What follows belongs to an exercise in optimizing a design on an open flow for small area and a short achievable clock period; a production flow would make more cautious choices.
Only simulation tests tie the RTL to the original design; equivalence was not proved.
Not every run is shown, and edits may drop behaviour that the tests do not exercise.

===== design.v =====
module hw8Pipelined        #(parameter WL = 8)
                    (input signed [WL-1:0] in1,
                    input signed [WL-1:0] in2,
						  input signed [WL-1:0] in3,
						  input signed [WL-1:0] c1,
                    input signed [WL-1:0] c2,
						  input signed [WL-1:0] c3,
						  input CLK,
                    output reg [(WL*2)+1:0] q);
		reg signed [(WL*2)-1:0] o1, o2, o3;
		always @(posedge CLK) begin 
		o1 <= in1 * c1;
		o2 <= in2 * c2;
		o3 <= in3 * c3;
		q <= o1 + o2 + o3;
         end
endmodule

===== run.sh =====
#!/bin/bash
# synth_recipe.tcl (not shown) runs the flow's synth.tcl, then flattens the netlist and writes it again
# the make line also repeats each setting of config.mk as NAME=value (left out here)
make -C /OpenROAD-flow-scripts/flow DESIGN_CONFIG=/design/flow/config.mk WORK_HOME=/design/flow/orfs CLKGATE_MAP_FILE= SYNTH_SCRIPT=/design/flow/synth_recipe.tcl finish

===== config.mk =====
export PLATFORM = sky130hd
export DESIGN_NAME = hw8Pipelined
export DESIGN_NICKNAME = hw8Pipelined
export VERILOG_FILES = /design/flow/design.v
export SDC_FILE = /design/flow/constraint.sdc
export NUM_CORES = 4
export LEC_CHECK = 0
export CAP_MARGIN = 20
export CORE_MARGIN = 2
export CORE_UTILIZATION = 40
export SLEW_MARGIN = 20

===== constraint.sdc =====
create_clock -name core_clock -period 5.5 [get_ports {CLK}]
set_input_delay 1.1000 -clock core_clock [delete_from_list [all_inputs] [get_ports {CLK}]]
set_output_delay 1.1000 -clock core_clock [all_outputs]
set_load 0.01 [all_outputs]

Run 1, port wiring:
Drawn at 4 px/um.
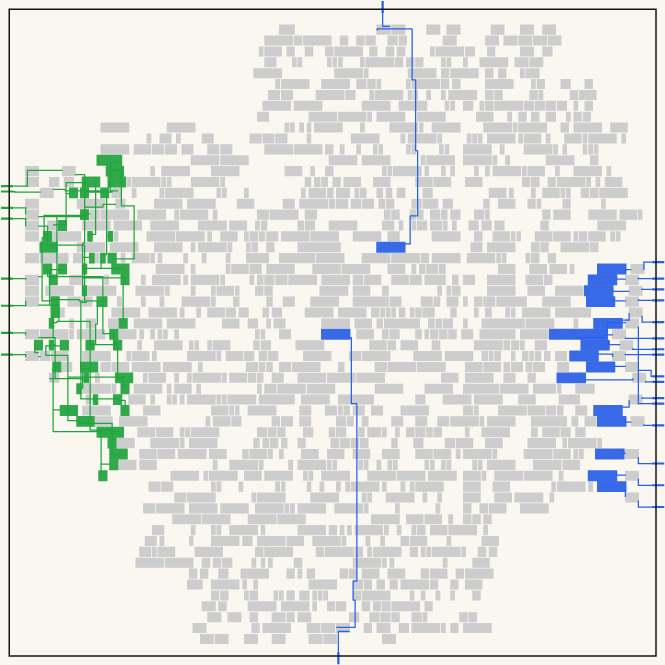
green -> in3  # bits 8, direction input, end cells 64, wire 676 um
blue -> q  # bits 18, direction output, end cells 18, wire 316 um

Run 1, wires after detailed routing:
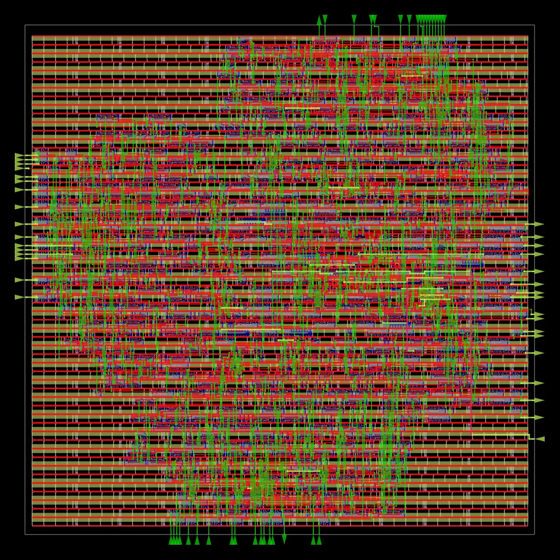
DRT met1 WL: 9140 um
GRT Resource Usage Total: 15.1%

==> reports/metrics.csv, run 1 <==
metric,value,unit
status,no timing/DRC/antenna violations,
clk root buf,clkbuf_16,
n_diodes,0,
fin area,11600,sq um
NumNets Final,1483,
post-synth cell types,46,
Core ar.,24300,sq um
DR vias,6669,
"reg-to-reg slack, setup",2.72,ns
"non-filler cells, final",1478,
dominant synthesized flop cell,dfxtp_1,
DP Wirelength,16400,um
Vias/cell,4.51,
placed instance area,11300,sq um
Remaining DRCs,0,
CTS tree,yes,
Post-DRT Antenna Nets,0,
Synth area leaders,"fa_1 37%, dfxtp_1 13%, ha_1 13%",
CTS sink cnt,66,
H-Tree Depth,3,
"most common cell after layout, fill and taps aside",inv_1,
final core area utilization,47.8,%
vias in the first global route,6942,
Synth top area share,36.8,%
"EDFF count, synth",0,
Crit Path Max Fanout,8,
pre-CTS setup slack,0.0258,ns
num rows,57,
initial antenna violation count,0,
"FFs w/ async S/R, synth",0,%
Num CTS Buffers,9,
WP data arrival,5.37,ns
number of buffers added on ports,66,
Fill cells,2324,
most frequent cells in the layout,"250 x inv_1, 182 x fa_1, 129 x and2_1",
hold slack,0.592,ns
final hold vios,0,
MaxCap Viol Count,0,
Worst Hold Class,reg2reg,
Final min period,5.17,ns
dpl cells,1462,
Run 1, clock network drawn from the DEF:
Drawn at 4 px/um.
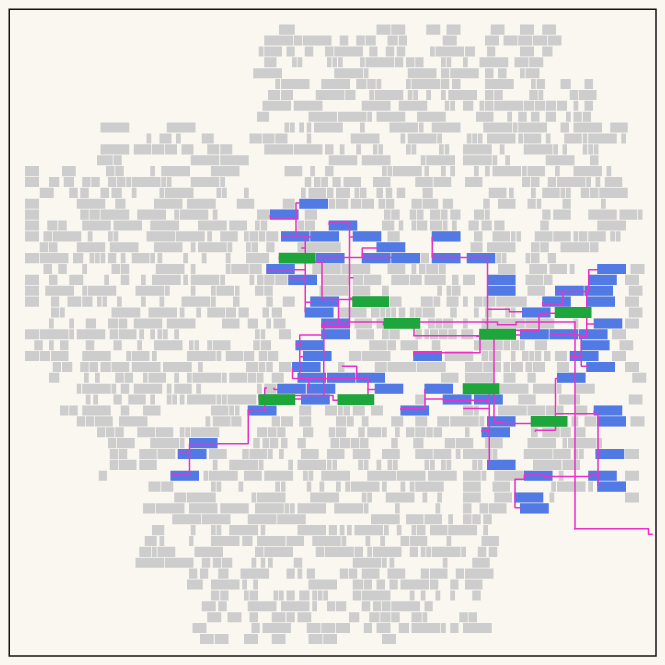
green -> clock-net drivers  # count 9
blue -> flip-flops  # count 66
magenta -> clock wires  # length 822 um
routed clock nets = 10
Worst Skew: 0.00383 ns
worst skew pair latency: 0.32 ns

Run 1, zoomed window:
Region (20, 20) to (60, 60) um. Cells in grey, sequential cells in the stronger grey; small squares are vias.
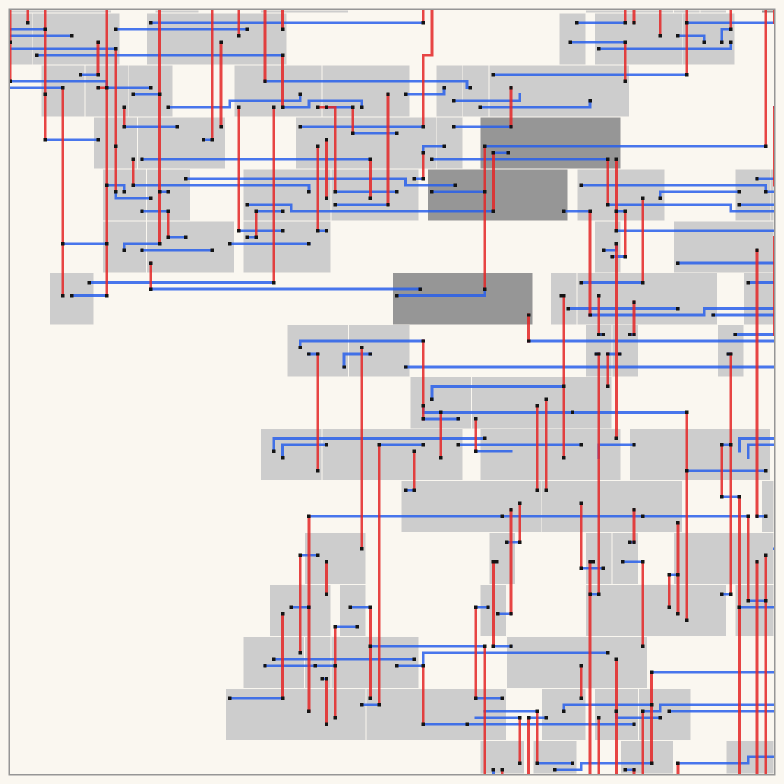
red -> M2
blue -> M1
cells with their middle in the window = 70
sequential cells in the window = 3
netlist names of flops here include = o3 (3)
most frequent = fa_1 (16), inv_1 (15), and2_1 (12)

## run 1: synth_stat cells (3+ instances only)
master    number
dfxtp_1       66
nor2_1        18
fa_1         182
nor3_1         8
nand3_1        3
a21oi_1       32
nor4_1         5
ha_1         103
xnor2_1       54
nand2b_1      10
and2_1       129
a31oi_1        8
nand4_1        5
mux2_2         3
nand2_1       54
o21a_1         8
a21o_1         8
o21ai_0       16
nor2b_1       25
a211oi_1       3
inv_1        250
xor2_1         6
## run 1: per-layer routing
layer,part of all wire [%],up-vias,global-route usage [%]
met3,2.3,5,1.95
li1,-,3372,-
met2,47,74,25.0
met1,51,3218,21.8
met4,0.40,0,2.11
met5,0,-,0
## run 1: final cells by class
cell class	count	area (sq um)	share of cell area, %
Sequential cell	66	1320	11.4
Tap cell	324	405	3.48
Clock inverter	7	93.8	0.807
Clock buffer	9	225	1.94
Multi-Input combinational cell	708	7630	65.6
Timing Repair Buffer	114	1020	8.78
Inverter	250	938	8.07
## run 1: cell families after synthesis
group	share of synthesized area, %
simple gates	14.9
fa+ha+maj	49.8
xor+xnor	5.31
mux	0.442
compound gates	6.57
buf+inv	9.59
flops	13.3
## run 1: worst max-delay path: stages
cell	delay, ns
clkdlybuf4s50_1	0.53
and2_1	0.22
fa_1	0.54
inv_1	0.06
fa_1	0.53
inv_1	0.05
fa_1	0.47
inv_1	0.05
fa_1	0.47
inv_1	0.04
ha_1	0.30
a21o_1	0.16
a31oi_1	0.19
o21ai_0	0.13
a31oi_1	0.23
o21ai_0	0.15
xnor2_1	0.15
## run 1: worst max-delay path by stage
stage / startpoint / end
final: in1[5] / o1[15]$_DFF_P_
after detailed placement: in1[5] / o1[15]$_DFF_P_
after CTS: in1[5] / o1[15]$_DFF_P_
after global routing: in1[4] / o1[15]$_DFF_P_
after floorplan: c3[4] / o3[14]$_DFF_P_
after global placement: in3[4] / o3[13]$_DFF_P_
## run 1: sequential cells by signal, summed over array words and instances, names as in the netlist
name	flops
o3	16
o1	16
o2	16
q	18
==> run 2: a larger rewrite; changed files in full <==
==> design.v <==
module hw8Pipelined        #(parameter WL = 8)
  (input signed [WL-1:0] in1,
   input signed [WL-1:0] in2,
   input signed [WL-1:0] in3,
   input signed [WL-1:0] c1,
   input signed [WL-1:0] c2,
   input signed [WL-1:0] c3,
   input CLK,
   output reg [(WL*2)+1:0] q);
  reg [51:0] r;
  wire p1_0_0 = ~(in1[0] & c1[0]);
  wire p1_0_1 = ~(in1[0] & c1[1]);
  wire p1_0_2 = ~(in1[0] & c1[2]);
  wire p1_0_3 = ~(in1[0] & c1[3]);
  wire p1_0_4 = ~(in1[0] & c1[4]);
  wire p1_0_5 = ~(in1[0] & c1[5]);
  wire p1_0_6 = ~(in1[0] & c1[6]);
  wire p1_0_7 = in1[0] & c1[7];
  wire p1_1_0 = ~(in1[1] & c1[0]);
  wire p1_1_1 = ~(in1[1] & c1[1]);
  wire p1_1_2 = ~(in1[1] & c1[2]);
  wire p1_1_3 = ~(in1[1] & c1[3]);
  wire p1_1_4 = ~(in1[1] & c1[4]);
  wire p1_1_5 = ~(in1[1] & c1[5]);
  wire p1_1_6 = ~(in1[1] & c1[6]);
  wire p1_1_7 = in1[1] & c1[7];
  wire p1_2_0 = ~(in1[2] & c1[0]);
  wire p1_2_1 = ~(in1[2] & c1[1]);
  wire p1_2_2 = ~(in1[2] & c1[2]);
  wire p1_2_3 = ~(in1[2] & c1[3]);
  wire p1_2_4 = ~(in1[2] & c1[4]);
  wire p1_2_5 = ~(in1[2] & c1[5]);
  wire p1_2_6 = ~(in1[2] & c1[6]);
  wire p1_2_7 = in1[2] & c1[7];
  wire p1_3_0 = ~(in1[3] & c1[0]);
  wire p1_3_1 = ~(in1[3] & c1[1]);
  wire p1_3_2 = ~(in1[3] & c1[2]);
  wire p1_3_3 = ~(in1[3] & c1[3]);
  wire p1_3_4 = ~(in1[3] & c1[4]);
  wire p1_3_5 = ~(in1[3] & c1[5]);
  wire p1_3_6 = ~(in1[3] & c1[6]);
  wire p1_3_7 = in1[3] & c1[7];
  wire p1_4_0 = ~(in1[4] & c1[0]);
  wire p1_4_1 = ~(in1[4] & c1[1]);
  wire p1_4_2 = ~(in1[4] & c1[2]);
  wire p1_4_3 = ~(in1[4] & c1[3]);
  wire p1_4_4 = ~(in1[4] & c1[4]);
  wire p1_4_5 = ~(in1[4] & c1[5]);
  wire p1_4_6 = ~(in1[4] & c1[6]);
  wire p1_4_7 = in1[4] & c1[7];
  wire p1_5_0 = ~(in1[5] & c1[0]);
  wire p1_5_1 = ~(in1[5] & c1[1]);
  wire p1_5_2 = ~(in1[5] & c1[2]);
  wire p1_5_3 = ~(in1[5] & c1[3]);
  wire p1_5_4 = ~(in1[5] & c1[4]);
  wire p1_5_5 = ~(in1[5] & c1[5]);
  wire p1_5_6 = ~(in1[5] & c1[6]);
  wire p1_5_7 = in1[5] & c1[7];
  wire p1_6_0 = ~(in1[6] & c1[0]);
  wire p1_6_1 = ~(in1[6] & c1[1]);
  wire p1_6_2 = ~(in1[6] & c1[2]);
  wire p1_6_3 = ~(in1[6] & c1[3]);
  wire p1_6_4 = ~(in1[6] & c1[4]);
  wire p1_6_5 = ~(in1[6] & c1[5]);
  wire p1_6_6 = ~(in1[6] & c1[6]);
  wire p1_6_7 = in1[6] & c1[7];
  wire p1_7_0 = in1[7] & c1[0];
  wire p1_7_1 = in1[7] & c1[1];
  wire p1_7_2 = in1[7] & c1[2];
  wire p1_7_3 = in1[7] & c1[3];
  wire p1_7_4 = in1[7] & c1[4];
  wire p1_7_5 = in1[7] & c1[5];
  wire p1_7_6 = in1[7] & c1[6];
  wire p1_7_7 = ~(in1[7] & c1[7]);
  wire p2_0_0 = ~(in2[0] & c2[0]);
  wire p2_0_1 = ~(in2[0] & c2[1]);
  wire p2_0_2 = ~(in2[0] & c2[2]);
  wire p2_0_3 = ~(in2[0] & c2[3]);
  wire p2_0_4 = ~(in2[0] & c2[4]);
  wire p2_0_5 = ~(in2[0] & c2[5]);
  wire p2_0_6 = ~(in2[0] & c2[6]);
  wire p2_0_7 = in2[0] & c2[7];
  wire p2_1_0 = ~(in2[1] & c2[0]);
  wire p2_1_1 = ~(in2[1] & c2[1]);
  wire p2_1_2 = ~(in2[1] & c2[2]);
  wire p2_1_3 = ~(in2[1] & c2[3]);
  wire p2_1_4 = ~(in2[1] & c2[4]);
  wire p2_1_5 = ~(in2[1] & c2[5]);
  wire p2_1_6 = ~(in2[1] & c2[6]);
  wire p2_1_7 = in2[1] & c2[7];
  wire p2_2_0 = ~(in2[2] & c2[0]);
  wire p2_2_1 = ~(in2[2] & c2[1]);
  wire p2_2_2 = ~(in2[2] & c2[2]);
  wire p2_2_3 = ~(in2[2] & c2[3]);
  wire p2_2_4 = ~(in2[2] & c2[4]);
  wire p2_2_5 = ~(in2[2] & c2[5]);
  wire p2_2_6 = ~(in2[2] & c2[6]);
  wire p2_2_7 = in2[2] & c2[7];
  wire p2_3_0 = ~(in2[3] & c2[0]);
  wire p2_3_1 = ~(in2[3] & c2[1]);
  wire p2_3_2 = ~(in2[3] & c2[2]);
  wire p2_3_3 = ~(in2[3] & c2[3]);
  wire p2_3_4 = ~(in2[3] & c2[4]);
  wire p2_3_5 = ~(in2[3] & c2[5]);
  wire p2_3_6 = ~(in2[3] & c2[6]);
  wire p2_3_7 = in2[3] & c2[7];
  wire p2_4_0 = ~(in2[4] & c2[0]);
  wire p2_4_1 = ~(in2[4] & c2[1]);
  wire p2_4_2 = ~(in2[4] & c2[2]);
  wire p2_4_3 = ~(in2[4] & c2[3]);
  wire p2_4_4 = ~(in2[4] & c2[4]);
  wire p2_4_5 = ~(in2[4] & c2[5]);
  wire p2_4_6 = ~(in2[4] & c2[6]);
  wire p2_4_7 = in2[4] & c2[7];
  wire p2_5_0 = ~(in2[5] & c2[0]);
  wire p2_5_1 = ~(in2[5] & c2[1]);
  wire p2_5_2 = ~(in2[5] & c2[2]);
  wire p2_5_3 = ~(in2[5] & c2[3]);
  wire p2_5_4 = ~(in2[5] & c2[4]);
  wire p2_5_5 = ~(in2[5] & c2[5]);
  wire p2_5_6 = ~(in2[5] & c2[6]);
  wire p2_5_7 = in2[5] & c2[7];
  wire p2_6_0 = ~(in2[6] & c2[0]);
  wire p2_6_1 = ~(in2[6] & c2[1]);
  wire p2_6_2 = ~(in2[6] & c2[2]);
  wire p2_6_3 = ~(in2[6] & c2[3]);
  wire p2_6_4 = ~(in2[6] & c2[4]);
  wire p2_6_5 = ~(in2[6] & c2[5]);
  wire p2_6_6 = ~(in2[6] & c2[6]);
  wire p2_6_7 = in2[6] & c2[7];
  wire p2_7_0 = in2[7] & c2[0];
  wire p2_7_1 = in2[7] & c2[1];
  wire p2_7_2 = in2[7] & c2[2];
  wire p2_7_3 = in2[7] & c2[3];
  wire p2_7_4 = in2[7] & c2[4];
  wire p2_7_5 = in2[7] & c2[5];
  wire p2_7_6 = in2[7] & c2[6];
  wire p2_7_7 = ~(in2[7] & c2[7]);
  wire p3_0_0 = ~(in3[0] & c3[0]);
  wire p3_0_1 = ~(in3[0] & c3[1]);
  wire p3_0_2 = ~(in3[0] & c3[2]);
  wire p3_0_3 = ~(in3[0] & c3[3]);
  wire p3_0_4 = ~(in3[0] & c3[4]);
  wire p3_0_5 = ~(in3[0] & c3[5]);
  wire p3_0_6 = ~(in3[0] & c3[6]);
  wire p3_0_7 = in3[0] & c3[7];
  wire p3_1_0 = ~(in3[1] & c3[0]);
  wire p3_1_1 = ~(in3[1] & c3[1]);
  wire p3_1_2 = ~(in3[1] & c3[2]);
  wire p3_1_3 = ~(in3[1] & c3[3]);
  wire p3_1_4 = ~(in3[1] & c3[4]);
  wire p3_1_5 = ~(in3[1] & c3[5]);
  wire p3_1_6 = ~(in3[1] & c3[6]);
  wire p3_1_7 = in3[1] & c3[7];
  wire p3_2_0 = ~(in3[2] & c3[0]);
  wire p3_2_1 = ~(in3[2] & c3[1]);
  wire p3_2_2 = ~(in3[2] & c3[2]);
  wire p3_2_3 = ~(in3[2] & c3[3]);
  wire p3_2_4 = ~(in3[2] & c3[4]);
  wire p3_2_5 = ~(in3[2] & c3[5]);
  wire p3_2_6 = ~(in3[2] & c3[6]);
  wire p3_2_7 = in3[2] & c3[7];
  wire p3_3_0 = ~(in3[3] & c3[0]);
  wire p3_3_1 = ~(in3[3] & c3[1]);
  wire p3_3_2 = ~(in3[3] & c3[2]);
  wire p3_3_3 = ~(in3[3] & c3[3]);
  wire p3_3_4 = ~(in3[3] & c3[4]);
  wire p3_3_5 = ~(in3[3] & c3[5]);
  wire p3_3_6 = ~(in3[3] & c3[6]);
  wire p3_3_7 = in3[3] & c3[7];
  wire p3_4_0 = ~(in3[4] & c3[0]);
  wire p3_4_1 = ~(in3[4] & c3[1]);
  wire p3_4_2 = ~(in3[4] & c3[2]);
  wire p3_4_3 = ~(in3[4] & c3[3]);
  wire p3_4_4 = ~(in3[4] & c3[4]);
  wire p3_4_5 = ~(in3[4] & c3[5]);
  wire p3_4_6 = ~(in3[4] & c3[6]);
  wire p3_4_7 = in3[4] & c3[7];
  wire p3_5_0 = ~(in3[5] & c3[0]);
  wire p3_5_1 = ~(in3[5] & c3[1]);
  wire p3_5_2 = ~(in3[5] & c3[2]);
  wire p3_5_3 = ~(in3[5] & c3[3]);
  wire p3_5_4 = ~(in3[5] & c3[4]);
  wire p3_5_5 = ~(in3[5] & c3[5]);
  wire p3_5_6 = ~(in3[5] & c3[6]);
  wire p3_5_7 = in3[5] & c3[7];
  wire p3_6_0 = ~(in3[6] & c3[0]);
  wire p3_6_1 = ~(in3[6] & c3[1]);
  wire p3_6_2 = ~(in3[6] & c3[2]);
  wire p3_6_3 = ~(in3[6] & c3[3]);
  wire p3_6_4 = ~(in3[6] & c3[4]);
  wire p3_6_5 = ~(in3[6] & c3[5]);
  wire p3_6_6 = ~(in3[6] & c3[6]);
  wire p3_6_7 = in3[6] & c3[7];
  wire p3_7_0 = in3[7] & c3[0];
  wire p3_7_1 = in3[7] & c3[1];
  wire p3_7_2 = in3[7] & c3[2];
  wire p3_7_3 = in3[7] & c3[3];
  wire p3_7_4 = in3[7] & c3[4];
  wire p3_7_5 = in3[7] & c3[5];
  wire p3_7_6 = in3[7] & c3[6];
  wire p3_7_7 = ~(in3[7] & c3[7]);
  wire s1, k2;
  fa_cell u2 (.a(p1_0_0), .b(p2_0_0), .c(p3_0_0), .s(s1), .co(k2));
  wire s3, k4;
  fa_cell u4 (.a(p1_0_1), .b(p1_1_0), .c(p2_0_1), .s(s3), .co(k4));
  wire s5, k6;
  fa_cell u6 (.a(p2_1_0), .b(p3_0_1), .c(p3_1_0), .s(s5), .co(k6));
  wire s7, k8;
  fa_cell u8 (.a(k2), .b(s3), .c(s5), .s(s7), .co(k8));
  wire s9, k10;
  fa_cell u10 (.a(p1_0_2), .b(p1_1_1), .c(p1_2_0), .s(s9), .co(k10));
  wire s11, k12;
  fa_cell u12 (.a(p2_0_2), .b(p2_1_1), .c(p2_2_0), .s(s11), .co(k12));
  wire s13, k14;
  fa_cell u14 (.a(p3_0_2), .b(p3_1_1), .c(p3_2_0), .s(s13), .co(k14));
  wire s15, k16;
  fa_cell u16 (.a(k4), .b(k6), .c(s11), .s(s15), .co(k16));
  wire s17, k18;
  fa_cell u18 (.a(s13), .b(s9), .c(k8), .s(s17), .co(k18));
  wire s19, k20;
  fa_cell u20 (.a(p1_0_3), .b(p1_1_2), .c(p1_2_1), .s(s19), .co(k20));
  wire s21, k22;
  fa_cell u22 (.a(p1_3_0), .b(p2_0_3), .c(p2_1_2), .s(s21), .co(k22));
  wire s23, k24;
  fa_cell u24 (.a(p2_2_1), .b(p2_3_0), .c(p3_0_3), .s(s23), .co(k24));
  wire s25, k26;
  fa_cell u26 (.a(p3_1_2), .b(p3_2_1), .c(p3_3_0), .s(s25), .co(k26));
  wire s27, k28;
  fa_cell u28 (.a(k10), .b(k12), .c(k14), .s(s27), .co(k28));
  wire s29, k30;
  fa_cell u30 (.a(s19), .b(s21), .c(s23), .s(s29), .co(k30));
  wire s31, k32;
  fa_cell u32 (.a(s25), .b(k16), .c(s27), .s(s31), .co(k32));
  wire s33, k34;
  fa_cell u34 (.a(s29), .b(k18), .c(s31), .s(s33), .co(k34));
  wire s35, k36;
  fa_cell u36 (.a(p1_0_4), .b(p1_1_3), .c(p1_2_2), .s(s35), .co(k36));
  wire s37, k38;
  fa_cell u38 (.a(p1_3_1), .b(p1_4_0), .c(p2_0_4), .s(s37), .co(k38));
  wire s39, k40;
  fa_cell u40 (.a(p2_1_3), .b(p2_2_2), .c(p2_3_1), .s(s39), .co(k40));
  wire s41, k42;
  fa_cell u42 (.a(p2_4_0), .b(p3_0_4), .c(p3_1_3), .s(s41), .co(k42));
  wire s43, k44;
  fa_cell u44 (.a(p3_2_2), .b(p3_3_1), .c(p3_4_0), .s(s43), .co(k44));
  wire s45, k46;
  fa_cell u46 (.a(k20), .b(k22), .c(k24), .s(s45), .co(k46));
  wire s47, k48;
  fa_cell u48 (.a(k26), .b(s35), .c(s37), .s(s47), .co(k48));
  wire s49, k50;
  fa_cell u50 (.a(s39), .b(s41), .c(s43), .s(s49), .co(k50));
  wire s51, k52;
  fa_cell u52 (.a(k28), .b(k30), .c(s45), .s(s51), .co(k52));
  wire s53, k54;
  fa_cell u54 (.a(s47), .b(s49), .c(k32), .s(s53), .co(k54));
  wire s55, k56;
  fa_cell u56 (.a(p1_0_5), .b(p1_1_4), .c(p1_2_3), .s(s55), .co(k56));
  wire s57, k58;
  fa_cell u58 (.a(p1_3_2), .b(p1_4_1), .c(p1_5_0), .s(s57), .co(k58));
  wire s59, k60;
  fa_cell u60 (.a(p2_0_5), .b(p2_1_4), .c(p2_2_3), .s(s59), .co(k60));
  wire s61, k62;
  fa_cell u62 (.a(p2_3_2), .b(p2_4_1), .c(p2_5_0), .s(s61), .co(k62));
  wire s63, k64;
  fa_cell u64 (.a(p3_0_5), .b(p3_1_4), .c(p3_2_3), .s(s63), .co(k64));
  wire s65, k66;
  fa_cell u66 (.a(p3_3_2), .b(p3_4_1), .c(p3_5_0), .s(s65), .co(k66));
  wire s67, k68;
  fa_cell u68 (.a(k36), .b(k38), .c(k40), .s(s67), .co(k68));
  wire s69, k70;
  fa_cell u70 (.a(k42), .b(k44), .c(s55), .s(s69), .co(k70));
  wire s71, k72;
  fa_cell u72 (.a(s57), .b(s59), .c(s61), .s(s71), .co(k72));
  wire s73, k74;
  fa_cell u74 (.a(s63), .b(s65), .c(k46), .s(s73), .co(k74));
  wire s75, k76;
  fa_cell u76 (.a(k48), .b(k50), .c(s67), .s(s75), .co(k76));
  wire s77, k78;
  fa_cell u78 (.a(s69), .b(s71), .c(k52), .s(s77), .co(k78));
  wire s79, k80;
  fa_cell u80 (.a(p1_0_6), .b(p1_1_5), .c(p1_2_4), .s(s79), .co(k80));
  wire s81, k82;
  fa_cell u82 (.a(p1_3_3), .b(p1_4_2), .c(p1_5_1), .s(s81), .co(k82));
  wire s83, k84;
  fa_cell u84 (.a(p1_6_0), .b(p2_0_6), .c(p2_1_5), .s(s83), .co(k84));
  wire s85, k86;
  fa_cell u86 (.a(p2_2_4), .b(p2_3_3), .c(p2_4_2), .s(s85), .co(k86));
  wire s87, k88;
  fa_cell u88 (.a(p2_5_1), .b(p2_6_0), .c(p3_0_6), .s(s87), .co(k88));
  wire s89, k90;
  fa_cell u90 (.a(p3_1_5), .b(p3_2_4), .c(p3_3_3), .s(s89), .co(k90));
  wire s91, k92;
  fa_cell u92 (.a(p3_4_2), .b(p3_5_1), .c(p3_6_0), .s(s91), .co(k92));
  wire s93, k94;
  fa_cell u94 (.a(k56), .b(k58), .c(k60), .s(s93), .co(k94));
  wire s95, k96;
  fa_cell u96 (.a(k62), .b(k64), .c(k66), .s(s95), .co(k96));
  wire s97, k98;
  fa_cell u98 (.a(s79), .b(s81), .c(s83), .s(s97), .co(k98));
  wire s99, k100;
  fa_cell u100 (.a(s85), .b(s87), .c(s89), .s(s99), .co(k100));
  wire s101, k102;
  fa_cell u102 (.a(s91), .b(k68), .c(k70), .s(s101), .co(k102));
  wire s103, k104;
  fa_cell u104 (.a(k72), .b(s93), .c(s95), .s(s103), .co(k104));
  wire s105, k106;
  fa_cell u106 (.a(s97), .b(s99), .c(k74), .s(s105), .co(k106));
  wire s107, k108;
  fa_cell u108 (.a(k76), .b(s101), .c(s103), .s(s107), .co(k108));
  wire s109, k110;
  fa_cell u110 (.a(p1_0_7), .b(p1_1_6), .c(p1_2_5), .s(s109), .co(k110));
  wire s111, k112;
  fa_cell u112 (.a(p1_3_4), .b(p1_4_3), .c(p1_5_2), .s(s111), .co(k112));
  wire s113, k114;
  fa_cell u114 (.a(p1_6_1), .b(p1_7_0), .c(p2_0_7), .s(s113), .co(k114));
  wire s115, k116;
  fa_cell u116 (.a(p2_1_6), .b(p2_2_5), .c(p2_3_4), .s(s115), .co(k116));
  wire s117, k118;
  fa_cell u118 (.a(p2_4_3), .b(p2_5_2), .c(p2_6_1), .s(s117), .co(k118));
  wire s119, k120;
  fa_cell u120 (.a(p2_7_0), .b(p3_0_7), .c(p3_1_6), .s(s119), .co(k120));
  wire s121, k122;
  fa_cell u122 (.a(p3_2_5), .b(p3_3_4), .c(p3_4_3), .s(s121), .co(k122));
  wire s123, k124;
  fa_cell u124 (.a(p3_5_2), .b(p3_6_1), .c(p3_7_0), .s(s123), .co(k124));
  wire s125, k126;
  fa_cell u126 (.a(k80), .b(k82), .c(k84), .s(s125), .co(k126));
  wire s127, k128;
  fa_cell u128 (.a(k86), .b(k88), .c(k90), .s(s127), .co(k128));
  wire s129, k130;
  fa_cell u130 (.a(k92), .b(s109), .c(s111), .s(s129), .co(k130));
  wire s131, k132;
  fa_cell u132 (.a(s113), .b(s115), .c(s117), .s(s131), .co(k132));
  wire s133, k134;
  fa_cell u134 (.a(s119), .b(s121), .c(s123), .s(s133), .co(k134));
  wire s135, k136;
  fa_cell u136 (.a(k100), .b(k94), .c(k96), .s(s135), .co(k136));
  wire s137, k138;
  fa_cell u138 (.a(k98), .b(s125), .c(s127), .s(s137), .co(k138));
  wire s139, k140;
  fa_cell u140 (.a(s129), .b(s131), .c(s133), .s(s139), .co(k140));
  wire s141, k142;
  fa_cell u142 (.a(k102), .b(k104), .c(s135), .s(s141), .co(k142));
  wire s143, k144;
  fa_cell u144 (.a(1'b0), .b(p1_1_7), .c(p1_2_6), .s(s143), .co(k144));
  wire s145, k146;
  fa_cell u146 (.a(p1_3_5), .b(p1_4_4), .c(p1_5_3), .s(s145), .co(k146));
  wire s147, k148;
  fa_cell u148 (.a(p1_6_2), .b(p1_7_1), .c(p2_1_7), .s(s147), .co(k148));
  wire s149, k150;
  fa_cell u150 (.a(p2_2_6), .b(p2_3_5), .c(p2_4_4), .s(s149), .co(k150));
  wire s151, k152;
  fa_cell u152 (.a(p2_5_3), .b(p2_6_2), .c(p2_7_1), .s(s151), .co(k152));
  wire s153, k154;
  fa_cell u154 (.a(p3_1_7), .b(p3_2_6), .c(p3_3_5), .s(s153), .co(k154));
  wire s155, k156;
  fa_cell u156 (.a(p3_4_4), .b(p3_5_3), .c(p3_6_2), .s(s155), .co(k156));
  wire s157, k158;
  fa_cell u158 (.a(p3_7_1), .b(k110), .c(k112), .s(s157), .co(k158));
  wire s159, k160;
  fa_cell u160 (.a(k114), .b(k116), .c(k118), .s(s159), .co(k160));
  wire s161, k162;
  fa_cell u162 (.a(k120), .b(k122), .c(k124), .s(s161), .co(k162));
  wire s163, k164;
  fa_cell u164 (.a(s143), .b(s145), .c(s147), .s(s163), .co(k164));
  wire s165, k166;
  fa_cell u166 (.a(s149), .b(s151), .c(s153), .s(s165), .co(k166));
  wire s167, k168;
  fa_cell u168 (.a(s155), .b(k126), .c(k128), .s(s167), .co(k168));
  wire s169, k170;
  fa_cell u170 (.a(k130), .b(k132), .c(k134), .s(s169), .co(k170));
  wire s171, k172;
  fa_cell u172 (.a(s157), .b(s159), .c(s161), .s(s171), .co(k172));
  wire s173, k174;
  fa_cell u174 (.a(s163), .b(s165), .c(k136), .s(s173), .co(k174));
  wire s175, k176;
  fa_cell u176 (.a(k138), .b(k140), .c(s167), .s(s175), .co(k176));
  wire s177, k178;
  fa_cell u178 (.a(1'b0), .b(p1_2_7), .c(p1_3_6), .s(s177), .co(k178));
  wire s179, k180;
  fa_cell u180 (.a(p1_4_5), .b(p1_5_4), .c(p1_6_3), .s(s179), .co(k180));
  wire s181, k182;
  fa_cell u182 (.a(p1_7_2), .b(p2_2_7), .c(p2_3_6), .s(s181), .co(k182));
  wire s183, k184;
  fa_cell u184 (.a(p2_4_5), .b(p2_5_4), .c(p2_6_3), .s(s183), .co(k184));
  wire s185, k186;
  fa_cell u186 (.a(p2_7_2), .b(p3_2_7), .c(p3_3_6), .s(s185), .co(k186));
  wire s187, k188;
  fa_cell u188 (.a(p3_4_5), .b(p3_5_4), .c(p3_6_3), .s(s187), .co(k188));
  wire s189, k190;
  fa_cell u190 (.a(p3_7_2), .b(k144), .c(k146), .s(s189), .co(k190));
  wire s191, k192;
  fa_cell u192 (.a(k148), .b(k150), .c(k152), .s(s191), .co(k192));
  wire s193, k194;
  fa_cell u194 (.a(k154), .b(k156), .c(s177), .s(s193), .co(k194));
  wire s195, k196;
  fa_cell u196 (.a(s179), .b(s181), .c(s183), .s(s195), .co(k196));
  wire s197, k198;
  fa_cell u198 (.a(s185), .b(s187), .c(k158), .s(s197), .co(k198));
  wire s199, k200;
  fa_cell u200 (.a(k160), .b(k162), .c(k164), .s(s199), .co(k200));
  wire s201, k202;
  fa_cell u202 (.a(k166), .b(s189), .c(s191), .s(s201), .co(k202));
  wire s203, k204;
  fa_cell u204 (.a(s193), .b(s195), .c(k168), .s(s203), .co(k204));
  wire s205, k206;
  fa_cell u206 (.a(k170), .b(k172), .c(s197), .s(s205), .co(k206));
  wire s207, k208;
  fa_cell u208 (.a(p1_3_7), .b(p1_4_6), .c(p1_5_5), .s(s207), .co(k208));
  wire s209, k210;
  fa_cell u210 (.a(p1_6_4), .b(p1_7_3), .c(p2_3_7), .s(s209), .co(k210));
  wire s211, k212;
  fa_cell u212 (.a(p2_4_6), .b(p2_5_5), .c(p2_6_4), .s(s211), .co(k212));
  wire s213, k214;
  fa_cell u214 (.a(p2_7_3), .b(p3_3_7), .c(p3_4_6), .s(s213), .co(k214));
  wire s215, k216;
  fa_cell u216 (.a(p3_5_5), .b(p3_6_4), .c(p3_7_3), .s(s215), .co(k216));
  wire s217, k218;
  fa_cell u218 (.a(k178), .b(k180), .c(k182), .s(s217), .co(k218));
  wire s219, k220;
  fa_cell u220 (.a(k184), .b(k186), .c(k188), .s(s219), .co(k220));
  wire s221, k222;
  fa_cell u222 (.a(s207), .b(s209), .c(s211), .s(s221), .co(k222));
  wire s223, k224;
  fa_cell u224 (.a(s213), .b(s215), .c(k190), .s(s223), .co(k224));
  wire s225, k226;
  fa_cell u226 (.a(k192), .b(k194), .c(k196), .s(s225), .co(k226));
  wire s227, k228;
  fa_cell u228 (.a(s217), .b(s219), .c(s221), .s(s227), .co(k228));
  wire s229, k230;
  fa_cell u230 (.a(k198), .b(k200), .c(k202), .s(s229), .co(k230));
  wire s231, k232;
  fa_cell u232 (.a(s223), .b(s225), .c(s227), .s(s231), .co(k232));
  wire s233, k234;
  fa_cell u234 (.a(p1_4_7), .b(p1_5_6), .c(p1_6_5), .s(s233), .co(k234));
  wire s235, k236;
  fa_cell u236 (.a(p1_7_4), .b(p2_4_7), .c(p2_5_6), .s(s235), .co(k236));
  wire s237, k238;
  fa_cell u238 (.a(p2_6_5), .b(p2_7_4), .c(p3_4_7), .s(s237), .co(k238));
  wire s239, k240;
  fa_cell u240 (.a(p3_5_6), .b(p3_6_5), .c(p3_7_4), .s(s239), .co(k240));
  wire s241, k242;
  fa_cell u242 (.a(k208), .b(k210), .c(k212), .s(s241), .co(k242));
  wire s243, k244;
  fa_cell u244 (.a(k214), .b(k216), .c(s233), .s(s243), .co(k244));
  wire s245, k246;
  fa_cell u246 (.a(s235), .b(s237), .c(s239), .s(s245), .co(k246));
  wire s247, k248;
  fa_cell u248 (.a(k218), .b(k220), .c(k222), .s(s247), .co(k248));
  wire s249, k250;
  fa_cell u250 (.a(s241), .b(s243), .c(s245), .s(s249), .co(k250));
  wire s251, k252;
  fa_cell u252 (.a(k224), .b(k226), .c(k228), .s(s251), .co(k252));
  wire s253, k254;
  fa_cell u254 (.a(p1_5_7), .b(p1_6_6), .c(p1_7_5), .s(s253), .co(k254));
  wire s255, k256;
  fa_cell u256 (.a(p2_5_7), .b(p2_6_6), .c(p2_7_5), .s(s255), .co(k256));
  wire s257, k258;
  fa_cell u258 (.a(p3_5_7), .b(p3_6_6), .c(p3_7_5), .s(s257), .co(k258));
  wire s259, k260;
  fa_cell u260 (.a(k234), .b(k236), .c(k238), .s(s259), .co(k260));
  wire s261, k262;
  fa_cell u262 (.a(k240), .b(s253), .c(s255), .s(s261), .co(k262));
  wire s263, k264;
  fa_cell u264 (.a(s257), .b(k242), .c(k244), .s(s263), .co(k264));
  wire s265, k266;
  fa_cell u266 (.a(k246), .b(s259), .c(s261), .s(s265), .co(k266));
  wire s267, k268;
  fa_cell u268 (.a(k248), .b(k250), .c(s263), .s(s267), .co(k268));
  wire s269, k270;
  fa_cell u270 (.a(p1_6_7), .b(p1_7_6), .c(p2_6_7), .s(s269), .co(k270));
  wire s271, k272;
  fa_cell u272 (.a(p2_7_6), .b(p3_6_7), .c(p3_7_6), .s(s271), .co(k272));
  wire s273, k274;
  fa_cell u274 (.a(k254), .b(k256), .c(k258), .s(s273), .co(k274));
  wire s275, k276;
  fa_cell u276 (.a(s269), .b(s271), .c(k260), .s(s275), .co(k276));
  wire s277, k278;
  fa_cell u278 (.a(k262), .b(s273), .c(k264), .s(s277), .co(k278));
  wire s279, k280;
  fa_cell u280 (.a(p1_7_7), .b(p2_7_7), .c(p3_7_7), .s(s279), .co(k280));
  wire s281, k282;
  fa_cell u282 (.a(k270), .b(k272), .c(s279), .s(s281), .co(k282));
  wire s283, k284;
  fa_cell u284 (.a(k274), .b(s281), .c(k276), .s(s283), .co(k284));
  wire s285, k286;
  fa_cell u286 (.a(1'b0), .b(k280), .c(k282), .s(s285), .co(k286));
  wire s287, k288;
  xnor_cell xs287 (.a(s15), .b(s17), .y(s287));
  or_cell ok288 (.a(s15), .b(s17), .y(k288));
  wire s289, k290;
  xnor_cell xs289 (.a(r[15]), .b(r[16]), .y(s289));
  or_cell ok290 (.a(r[15]), .b(r[16]), .y(k290));
  wire s291, k292;
  fa_cell u292 (.a(r[20]), .b(r[21]), .c(r[22]), .s(s291), .co(k292));
  wire s293, k294;
  fa_cell u294 (.a(r[25]), .b(r[26]), .c(r[27]), .s(s293), .co(k294));
  wire s295, k296;
  xnor_cell xs295 (.a(r[28]), .b(r[29]), .y(s295));
  or_cell ok296 (.a(r[28]), .b(r[29]), .y(k296));
  wire s297, k298;
  fa_cell u298 (.a(r[31]), .b(r[32]), .c(r[33]), .s(s297), .co(k298));
  wire s299, k300;
  fa_cell u300 (.a(r[35]), .b(r[36]), .c(r[37]), .s(s299), .co(k300));
  wire s301, k302;
  xnor_cell xs301 (.a(r[10]), .b(r[11]), .y(s301));
  or_cell ok302 (.a(r[10]), .b(r[11]), .y(k302));
  wire s303, k304;
  xnor_cell xs303 (.a(r[12]), .b(r[13]), .y(s303));
  or_cell ok304 (.a(r[12]), .b(r[13]), .y(k304));
  wire s305, k306;
  fa_cell u306 (.a(r[17]), .b(r[18]), .c(r[19]), .s(s305), .co(k306));
  wire s307, k308;
  fa_cell u308 (.a(r[23]), .b(r[24]), .c(k290), .s(s307), .co(k308));
  wire s309, k310;
  fa_cell u310 (.a(r[30]), .b(s295), .c(k292), .s(s309), .co(k310));
  wire s311, k312;
  fa_cell u312 (.a(r[34]), .b(k296), .c(k294), .s(s311), .co(k312));
  wire s313, k314;
  fa_cell u314 (.a(r[38]), .b(r[39]), .c(k298), .s(s313), .co(k314));
  wire s315, k316;
  fa_cell u316 (.a(r[40]), .b(r[41]), .c(r[42]), .s(s315), .co(k316));
  wire s317, k318;
  fa_cell u318 (.a(r[43]), .b(r[44]), .c(r[45]), .s(s317), .co(k318));
  wire s319, k320;
  xnor_cell xs319 (.a(r[5]), .b(r[6]), .y(s319));
  or_cell ok320 (.a(r[5]), .b(r[6]), .y(k320));
  wire s321, k322;
  fa_cell u322 (.a(r[8]), .b(r[9]), .c(s301), .s(s321), .co(k322));
  wire s323, k324;
  fa_cell u324 (.a(r[14]), .b(k302), .c(s303), .s(s323), .co(k324));
  wire s325, k326;
  fa_cell u326 (.a(k304), .b(s289), .c(s305), .s(s325), .co(k326));
  wire s327, k328;
  fa_cell u328 (.a(k306), .b(s291), .c(s307), .s(s327), .co(k328));
  wire s329, k330;
  fa_cell u330 (.a(s293), .b(k308), .c(s309), .s(s329), .co(k330));
  wire s331, k332;
  fa_cell u332 (.a(s297), .b(k310), .c(s311), .s(s331), .co(k332));
  wire s333, k334;
  fa_cell u334 (.a(s299), .b(k312), .c(s313), .s(s333), .co(k334));
  wire s335, k336;
  fa_cell u336 (.a(k300), .b(s315), .c(k314), .s(s335), .co(k336));
  wire s337, k338;
  fa_cell u338 (.a(r[46]), .b(k316), .c(s317), .s(s337), .co(k338));
  wire s339, k340;
  fa_cell u340 (.a(r[47]), .b(r[48]), .c(k318), .s(s339), .co(k340));
  wire s341, k342;
  xnor_cell xs341 (.a(r[49]), .b(r[50]), .y(s341));
  or_cell ok342 (.a(r[49]), .b(r[50]), .y(k342));
  wire [51:0] r_d = {k286, s285, k284, s283, k278, s277, k268, s275, k266, s267, k252, s265, s251, k232, k230, s249, s247, s231, s229, k206, k204, s205, s203, k176, k174, s201, s199, s175, s173, k142, s171, s169, s141, k108, k106, s139, s137, s107, s105, k78, s77, k54, s75, s73, s53, k34, s51, k288, s33, s287, s7, s1};
  wire [17:0] sum_a = {1'b0, r[51], s341, k338, s337, k334, k332, k330, k328, k326, k324, k322, k320, r[7], r[3], r[2], r[1], r[0]};
  wire [17:0] sum_b = {1'b1, k342, k340, s339, k336, s335, s333, s331, s329, s327, s325, s323, s321, s319, r[4], 1'b1, 1'b1, 1'b1};
  always @(posedge CLK) begin
    r <= r_d;
    q <= ~(sum_a + sum_b + 18'd1);
  end
endmodule
module fa_cell (input a, input b, input c, output s, output co);
  assign s = a ^ b ^ c;
  assign co = (a & b) | (a & c) | (b & c);
endmodule
module xnor_cell (input a, input b, output y);
  assign y = ~(a ^ b);
endmodule
module or_cell (input a, input b, output y);
  assign y = a | b;
endmodule
==> config.mk <==
export PLATFORM = sky130hd
export DESIGN_NAME = hw8Pipelined
export DESIGN_NICKNAME = hw8Pipelined
export VERILOG_FILES = /design/flow/design.v
export SDC_FILE = /design/flow/constraint.sdc
export NUM_CORES = 4
export LEC_CHECK = 0
export CAP_MARGIN = 20
export CORE_MARGIN = 2
export CORE_UTILIZATION = 65
export CTS_BUF_LIST = sky130_fd_sc_hd__clkbuf_4 sky130_fd_sc_hd__clkbuf_8
export SETUP_SLACK_MARGIN = 2.4
export SLEW_MARGIN = 20
export SYNTH_HIERARCHICAL = 1
export SYNTH_MINIMUM_KEEP_SIZE = 0
Run 2, signal metal coverage by tile:
Drawn at 4 px/um. The die is cut into 21 by 21 equal tiles; dark blue is low, red is high, scaled to the fullest tile. Values are wire area over tile area, all layers added.
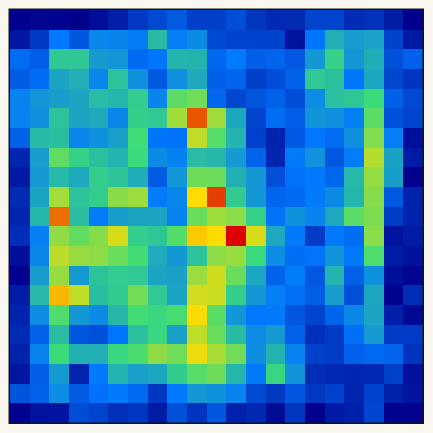
mean over tiles = 0.24
emptiest ninth of the die = south-east
tiles over half the peak = 16%
nearly empty tiles = 3.2%
DR vias: 4334
Routed WL per cell: 20.2 um

Run 2, clock network drawn from the DEF:
Drawn at 6 px/um.
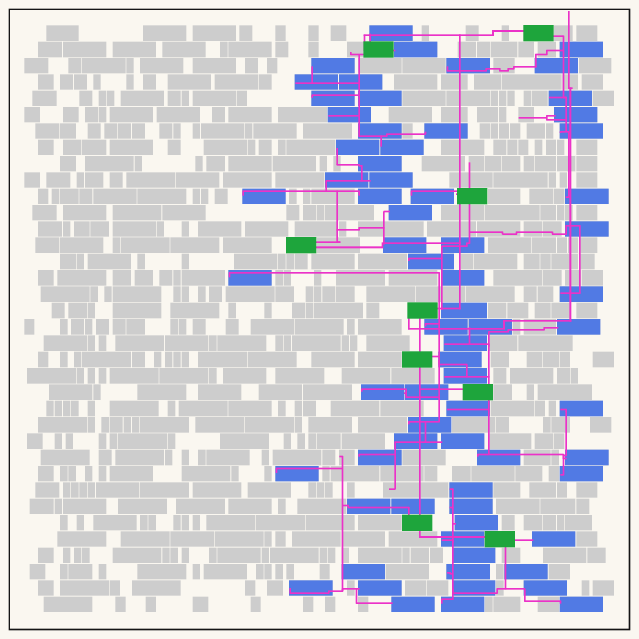
magenta -> clock wires  # length 879 um
blue -> flip-flops  # count 70
green -> clock-net drivers  # count 9
routed clock nets = 10
Worst Skew: 0.00945 ns

Run 2, zoomed window:
Region (6, 6) to (46, 46) um. Cells in grey, sequential cells in the stronger grey; small squares are vias.
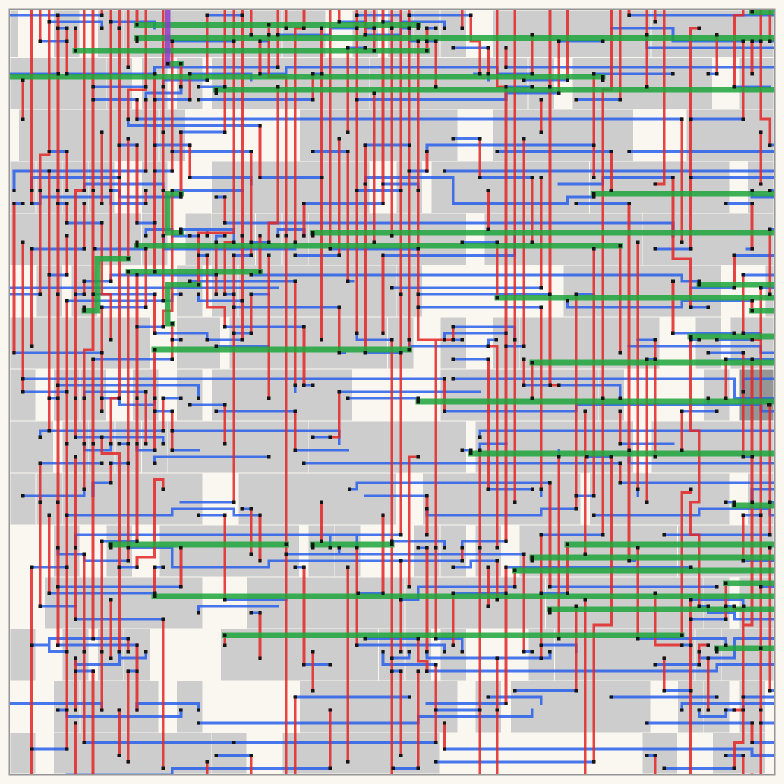
purple -> M4
green -> M3
blue -> M1
red -> M2
sequential cells in the window = 0
most frequent = nand2_1 (64), fa_2 (31), fa_1 (15)
cells with their middle in the window = 120

==> reports/metrics.csv, run 2 <==
metric,value,unit,change
Vias/cell,5.70,,+26%
vias in the first global route,4739,,-32%
Synth area leaders,"fa_1 52%, dfxtp_1 22%, nand2_1 9.3%",,
"count leader, synth",fa_1,,
M3 GR Usage,8.81,%,+6.9 points
NumNets Final,851,,-43%
WP data arrival,3.40,ns,-1.97 ns
most frequent cells in the layout,"146 x nand2_1, 89 x fa_1, 76 x fa_2",,
Remaining DRCs,0,,unchanged
clk root buf,clkbuf_8,,
Core ar.,9640,sq um,-60%
Post-DRT Antenna Nets,0,,unchanged
number of buffers added on ports,66,,unchanged
max FFs per register,52,,+34
crit-path most repeated cell,fa_1,,
"non-filler cells, final",761,,-49%
"FFs w/ async S/R, synth",0,%,unchanged
dpl cells,737,,-50%
"reg-to-reg slack, setup",2.33,ns,-0.39 ns
CTS tree,yes,,
H-Tree Depth,3,,unchanged
GRT Resource Usage Total,31.3,%,+16 points
gr busiest metal,met2,,
"EDFF count, synth",0,,unchanged
post-synth cell types,40,,-13%
final core area utilization,79.6,%,+32 points
status,no timing/DRC/antenna violations,,
Num CTS Buffers,9,,unchanged
"Most flops, register",r,,
dominant synthesized flop cell,dfxtp_1,,
n_diodes,0,,unchanged
num rows,36,,-37%
M2 GR Usage,49.5,%,+24 points
met1 Usage GRT,43.7,%,+22 points
CTS sink cnt,70,,+6.1%
run 2: cell count changes after synthesis, moves of 24 or more:
cell | before | now
inv_1 | 250 | 16
nand2_1 | 54 | 158
ha_1 | 103 | 14
and2_1 | 129 | 42
xnor2_1 | 54 | 14
a21oi_1 | 32 | 6
nor2b_1 | 25 | 1
run 2: critical path, delay by kind of cell, from the launching register on:
family                     cells  cell delay, ns
AOI/OAI and AO/OA              3            0.91
and+or+nand+nor                1            0.20
adders and majority gates      4            1.62
DFF                            1            0.33
run 2: timing repair:
item,in CTS,in global routing
setup buffers,4,4
hold buffers,0,0
gates resized for setup,254,87
endpoints found under the setup margin,48,13
pin swaps,21,22
cloned,0,0
run 2: how the worst max path moves through the flow:
stage | depth (start not counted) | to | slack [ns]
finish | 8 | q[17]$_DFF_P_ | 2.33
global route | 8 | q[15]$_DFF_P_ | 2.27
CTS | 6 | r[34]$_DFF_P_ | 2.27
detailed placement | 6 | r[14]$_DFF_P_ | 1.45
global placement | 6 | r[34]$_DFF_P_ | 1.52
floorplan | 6 | r[34]$_DFF_P_ | 2.16
run 2: cell type report:
cell class	instances	area, sq um
well taps	133	166
clock inverters	5	82.6
inverters	16	60.1
fillers	612	1970
flip-flops and latches	70	1400
clock buffers	11	145
repair buffers	74	602
multi-input cells	452	5210
run 2: cell families (layout without fill, tap and decap cells):
family / count (synthesis) / count (layout) / share of synthesized area (%)
DFF: 70 / 70 / 21.9
AOI/OAI and AO/OA: 32 / 32 / 3.94
other: 1 / 3 / 0.0587
xor gates and xnor gates: 15 / 15 / 2.06
and+or+nand+nor: 223 / 223 / 15.4
buffers and inverters: 34 / 106 / 2.12
adders and majority gates: 179 / 179 / 54.5
run 2: metal layers:
| metal | wire length (um) | part of all wire (%) |
|---|---|---|
| met1 | 6310 | 41 |
| met2 | 7470 | 48 |
| met3 | 1410 | 9.2 |
| met4 | 217 | 1.4 |
| met5 | 0 | 0 |
run 2: modules after synthesis (local to each module, per instance):
module        cell area [sq um]  times used  cells
hw8Pipelined               3000           1    376
fa_cell                    20.0         164      1
xnor_cell                  8.76           7      1
or_cell                    6.26           7      1
## Run 3: what changed since run 2
--- a/design.v
+++ b/design.v
@@ -550,11 +550,223 @@
   xnor_cell xs341 (.a(r[49]), .b(r[50]), .y(s341));
   or_cell ok342 (.a(r[49]), .b(r[50]), .y(k342));
   wire [51:0] r_d = {k286, s285, k284, s283, k278, s277, k268, s275, k266, s267, k252, s265, s251, k232, k230, s249, s247, s231, s229, k206, k204, s205, s203, k176, k174, s201, s199, s175, s173, k142, s171, s169, s141, k108, k106, s139, s137, s107, s105, k78, s77, k54, s75, s73, s53, k34, s51, k288, s33, s287, s7, s1};
-  wire [17:0] sum_a = {1'b0, r[51], s341, k338, s337, k334, k332, k330, k328, k326, k324, k322, k320, r[7], r[3], r[2], r[1], r[0]};
-  wire [17:0] sum_b = {1'b1, k342, k340, s339, k336, s335, s333, s331, s329, s327, s325, s323, s321, s319, r[4], 1'b1, 1'b1, 1'b1};
+  wire [17:0] sum_a = {~1'b0, ~r[51], ~s341, ~k338, ~s337, ~k334, ~k332, ~k330, ~k328, ~k326, ~k324, ~k322, ~k320, ~r[7], ~r[3], ~r[2], ~r[1], ~r[0]};
+  wire [17:0] sum_b = {1'b0, ~k342, ~k340, ~s339, ~k336, ~s335, ~s333, ~s331, ~s329, ~s327, ~s325, ~s323, ~s321, ~s319, ~r[4], 1'b0, 1'b0, 1'b0};
+  wire [17:0] q_d;
+  wire y343;
+  nor_cell uy343 (.a(r[3]), .b(r[4]), .y(y343));
+  wire y344;
+  xor_cell uy344 (.a(r[3]), .b(r[4]), .y(y344));
+  wire y345;
+  nor_cell uy345 (.a(r[7]), .b(s319), .y(y345));
+  wire y346;
+  xor_cell uy346 (.a(r[7]), .b(s319), .y(y346));
+  wire y347;
+  nor_cell uy347 (.a(k320), .b(s321), .y(y347));
+  wire y348;
+  xor_cell uy348 (.a(k320), .b(s321), .y(y348));
+  wire y349;
+  nor_cell uy349 (.a(k322), .b(s323), .y(y349));
+  wire y350;
+  xor_cell uy350 (.a(k322), .b(s323), .y(y350));
+  wire y351;
+  nor_cell uy351 (.a(k324), .b(s325), .y(y351));
+  wire y352;
+  xor_cell uy352 (.a(k324), .b(s325), .y(y352));
+  wire y353;
+  nor_cell uy353 (.a(k326), .b(s327), .y(y353));
+  wire y354;
+  xor_cell uy354 (.a(k326), .b(s327), .y(y354));
+  wire y355;
+  nor_cell uy355 (.a(k328), .b(s329), .y(y355));
+  wire y356;
+  xor_cell uy356 (.a(k328), .b(s329), .y(y356));
+  wire y357;
+  nor_cell uy357 (.a(k330), .b(s331), .y(y357));
+  wire y358;
+  xor_cell uy358 (.a(k330), .b(s331), .y(y358));
+  wire y359;
+  nor_cell uy359 (.a(k332), .b(s333), .y(y359));
+  wire y360;
+  xor_cell uy360 (.a(k332), .b(s333), .y(y360));
+  wire y361;
+  nor_cell uy361 (.a(k334), .b(s335), .y(y361));
+  wire y362;
+  xor_cell uy362 (.a(k334), .b(s335), .y(y362));
+  wire y363;
+  nor_cell uy363 (.a(s337), .b(k336), .y(y363));
+  wire y364;
+  xor_cell uy364 (.a(s337), .b(k336), .y(y364));
+  wire y365;
+  nor_cell uy365 (.a(k338), .b(s339), .y(y365));
+  wire y366;
+  xor_cell uy366 (.a(k338), .b(s339), .y(y366));
+  wire y367;
+  nor_cell uy367 (.a(s341), .b(k340), .y(y367));
+  wire y368;
+  xor_cell uy368 (.a(s341), .b(k340), .y(y368));
+  wire y369;
+  nor_cell uy369 (.a(r[51]), .b(k342), .y(y369));
+  wire y370;
+  xor_cell uy370 (.a(r[51]), .b(k342), .y(y370));
+  wire y371;
+  inv_cell uy371 (.a(r[2]), .y(y371));
+  wire y372;
+  nand_cell uy372 (.a(y344), .b(y371), .y(y372));
+  wire y373;
+  aoi21_cell uy373 (.a(y347), .b(y348), .c(y345), .y(y373));
+  wire y374;
+  nand_cell uy374 (.a(y348), .b(y346), .y(y374));
+  wire y375;
+  aoi21_cell uy375 (.a(y351), .b(y352), .c(y349), .y(y375));
+  wire y376;
+  nand_cell uy376 (.a(y352), .b(y350), .y(y376));
+  wire y377;
+  aoi21_cell uy377 (.a(y355), .b(y356), .c(y353), .y(y377));
+  wire y378;
+  nand_cell uy378 (.a(y356), .b(y354), .y(y378));
+  wire y379;
+  aoi21_cell uy379 (.a(y359), .b(y360), .c(y357), .y(y379));
+  wire y380;
+  nand_cell uy380 (.a(y360), .b(y358), .y(y380));
+  wire y381;
+  aoi21_cell uy381 (.a(y363), .b(y364), .c(y361), .y(y381));
+  wire y382;
+  nand_cell uy382 (.a(y364), .b(y362), .y(y382));
+  wire y383;
+  aoi21_cell uy383 (.a(y367), .b(y368), .c(y365), .y(y383));
+  wire y384;
+  nand_cell uy384 (.a(y368), .b(y366), .y(y384));
+  wire y385;
+  inv_cell uy385 (.a(y373), .y(y385));
+  wire y386;
+  aoi21_cell uy386 (.a(y349), .b(y350), .c(y385), .y(y386));
+  wire y387;
+  inv_cell uy387 (.a(y374), .y(y387));
+  wire y388;
+  nand_cell uy388 (.a(y350), .b(y387), .y(y388));
+  wire y389;
+  oai21_cell uy389 (.a(y375), .b(y376), .c(y373), .y(y389));
+  wire y390;
+  nor_cell uy390 (.a(y376), .b(y374), .y(y390));
+  wire y391;
+  inv_cell uy391 (.a(y377), .y(y391));
+  wire y392;
+  aoi21_cell uy392 (.a(y357), .b(y358), .c(y391), .y(y392));
+  wire y393;
+  inv_cell uy393 (.a(y378), .y(y393));
+  wire y394;
+  nand_cell uy394 (.a(y358), .b(y393), .y(y394));
+  wire y395;
+  oai21_cell uy395 (.a(y379), .b(y380), .c(y377), .y(y395));
+  wire y396;
+  nor_cell uy396 (.a(y380), .b(y378), .y(y396));
+  wire y397;
+  inv_cell uy397 (.a(y381), .y(y397));
+  wire y398;
+  aoi21_cell uy398 (.a(y365), .b(y366), .c(y397), .y(y398));
+  wire y399;
+  inv_cell uy399 (.a(y382), .y(y399));
+  wire y400;
+  nand_cell uy400 (.a(y366), .b(y399), .y(y400));
+  wire y401;
+  oai21_cell uy401 (.a(y383), .b(y384), .c(y381), .y(y401));
+  wire y402;
+  nor_cell uy402 (.a(y384), .b(y382), .y(y402));
+  wire y403;
+  aoi21_cell uy403 (.a(y345), .b(y346), .c(y343), .y(y403));
+  wire y404;
+  inv_cell uy404 (.a(y343), .y(y404));
+  wire y405;
+  oai21_cell uy405 (.a(y373), .b(y374), .c(y404), .y(y405));
+  wire y406;
+  inv_cell uy406 (.a(y343), .y(y406));
+  wire y407;
+  oai21_cell uy407 (.a(y386), .b(y388), .c(y406), .y(y407));
+  wire y408;
+  aoi21_cell uy408 (.a(y389), .b(y390), .c(y343), .y(y408));
+  wire y409;
+  aoi21_cell uy409 (.a(y361), .b(y362), .c(y395), .y(y409));
+  wire y410;
+  nand_cell uy410 (.a(y362), .b(y396), .y(y410));
+  wire y411;
+  inv_cell uy411 (.a(y395), .y(y411));
+  wire y412;
+  oai21_cell uy412 (.a(y381), .b(y382), .c(y411), .y(y412));
+  wire y413;
+  inv_cell uy413 (.a(y396), .y(y413));
+  wire y414;
+  nor_cell uy414 (.a(y382), .b(y413), .y(y414));
+  wire y415;
+  inv_cell uy415 (.a(y395), .y(y415));
+  wire y416;
+  oai21_cell uy416 (.a(y398), .b(y400), .c(y415), .y(y416));
+  wire y417;
+  inv_cell uy417 (.a(y396), .y(y417));
+  wire y418;
+  nor_cell uy418 (.a(y400), .b(y417), .y(y418));
+  wire y419;
+  aoi21_cell uy419 (.a(y401), .b(y402), .c(y395), .y(y419));
+  wire y420;
+  nand_cell uy420 (.a(y402), .b(y396), .y(y420));
+  wire y421;
+  inv_cell uy421 (.a(y408), .y(y421));
+  wire y422;
+  aoi21_cell uy422 (.a(y353), .b(y354), .c(y421), .y(y422));
+  wire y423;
+  oai21_cell uy423 (.a(y377), .b(y378), .c(y408), .y(y423));
+  wire y424;
+  oai21_cell uy424 (.a(y392), .b(y394), .c(y408), .y(y424));
+  wire y425;
+  inv_cell uy425 (.a(y408), .y(y425));
+  wire y426;
+  aoi21_cell uy426 (.a(y395), .b(y396), .c(y425), .y(y426));
+  wire y427;
+  oai21_cell uy427 (.a(y409), .b(y410), .c(y408), .y(y427));
+  wire y428;
+  inv_cell uy428 (.a(y408), .y(y428));
+  wire y429;
+  aoi21_cell uy429 (.a(y412), .b(y414), .c(y428), .y(y429));
+  wire y430;
+  inv_cell uy430 (.a(y408), .y(y430));
+  wire y431;
+  aoi21_cell uy431 (.a(y416), .b(y418), .c(y430), .y(y431));
+  wire y432;
+  oai21_cell uy432 (.a(y419), .b(y420), .c(y408), .y(y432));
+  wire y433;
+  aoi21_cell uy433 (.a(y369), .b(y370), .c(y432), .y(y433));
+  wire y434;
+  aoi21_cell uy434 (.a(y369), .b(y370), .c(y432), .y(y434));
+  wire y435;
+  xor_cell uy435 (.a(y346), .b(y343), .y(y435));
+  wire y436;
+  xor_cell uy436 (.a(y348), .b(y403), .y(y436));
+  wire y437;
+  xor_cell uy437 (.a(y350), .b(y405), .y(y437));
+  wire y438;
+  xor_cell uy438 (.a(y352), .b(y407), .y(y438));
+  wire y439;
+  xor_cell uy439 (.a(y354), .b(y408), .y(y439));
+  wire y440;
+  xor_cell uy440 (.a(y356), .b(y422), .y(y440));
+  wire y441;
+  xor_cell uy441 (.a(y358), .b(y423), .y(y441));
+  wire y442;
+  xor_cell uy442 (.a(y360), .b(y424), .y(y442));
+  wire y443;
+  xor_cell uy443 (.a(y362), .b(y426), .y(y443));
+  wire y444;
+  xor_cell uy444 (.a(y364), .b(y427), .y(y444));
+  wire y445;
+  xor_cell uy445 (.a(y366), .b(y429), .y(y445));
+  wire y446;
+  xor_cell uy446 (.a(y368), .b(y431), .y(y446));
+  wire y447;
+  xor_cell uy447 (.a(y370), .b(y432), .y(y447));
+  assign q_d = {y433, y447, ~y446, ~y445, y444, ~y443, y442, y441, ~y440, ~y439, y438, y437, ~y436, y435, y344, ~r[2], ~r[1], ~r[0]};
   always @(posedge CLK) begin
     r <= r_d;
-    q <= ~(sum_a + sum_b + 18'd1);
+    q <= q_d;
   end
 endmodule
 module fa_cell (input a, input b, input c, output s, output co);
@@ -567,3 +779,21 @@
 module or_cell (input a, input b, output y);
   assign y = a | b;
 endmodule
+module aoi21_cell (input a, input b, input c, output y);
+  assign y = ~(a | (b & c));
+endmodule
+module inv_cell (input a, output y);
+  assign y = ~a;
+endmodule
+module nand_cell (input a, input b, output y);
+  assign y = ~(a & b);
+endmodule
+module nor_cell (input a, input b, output y);
+  assign y = ~(a | b);
+endmodule
+module oai21_cell (input a, input b, input c, output y);
+  assign y = ~(a & (b | c));
+endmodule
+module xor_cell (input a, input b, output y);
+  assign y = a ^ b;
+endmodule
==> flow/run.sh (new file) <==
#!/bin/bash
# Layout flow: the standard layout (standard.sh, unchanged synthesis) with two
# placement/CTS options changed:
#  - the port buffers start as the smallest buffer (buf_1); timing repair upsizes
#    the ones on critical paths as usual;
#  - clock tree synthesis inserts no dummy loads.
# make's full output goes to standard.log in this folder; each ORFS step also keeps
# its own log under orfs/logs/.
set -euo pipefail
export BUFFER_PORTS_ARGS="-buffer_cell sky130_fd_sc_hd__buf_1"
export CTS_ARGS="-sink_clustering_enable -repair_clock_nets -buf_list {sky130_fd_sc_hd__clkbuf_4 sky130_fd_sc_hd__clkbuf_8} -dont_use_dummy_load"
bash standard.sh > standard.log 2>&1
==> standard.sh (new file) <==
#!/bin/bash
# synth_recipe.tcl (not shown) runs the flow's synth.tcl, then flattens the netlist and writes it again
# the make line also repeats each setting of config.mk as NAME=value (left out here)
make -C /OpenROAD-flow-scripts/flow DESIGN_CONFIG=/design/flow/config.mk WORK_HOME=/design/flow/orfs CLKGATE_MAP_FILE= SYNTH_SCRIPT=/design/flow/synth_recipe.tcl "${@:-finish}"
--- a/config.mk
+++ b/config.mk
@@ -9,7 +9,7 @@
 export CORE_MARGIN = 2
 export CORE_UTILIZATION = 65
 export CTS_BUF_LIST = sky130_fd_sc_hd__clkbuf_4 sky130_fd_sc_hd__clkbuf_8
-export SETUP_SLACK_MARGIN = 2.4
+export SETUP_SLACK_MARGIN = 2.35
 export SLEW_MARGIN = 20
 export SYNTH_HIERARCHICAL = 1
 export SYNTH_MINIMUM_KEEP_SIZE = 0
removed: run.sh
Run 3, wires after detailed routing:
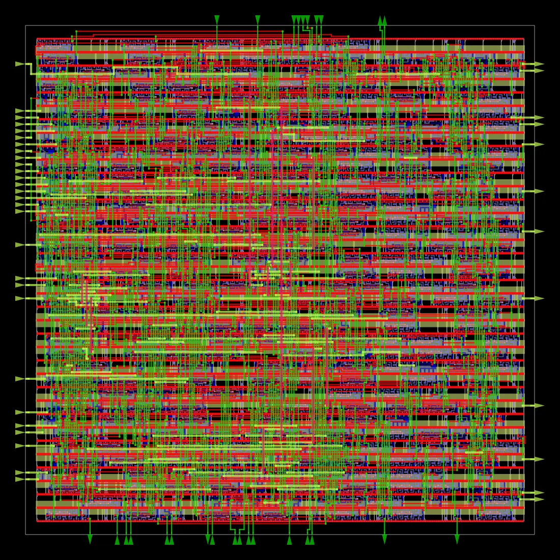
top layer in use: met4
WL final: 14900 um

Run 3, signal metal coverage by tile:
Drawn at 4 px/um. The die is cut into 21 by 21 equal tiles; dark blue is low, red is high, scaled to the fullest tile. Values are wire area over tile area, all layers added.
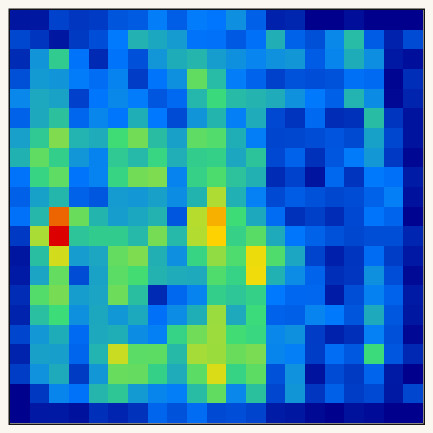
DR vias: 4222
Routed WL per cell: 19.5 um
GRT Resource Usage Total: 31.2%

Run 3, clock network drawn from the DEF:
Drawn at 6 px/um.
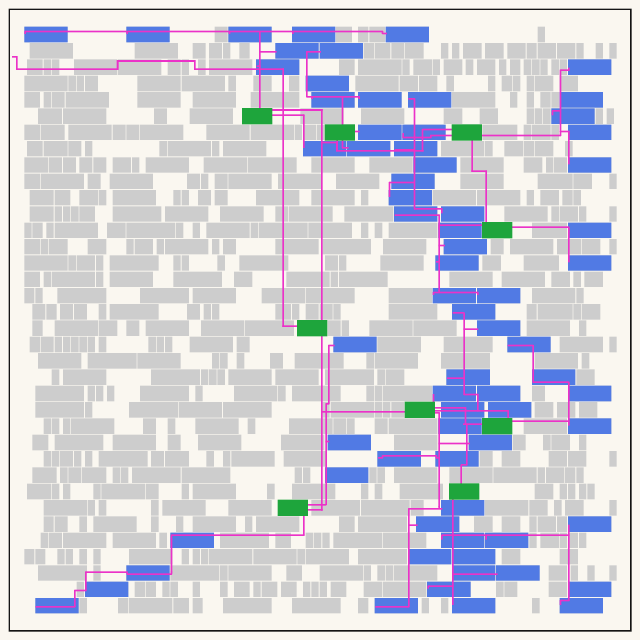
green -> clock-net drivers  # count 9
magenta -> clock wires  # length 850 um
blue -> flip-flops  # count 70
routed clock nets = 10

==> reports/metrics.csv, run 3 <==
metric,value,unit,change
status,no timing/DRC/antenna violations,,
num rows,36,,unchanged
"count leader, synth",fa_1,,
Synth Area in XOR/XNOR,4.64,%,+2.6 points
Core ar.,9680,sq um,+0.47%
clk root buf,clkbuf_8,,
main combinational cell family by area after synthesis,adder cells,,
complex-gate fraction of the synthesized area,3.31,%,-0.62 points
most frequent cells in the layout,"145 x nand2_1, 118 x fa_1, 70 x dfxtp_1",,
"EDFF count, synth",0,,unchanged
max FFs per register,52,,unchanged
Post-DRT Antenna Nets,0,,unchanged
Remaining DRCs,0,,unchanged
Fill cells,695,,+14%
Worst Skew,0.0250,ns,+0.0156 ns
NumNets Final,844,,-0.82%
n_diodes,0,,unchanged
number of buffers added on ports,66,,unchanged
H-Tree Depth,3,,unchanged
CTS tree,yes,,
WP data arrival,3.36,ns,-0.04 ns
Synth area leaders,"fa_1 51%, dfxtp_1 22%, nand2_1 9.4%",,
multiplexer share of the synthesized area,0,%,unchanged
CTS sink cnt,70,,unchanged
"reg-to-reg slack, setup",2.50,ns,+0.17 ns
"Hold-fix buffers, CTS",0,,unchanged
met2 wire len,7210,um,-3.5%
Num CTS Buffers,9,,unchanged
## run 3: changes by cell type after synthesis, sizes merged, moves of 10 or more
cell and change:
buf +18, xor2 +26, ha -14, nor2 +16
clkbuf -17, a21oi +10
## run 3: kinds of logic after synthesis
family / Yosys count
buf+inv: 44
xor+xnor: 34
fa+ha+maj: 164
simple gates: 229
flops: 70
other cells: 1
compound gates: 29
## run 3: worst min-delay path by stage
stage,from,endpoint,slack [ns],cells after the start
2_1_floorplan,r[0]$_DFF_P_,q[0]$_DFF_P_,0.34,1
3_3_place_gp,r[2]$_DFF_P_,q[2]$_DFF_P_,0.34,1
3_5_place_dp,r[2]$_DFF_P_,q[2]$_DFF_P_,0.35,1
4_1_cts,r[2]$_DFF_P_,q[2]$_DFF_P_,0.37,1
5_1_grt,r[2]$_DFF_P_,q[2]$_DFF_P_,0.39,1
6_report,r[2]$_DFF_P_,q[2]$_DFF_P_,0.36,1
## run 3: modules after synthesis (local to each module, per instance), a selection
module / flip-flops and latches / cells
aoi21_cell: 0 / 1
fa_cell: 0 / 1
hw8Pipelined: 70 / 291
inv_cell: 0 / 1
nand_cell: 0 / 1
nor_cell: 0 / 1
or_cell: 0 / 1
xnor_cell: 0 / 1
xor_cell: 0 / 1
## run 3: worst max-delay path: stages
cell	delay (ns)
buf_4	0.14
and2_4	0.14
fa_1	0.54
fa_1	0.45
fa_1	0.50
fa_1	0.48
## run 3: metrics by stage
stage	worst slack, ns	std cells	hold WS (ns)	area (sq um)	util (%)
floorplan	2.21	573	0.338	6630	-
global placement	1.81	753	0.337	6850	70.7
detailed placement	1.78	753	0.352	6850	70.7
finish	2.37	762	0.361	7230	74.6
global route	2.35	762	0.393	7230	74.6
CTS	2.35	762	0.366	7050	72.8
## run 3: layer usage
metal / global-route usage [%] / vias to the layer above
met1: 44.8 / 2179
met3: 7.46 / 27
met4: 7.39 / 0
met2: 49.3 / 198
met5: 0 / -
li1: - / 1818
## run 3: repair_timing
item,in CTS,in global routing
cloned,0,0
resized for setup,51,79
setup buffers,0,0
endpoints found under the hold margin,0,0
setup endpoints to repair,31,11
pin swaps,3,16
## run 3: cell type report
type,instances,area [sq um],area share [%]
sequential,70,1400,19.4
tap,133,166,2.30
timing repair buffer,66,419,5.80
clock buffer,9,124,1.71
multi-input combinational,459,5020,69.5
inverter,25,93.8,1.30
--- run 4: outline of the changes from run 3 ---
design.v: 799 -> 751 lines; modules unchanged: 4
  hw8Pipelined: edited, 771 -> 713 lines
  ha_cell: new, 4 lines
  and_00_1: new, 3 lines
  and_01_1: new, 3 lines
  and_11_0: new, 3 lines
  ao21_000_1: new, 3 lines
  ao21_001_1: new, 3 lines
  ao21_110_0: new, 3 lines
  ao21_111_0: new, 3 lines
  removed: aoi21_cell, inv_cell, nand_cell, nor_cell, oai21_cell
==> module and_00_1 as of run 4 <==
module and_00_1 (input a, input b, output y);
  assign y = ~(a & b);
endmodule
==> module ao21_000_1 as of run 4 <==
module ao21_000_1 (input a, input b, input c, output y);
  assign y = ~(a | (b & c));
endmodule
==> module ha_cell as of run 4 <==
module ha_cell (input a, input b, output s, output co);
  assign s = a ^ b;
  assign co = a & b;
endmodule
==> module and_01_1 as of run 4 <==
module and_01_1 (input a, input b, output y);
  assign y = ~(a & ~b);
endmodule
==> module ao21_001_1 as of run 4 <==
module ao21_001_1 (input a, input b, input c, output y);
  assign y = ~(a | (b & ~c));
endmodule
==> module and_11_0 as of run 4 <==
module and_11_0 (input a, input b, output y);
  assign y = ~a & ~b;
endmodule
==> module ao21_111_0 as of run 4 <==
module ao21_111_0 (input a, input b, input c, output y);
  assign y = ~a | (~b & ~c);
endmodule
==> module ao21_110_0 as of run 4 <==
module ao21_110_0 (input a, input b, input c, output y);
  assign y = ~a | (~b & c);
endmodule
--- a/config.mk
+++ b/config.mk
@@ -10,6 +10,7 @@
 export CORE_UTILIZATION = 65
 export CTS_BUF_LIST = sky130_fd_sc_hd__clkbuf_4 sky130_fd_sc_hd__clkbuf_8
-export SETUP_SLACK_MARGIN = 2.35
+export SETUP_SLACK_MARGIN = 2.45
 export SLEW_MARGIN = 20
 export SYNTH_HIERARCHICAL = 1
 export SYNTH_MINIMUM_KEEP_SIZE = 0
+export TNS_END_PERCENT = 5
Run 4, wires after detailed routing:
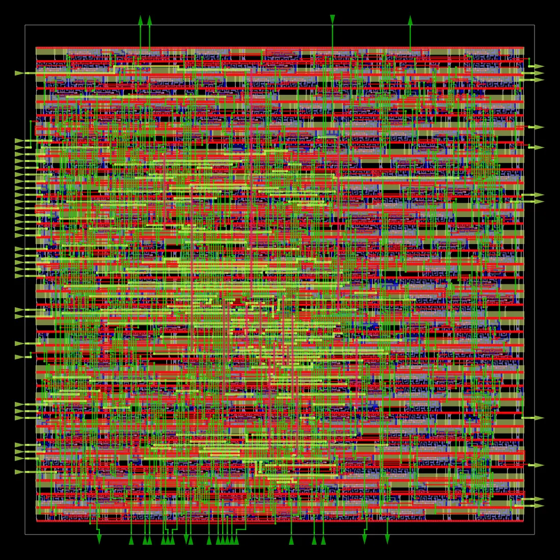
DRT met1 WL: 5970 um
met2 wire len: 6760 um
WL final: 14700 um
met3 routed wirelength: 1670 um

Run 4, port wiring:
Drawn at 6 px/um.
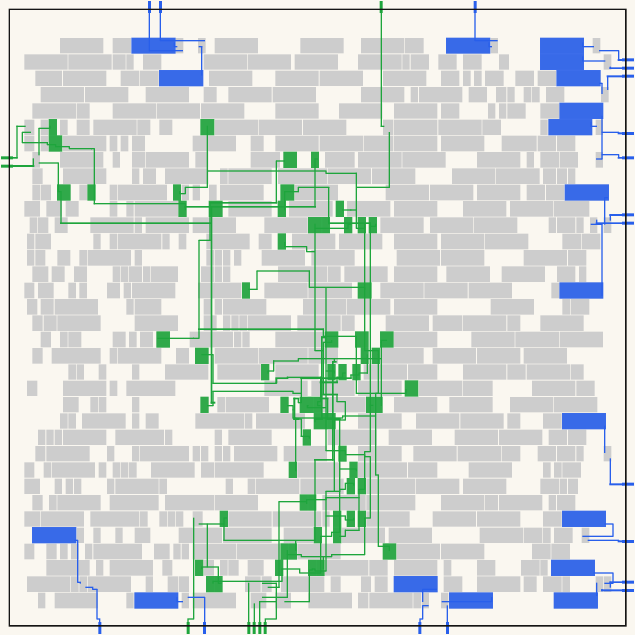
blue -> q  # bits 18, direction output, end cells 18, wire 191 um
green -> in3  # bits 8, direction input, end cells 64, wire 1070 um
number of buffers added on ports: 66
I/O Pins: 67

Run 4, clock network drawn from the DEF:
Drawn at 6 px/um.
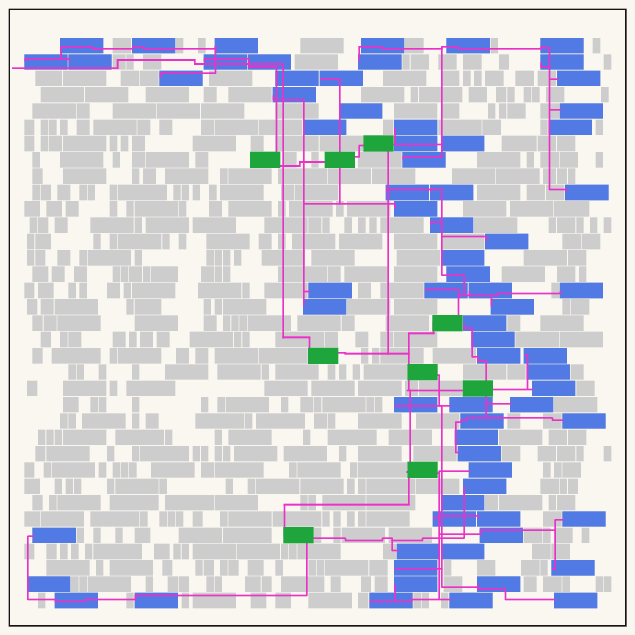
magenta -> clock wires  # length 910 um
blue -> flip-flops  # count 72
green -> clock-net drivers  # count 9
flops lie = widely spread

==> reports/metrics.csv, run 4 <==
metric,value,unit,change
grt ovf,0,,
"count leader, synth",fa_1,,
n_diodes,0,,unchanged
fin area,6880,sq um,-4.8%
largest net degree at the start of global routing,14,,
top cell type by total area after synthesis,fa_1,,
full die area,10500,sq um,
Core ar.,9330,sq um,-3.7%
num rows,35,,-2.8%
Bufs on Longest Clock Path,2,,
multi-input combinational cell area,4790,sq um,-4.7%
pre-CTS setup slack,1.82,ns,+0.0428 ns
Routed WL per cell,20.2,um,+3.4%
DP Wirelength,12300,um,
"FFs w/ async S/R, synth",0,%,
max FFs per register,54,,+3.8%
"non-filler cells, final",727,,-4.6%
Worst Skew,0.0173,ns,-0.00772 ns
most frequent cells in the layout,"152 x nand2_1, 139 x fa_1, 72 x dfxtp_1",,
NumNets Final,813,,-3.7%
"most common cell after layout, fill and taps aside",nand2_1,,
"EDFF count, synth",0,,unchanged
Post-DRT Antenna Nets,0,,unchanged
Num CTS Buffers,9,,unchanged
Remaining DRCs,0,,unchanged
H-Tree Depth,3,,unchanged
placed instance area,6630,sq um,-3.2%
"reg-to-reg slack, setup",2.48,ns,-0.02 ns
first-pass GRT wire length,23500,um,
clk root buf,clkbuf_8,,
WP data arrival,3.33,ns,-0.03 ns
DR vias,4108,,-2.7%
# Post-CTS Setup Buffers,0,,unchanged
status,no timing/DRC/antenna violations,,
setup ws final,2.38,ns,+0.0130 ns
relative slew slack,66.9,%,
final core area utilization,73.7,%,-0.90 points
top layer in use,met4,,
CTS sink cnt,72,,+2.9%
register area,1440,sq um,+2.9%
CTS tree,yes,,
Fill cells,699,,+0.58%
dpl cells,718,,-4.6%
hold slack,0.360,ns,-0.00180 ns
GRT Resource Usage Total,31.2,%,-0.045 points
1st-pass router iterations,5,,
"Hold-fix buffers, CTS",0,,unchanged
-- run 4: changes by cell type after synthesis, moves of 3 or more --
| cell | previous run | this run |
|---|---|---|
| xnor2_1 | 7 | 15 |
| fa_1 | 164 | 161 |
| o21ai_1 | 11 | 6 |
| nand2_1 | 161 | 157 |
| ha_1 | 0 | 3 |
| inv_1 | 25 | 7 |
| xor2_1 | 27 | 19 |
-- run 4: cell type report --
cell class	count	area share (%)
multi-input combinational	444	69.6
inverter	7	0.382
timing repair buffer	66	4.88
clock buffer	9	1.80
tap	129	2.35
sequential	72	21.0
-- run 4: routing by layer --
layer	vias up	global-route usage (%)
met5	-	0
met4	0	6.77
met3	36	11.1
met2	261	48.2
met1	2067	43.5
li1	1744	-
-- run 4: critical path, stage by stage --
cell     delay [ns]
buf_2          0.20
nand2_1        0.12
fa_1           0.47
fa_1           0.50
fa_1           0.52
fa_1           0.41
-- run 4: modules after synthesis (local to each module, per instance) --
module        flip-flops and latches  area (sq um)  times used  cells inside
and_00_1                           0          3.75           7             1
xnor_cell                          0          8.76          15             1
ao21_001_1                         0          12.5           3             2
ao21_111_0                         0          5.00           6             1
or_cell                            0          6.26           7             1
ha_cell                            0          12.5           3             1
hw8Pipelined                      72          2420           1           286
fa_cell                            0          20.0         161             1
xor_cell                           0          8.76          19             1
and_11_0                           0          3.75          17             1
ao21_110_0                         0          12.5           1             2
ao21_000_1                         0          8.76          13             1
-- run 4: what timing repair did --
| item | in CTS | in global routing |
|---|---|---|
| resized for setup | 48 | 17 |
| setup endpoints to repair | 30 | 22 |
| pin swaps | 0 | 2 |
-- run 4: logic make-up after synthesis --
| kind of cell | share of synthesized area (%) |
|---|---|
| compound gates | 2.84 |
| buf+inv | 2.68 |
| fa+ha+maj | 51.7 |
| flops | 22.9 |
| simple gates | 15.2 |
| xor+xnor | 4.72 |
-- run 4: path summary, 6_finish.rpt --
kind,from,to,cells after the start
worst max register to register,r[31]$_DFF_P_,q[15]$_DFF_P_,10
worst min register to register,r[2]$_DFF_P_,q[2]$_DFF_P_,1
worst min-delay path,r[2]$_DFF_P_,q[2]$_DFF_P_,1
worst max-delay path,in2[4],r[40]$_DFF_P_,6
## Run 5: what changed since run 4
--- a/config.mk
+++ b/config.mk
@@ -9,6 +9,7 @@
 export CORE_MARGIN = 2
 export CORE_UTILIZATION = 65
 export CTS_BUF_LIST = sky130_fd_sc_hd__clkbuf_4 sky130_fd_sc_hd__clkbuf_8
+export PLACE_DENSITY = 0.75
 export SETUP_SLACK_MARGIN = 2.45
 export SLEW_MARGIN = 20
 export SYNTH_HIERARCHICAL = 1
Run 5, signal metal coverage by tile:
Drawn at 4 px/um. The die is cut into 21 by 21 equal tiles; dark blue is low, red is high, scaled to the fullest tile. Values are wire area over tile area, all layers added.
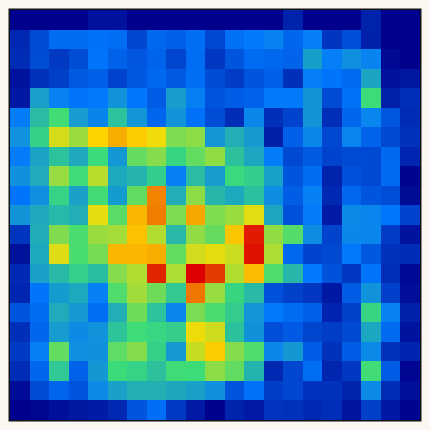
mean over tiles = 0.23
densest ninth of the die = centre
tiles over half the peak = 19%
nearly empty tiles = 6.3%
fullest tile = 0.77
GRT Resource Usage Total: 30.6%
Routed WL per cell: 19.7 um

Run 5, zoomed window:
Region (6, 6) to (46, 46) um. Cells in grey, sequential cells in the stronger grey; small squares are vias.
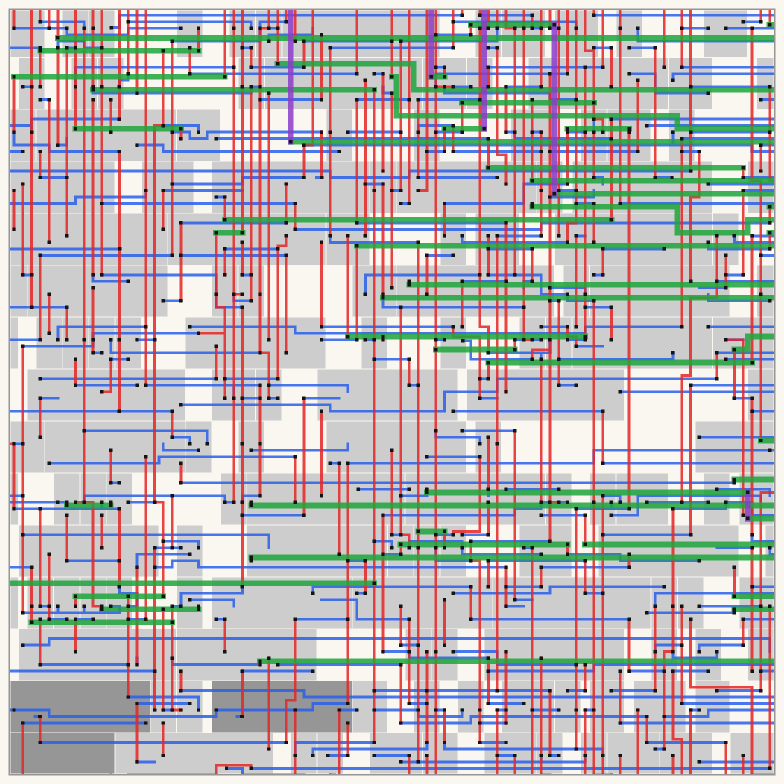
blue -> M1
purple -> M4
red -> M2
green -> M3
netlist names of flops here include = r (2), q (1)
sequential cells in the window = 3
cells with their middle in the window = 133
most frequent = nand2_1 (67), fa_1 (19), fa_2 (14)

Run 5, wires after detailed routing:
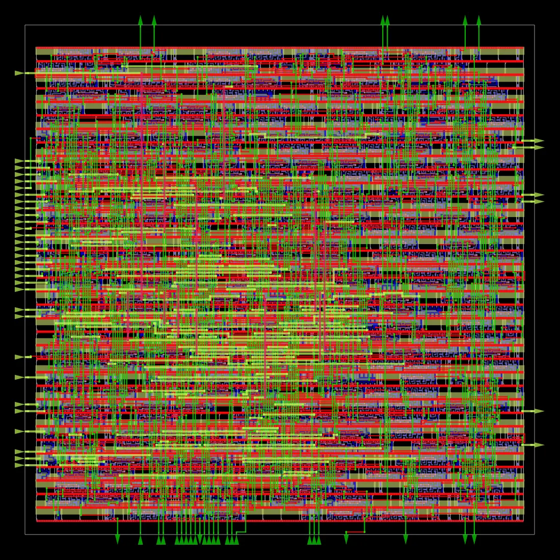
DR vias: 4117
DRT met1 WL: 5900 um

==> reports/metrics.csv, run 5 <==
metric,value,unit,change
status,no timing/DRC/antenna violations,,
Synth top area share,51.1,%,
number of buffers added on ports,66,,unchanged
Post-DRT Antenna Nets,0,,unchanged
Bufs on Longest Clock Path,2,,unchanged
Remaining DRCs,0,,unchanged
register area,1440,sq um,unchanged
Tapcells,129,,unchanged
"EDFF count, synth",0,,unchanged
Seq/total area,20.4,%,-0.55 points
"Hold-fix buffers, CTS",0,,unchanged
full die area,10500,sq um,unchanged
Fill cells,633,,-9.4%
Crit path max-delay family,adder cells,,
CTS tree,yes,,
grt ovf,0,,unchanged
first-pass GRT wire length,23100,um,-1.7%
multi-input combinational cell area,4890,sq um,+2.0%
"Buffers, non-clock",72,,+9.1%
multi-input combinational area share,69.2,%,-0.47 points
1st-pass router iterations,5,,unchanged
max FFs per register,54,,unchanged
DP Wirelength,12000,um,-2.0%
Clock buf/inv share,1.75,%,-0.048 points
NumNets Final,819,,+0.74%
"FFs w/ async S/R, synth",0,%,unchanged
H-Tree Depth,3,,unchanged
Logic inverters,7,,unchanged
"count leader, synth",fa_1,,
relative slew slack,70.8,%,+3.9 points
num rows,35,,unchanged
"most common cell after layout, fill and taps aside",nand2_1,,
Num CTS Buffers,9,,unchanged
Core ar.,9330,sq um,unchanged
slowest cell on the critical path,fa_1,,
WP data arrival,3.27,ns,-0.06 ns
most frequent cells in the layout,"142 x nand2_1, 127 x fa_1, 72 x dfxtp_1",,
CTS sink cnt,72,,unchanged
Worst Skew,0.0266,ns,+0.00927 ns
CP Cell Sequence,buf_2 > nand2_1 > fa_1 > fa_2 > fa_1 > fa_1,,
crit-path most repeated cell,fa_1,,
#MultiIn Comb,444,,unchanged
[run 5: path summary, 6_finish.rpt]
path,startpoint,end,slack (ns),depth (start not counted)
setup / recovery,c2[1],r[24]$_DFF_P_,2.43,6
hold / removal,r[1]$_DFF_P_,q[1]$_DFF_P_,0.36,1
hold reg to reg,r[1]$_DFF_P_,q[1]$_DFF_P_,0.36,1
setup reg to reg,r[31]$_DFF_P_,q[16]$_DFF_P_,2.51,11
[run 5: metal layers]
layer	up-vias	part of all wire [%]	track usage [%]	routed length (um)
met1	2106	41	43.7	5900
met5	-	0	0	0
li1	1751	-	-	-
met4	0	1.6	8.10	225
met2	233	46	46.5	6660
met3	27	11	9.97	1630
[run 5: cells by family after synthesis]
kind of cell,after synthesis,share of synthesized area (%)
compound gates,23,2.84
xor+xnor,34,4.72
fa+ha+maj,164,51.7
buf+inv,26,2.68
flops,72,22.9
simple gates,223,15.2
[run 5: timing repair]
item	CTS	global route
setup endpoints to repair	29	24
resized for setup	46	79
pin swaps	0	29
setup buffers	0	6
[run 5: metrics by stage]
step / hold slack (ns) / area (sq um) / setup slack (ns) / utilization (%) / instances
global route: 0.369 / 7060 / 2.40 / 75.7 / 733
finish: 0.358 / 7060 / 2.43 / 75.7 / 733
detailed placement: 0.345 / 6630 / 1.83 / 71.1 / 718
global placement: 0.339 / 6630 / 1.88 / 71.1 / 718
floorplan: 0.338 / 6370 / 2.27 / - / 542
CTS: 0.360 / 6830 / 2.41 / 73.2 / 727
[run 5: Yosys stat by module, one instance, submodules excluded, a selection]
module / flops+latches / copies in the design / cell area [sq um]
ao21_111_0: 0 / 6 / 5.00
ha_cell: 0 / 3 / 12.5
hw8Pipelined: 72 / 1 / 2420
and_00_1: 0 / 7 / 3.75
or_cell: 0 / 7 / 6.26
ao21_110_0: 0 / 1 / 12.5
xnor_cell: 0 / 15 / 8.76
[run 5: worst reg2reg max path: stages, from the launching register on]
cell and delay [ns]:
dfxtp_1 0.33, fa_1 0.55, fa_1 0.43, fa_1 0.59
buf_4 0.13, nor2_1 0.06, a21oi_2 0.13, o21ai_2 0.08
buf_4 0.14, a21oi_4 0.15, o21ai_4 0.10, xor2_1 0.17

[afterwards: timing with drivers on the ports]
Ports are ideal in the flow. The routed layouts listed here were re-timed in OpenROAD. Step 1, drivers: a clkbuf_16 drives CLK and a buf_2 each remaining input, both assumed. Step 2 moves the port delays by t, midway between the first and last clock arrival at a register: inputs arrive t later, outputs are due t later. That takes back most of the time a late clock gives input paths. Three values: no drivers, after step 1, after step 2; two values: the first two.
| run | t (ns) | setup WS [ns] | latest minus earliest clock arrival (ns) | worst data-port slew with drivers (ns) |
|---|---|---|---|---|
| run 1 | 0.366 | 0.330 / 0.350 / -0.016 | 0.004 / 0.005 | 0.03 |
| run 2 | 0.373 | 2.333 / 2.333 / 1.985 | 0.012 / 0.012 | 0.05 |
| run 3 | 0.368 | 2.371 / 2.381 / 2.013 | 0.025 / 0.025 | 0.05 |
| run 4 | 0.371 | 2.384 / 2.394 / 2.023 | 0.018 / 0.018 | 0.03 |
| run 5 | 0.366 | 2.431 / 2.440 / 2.074 | 0.027 / 0.027 | 0.04 |
Met with ideal ports but missed after step 2: setup timing in run 1. For run 4, which loses most, drivers alone change the setup slack by +0.010 ns; drivers and shift together by -0.361 ns.
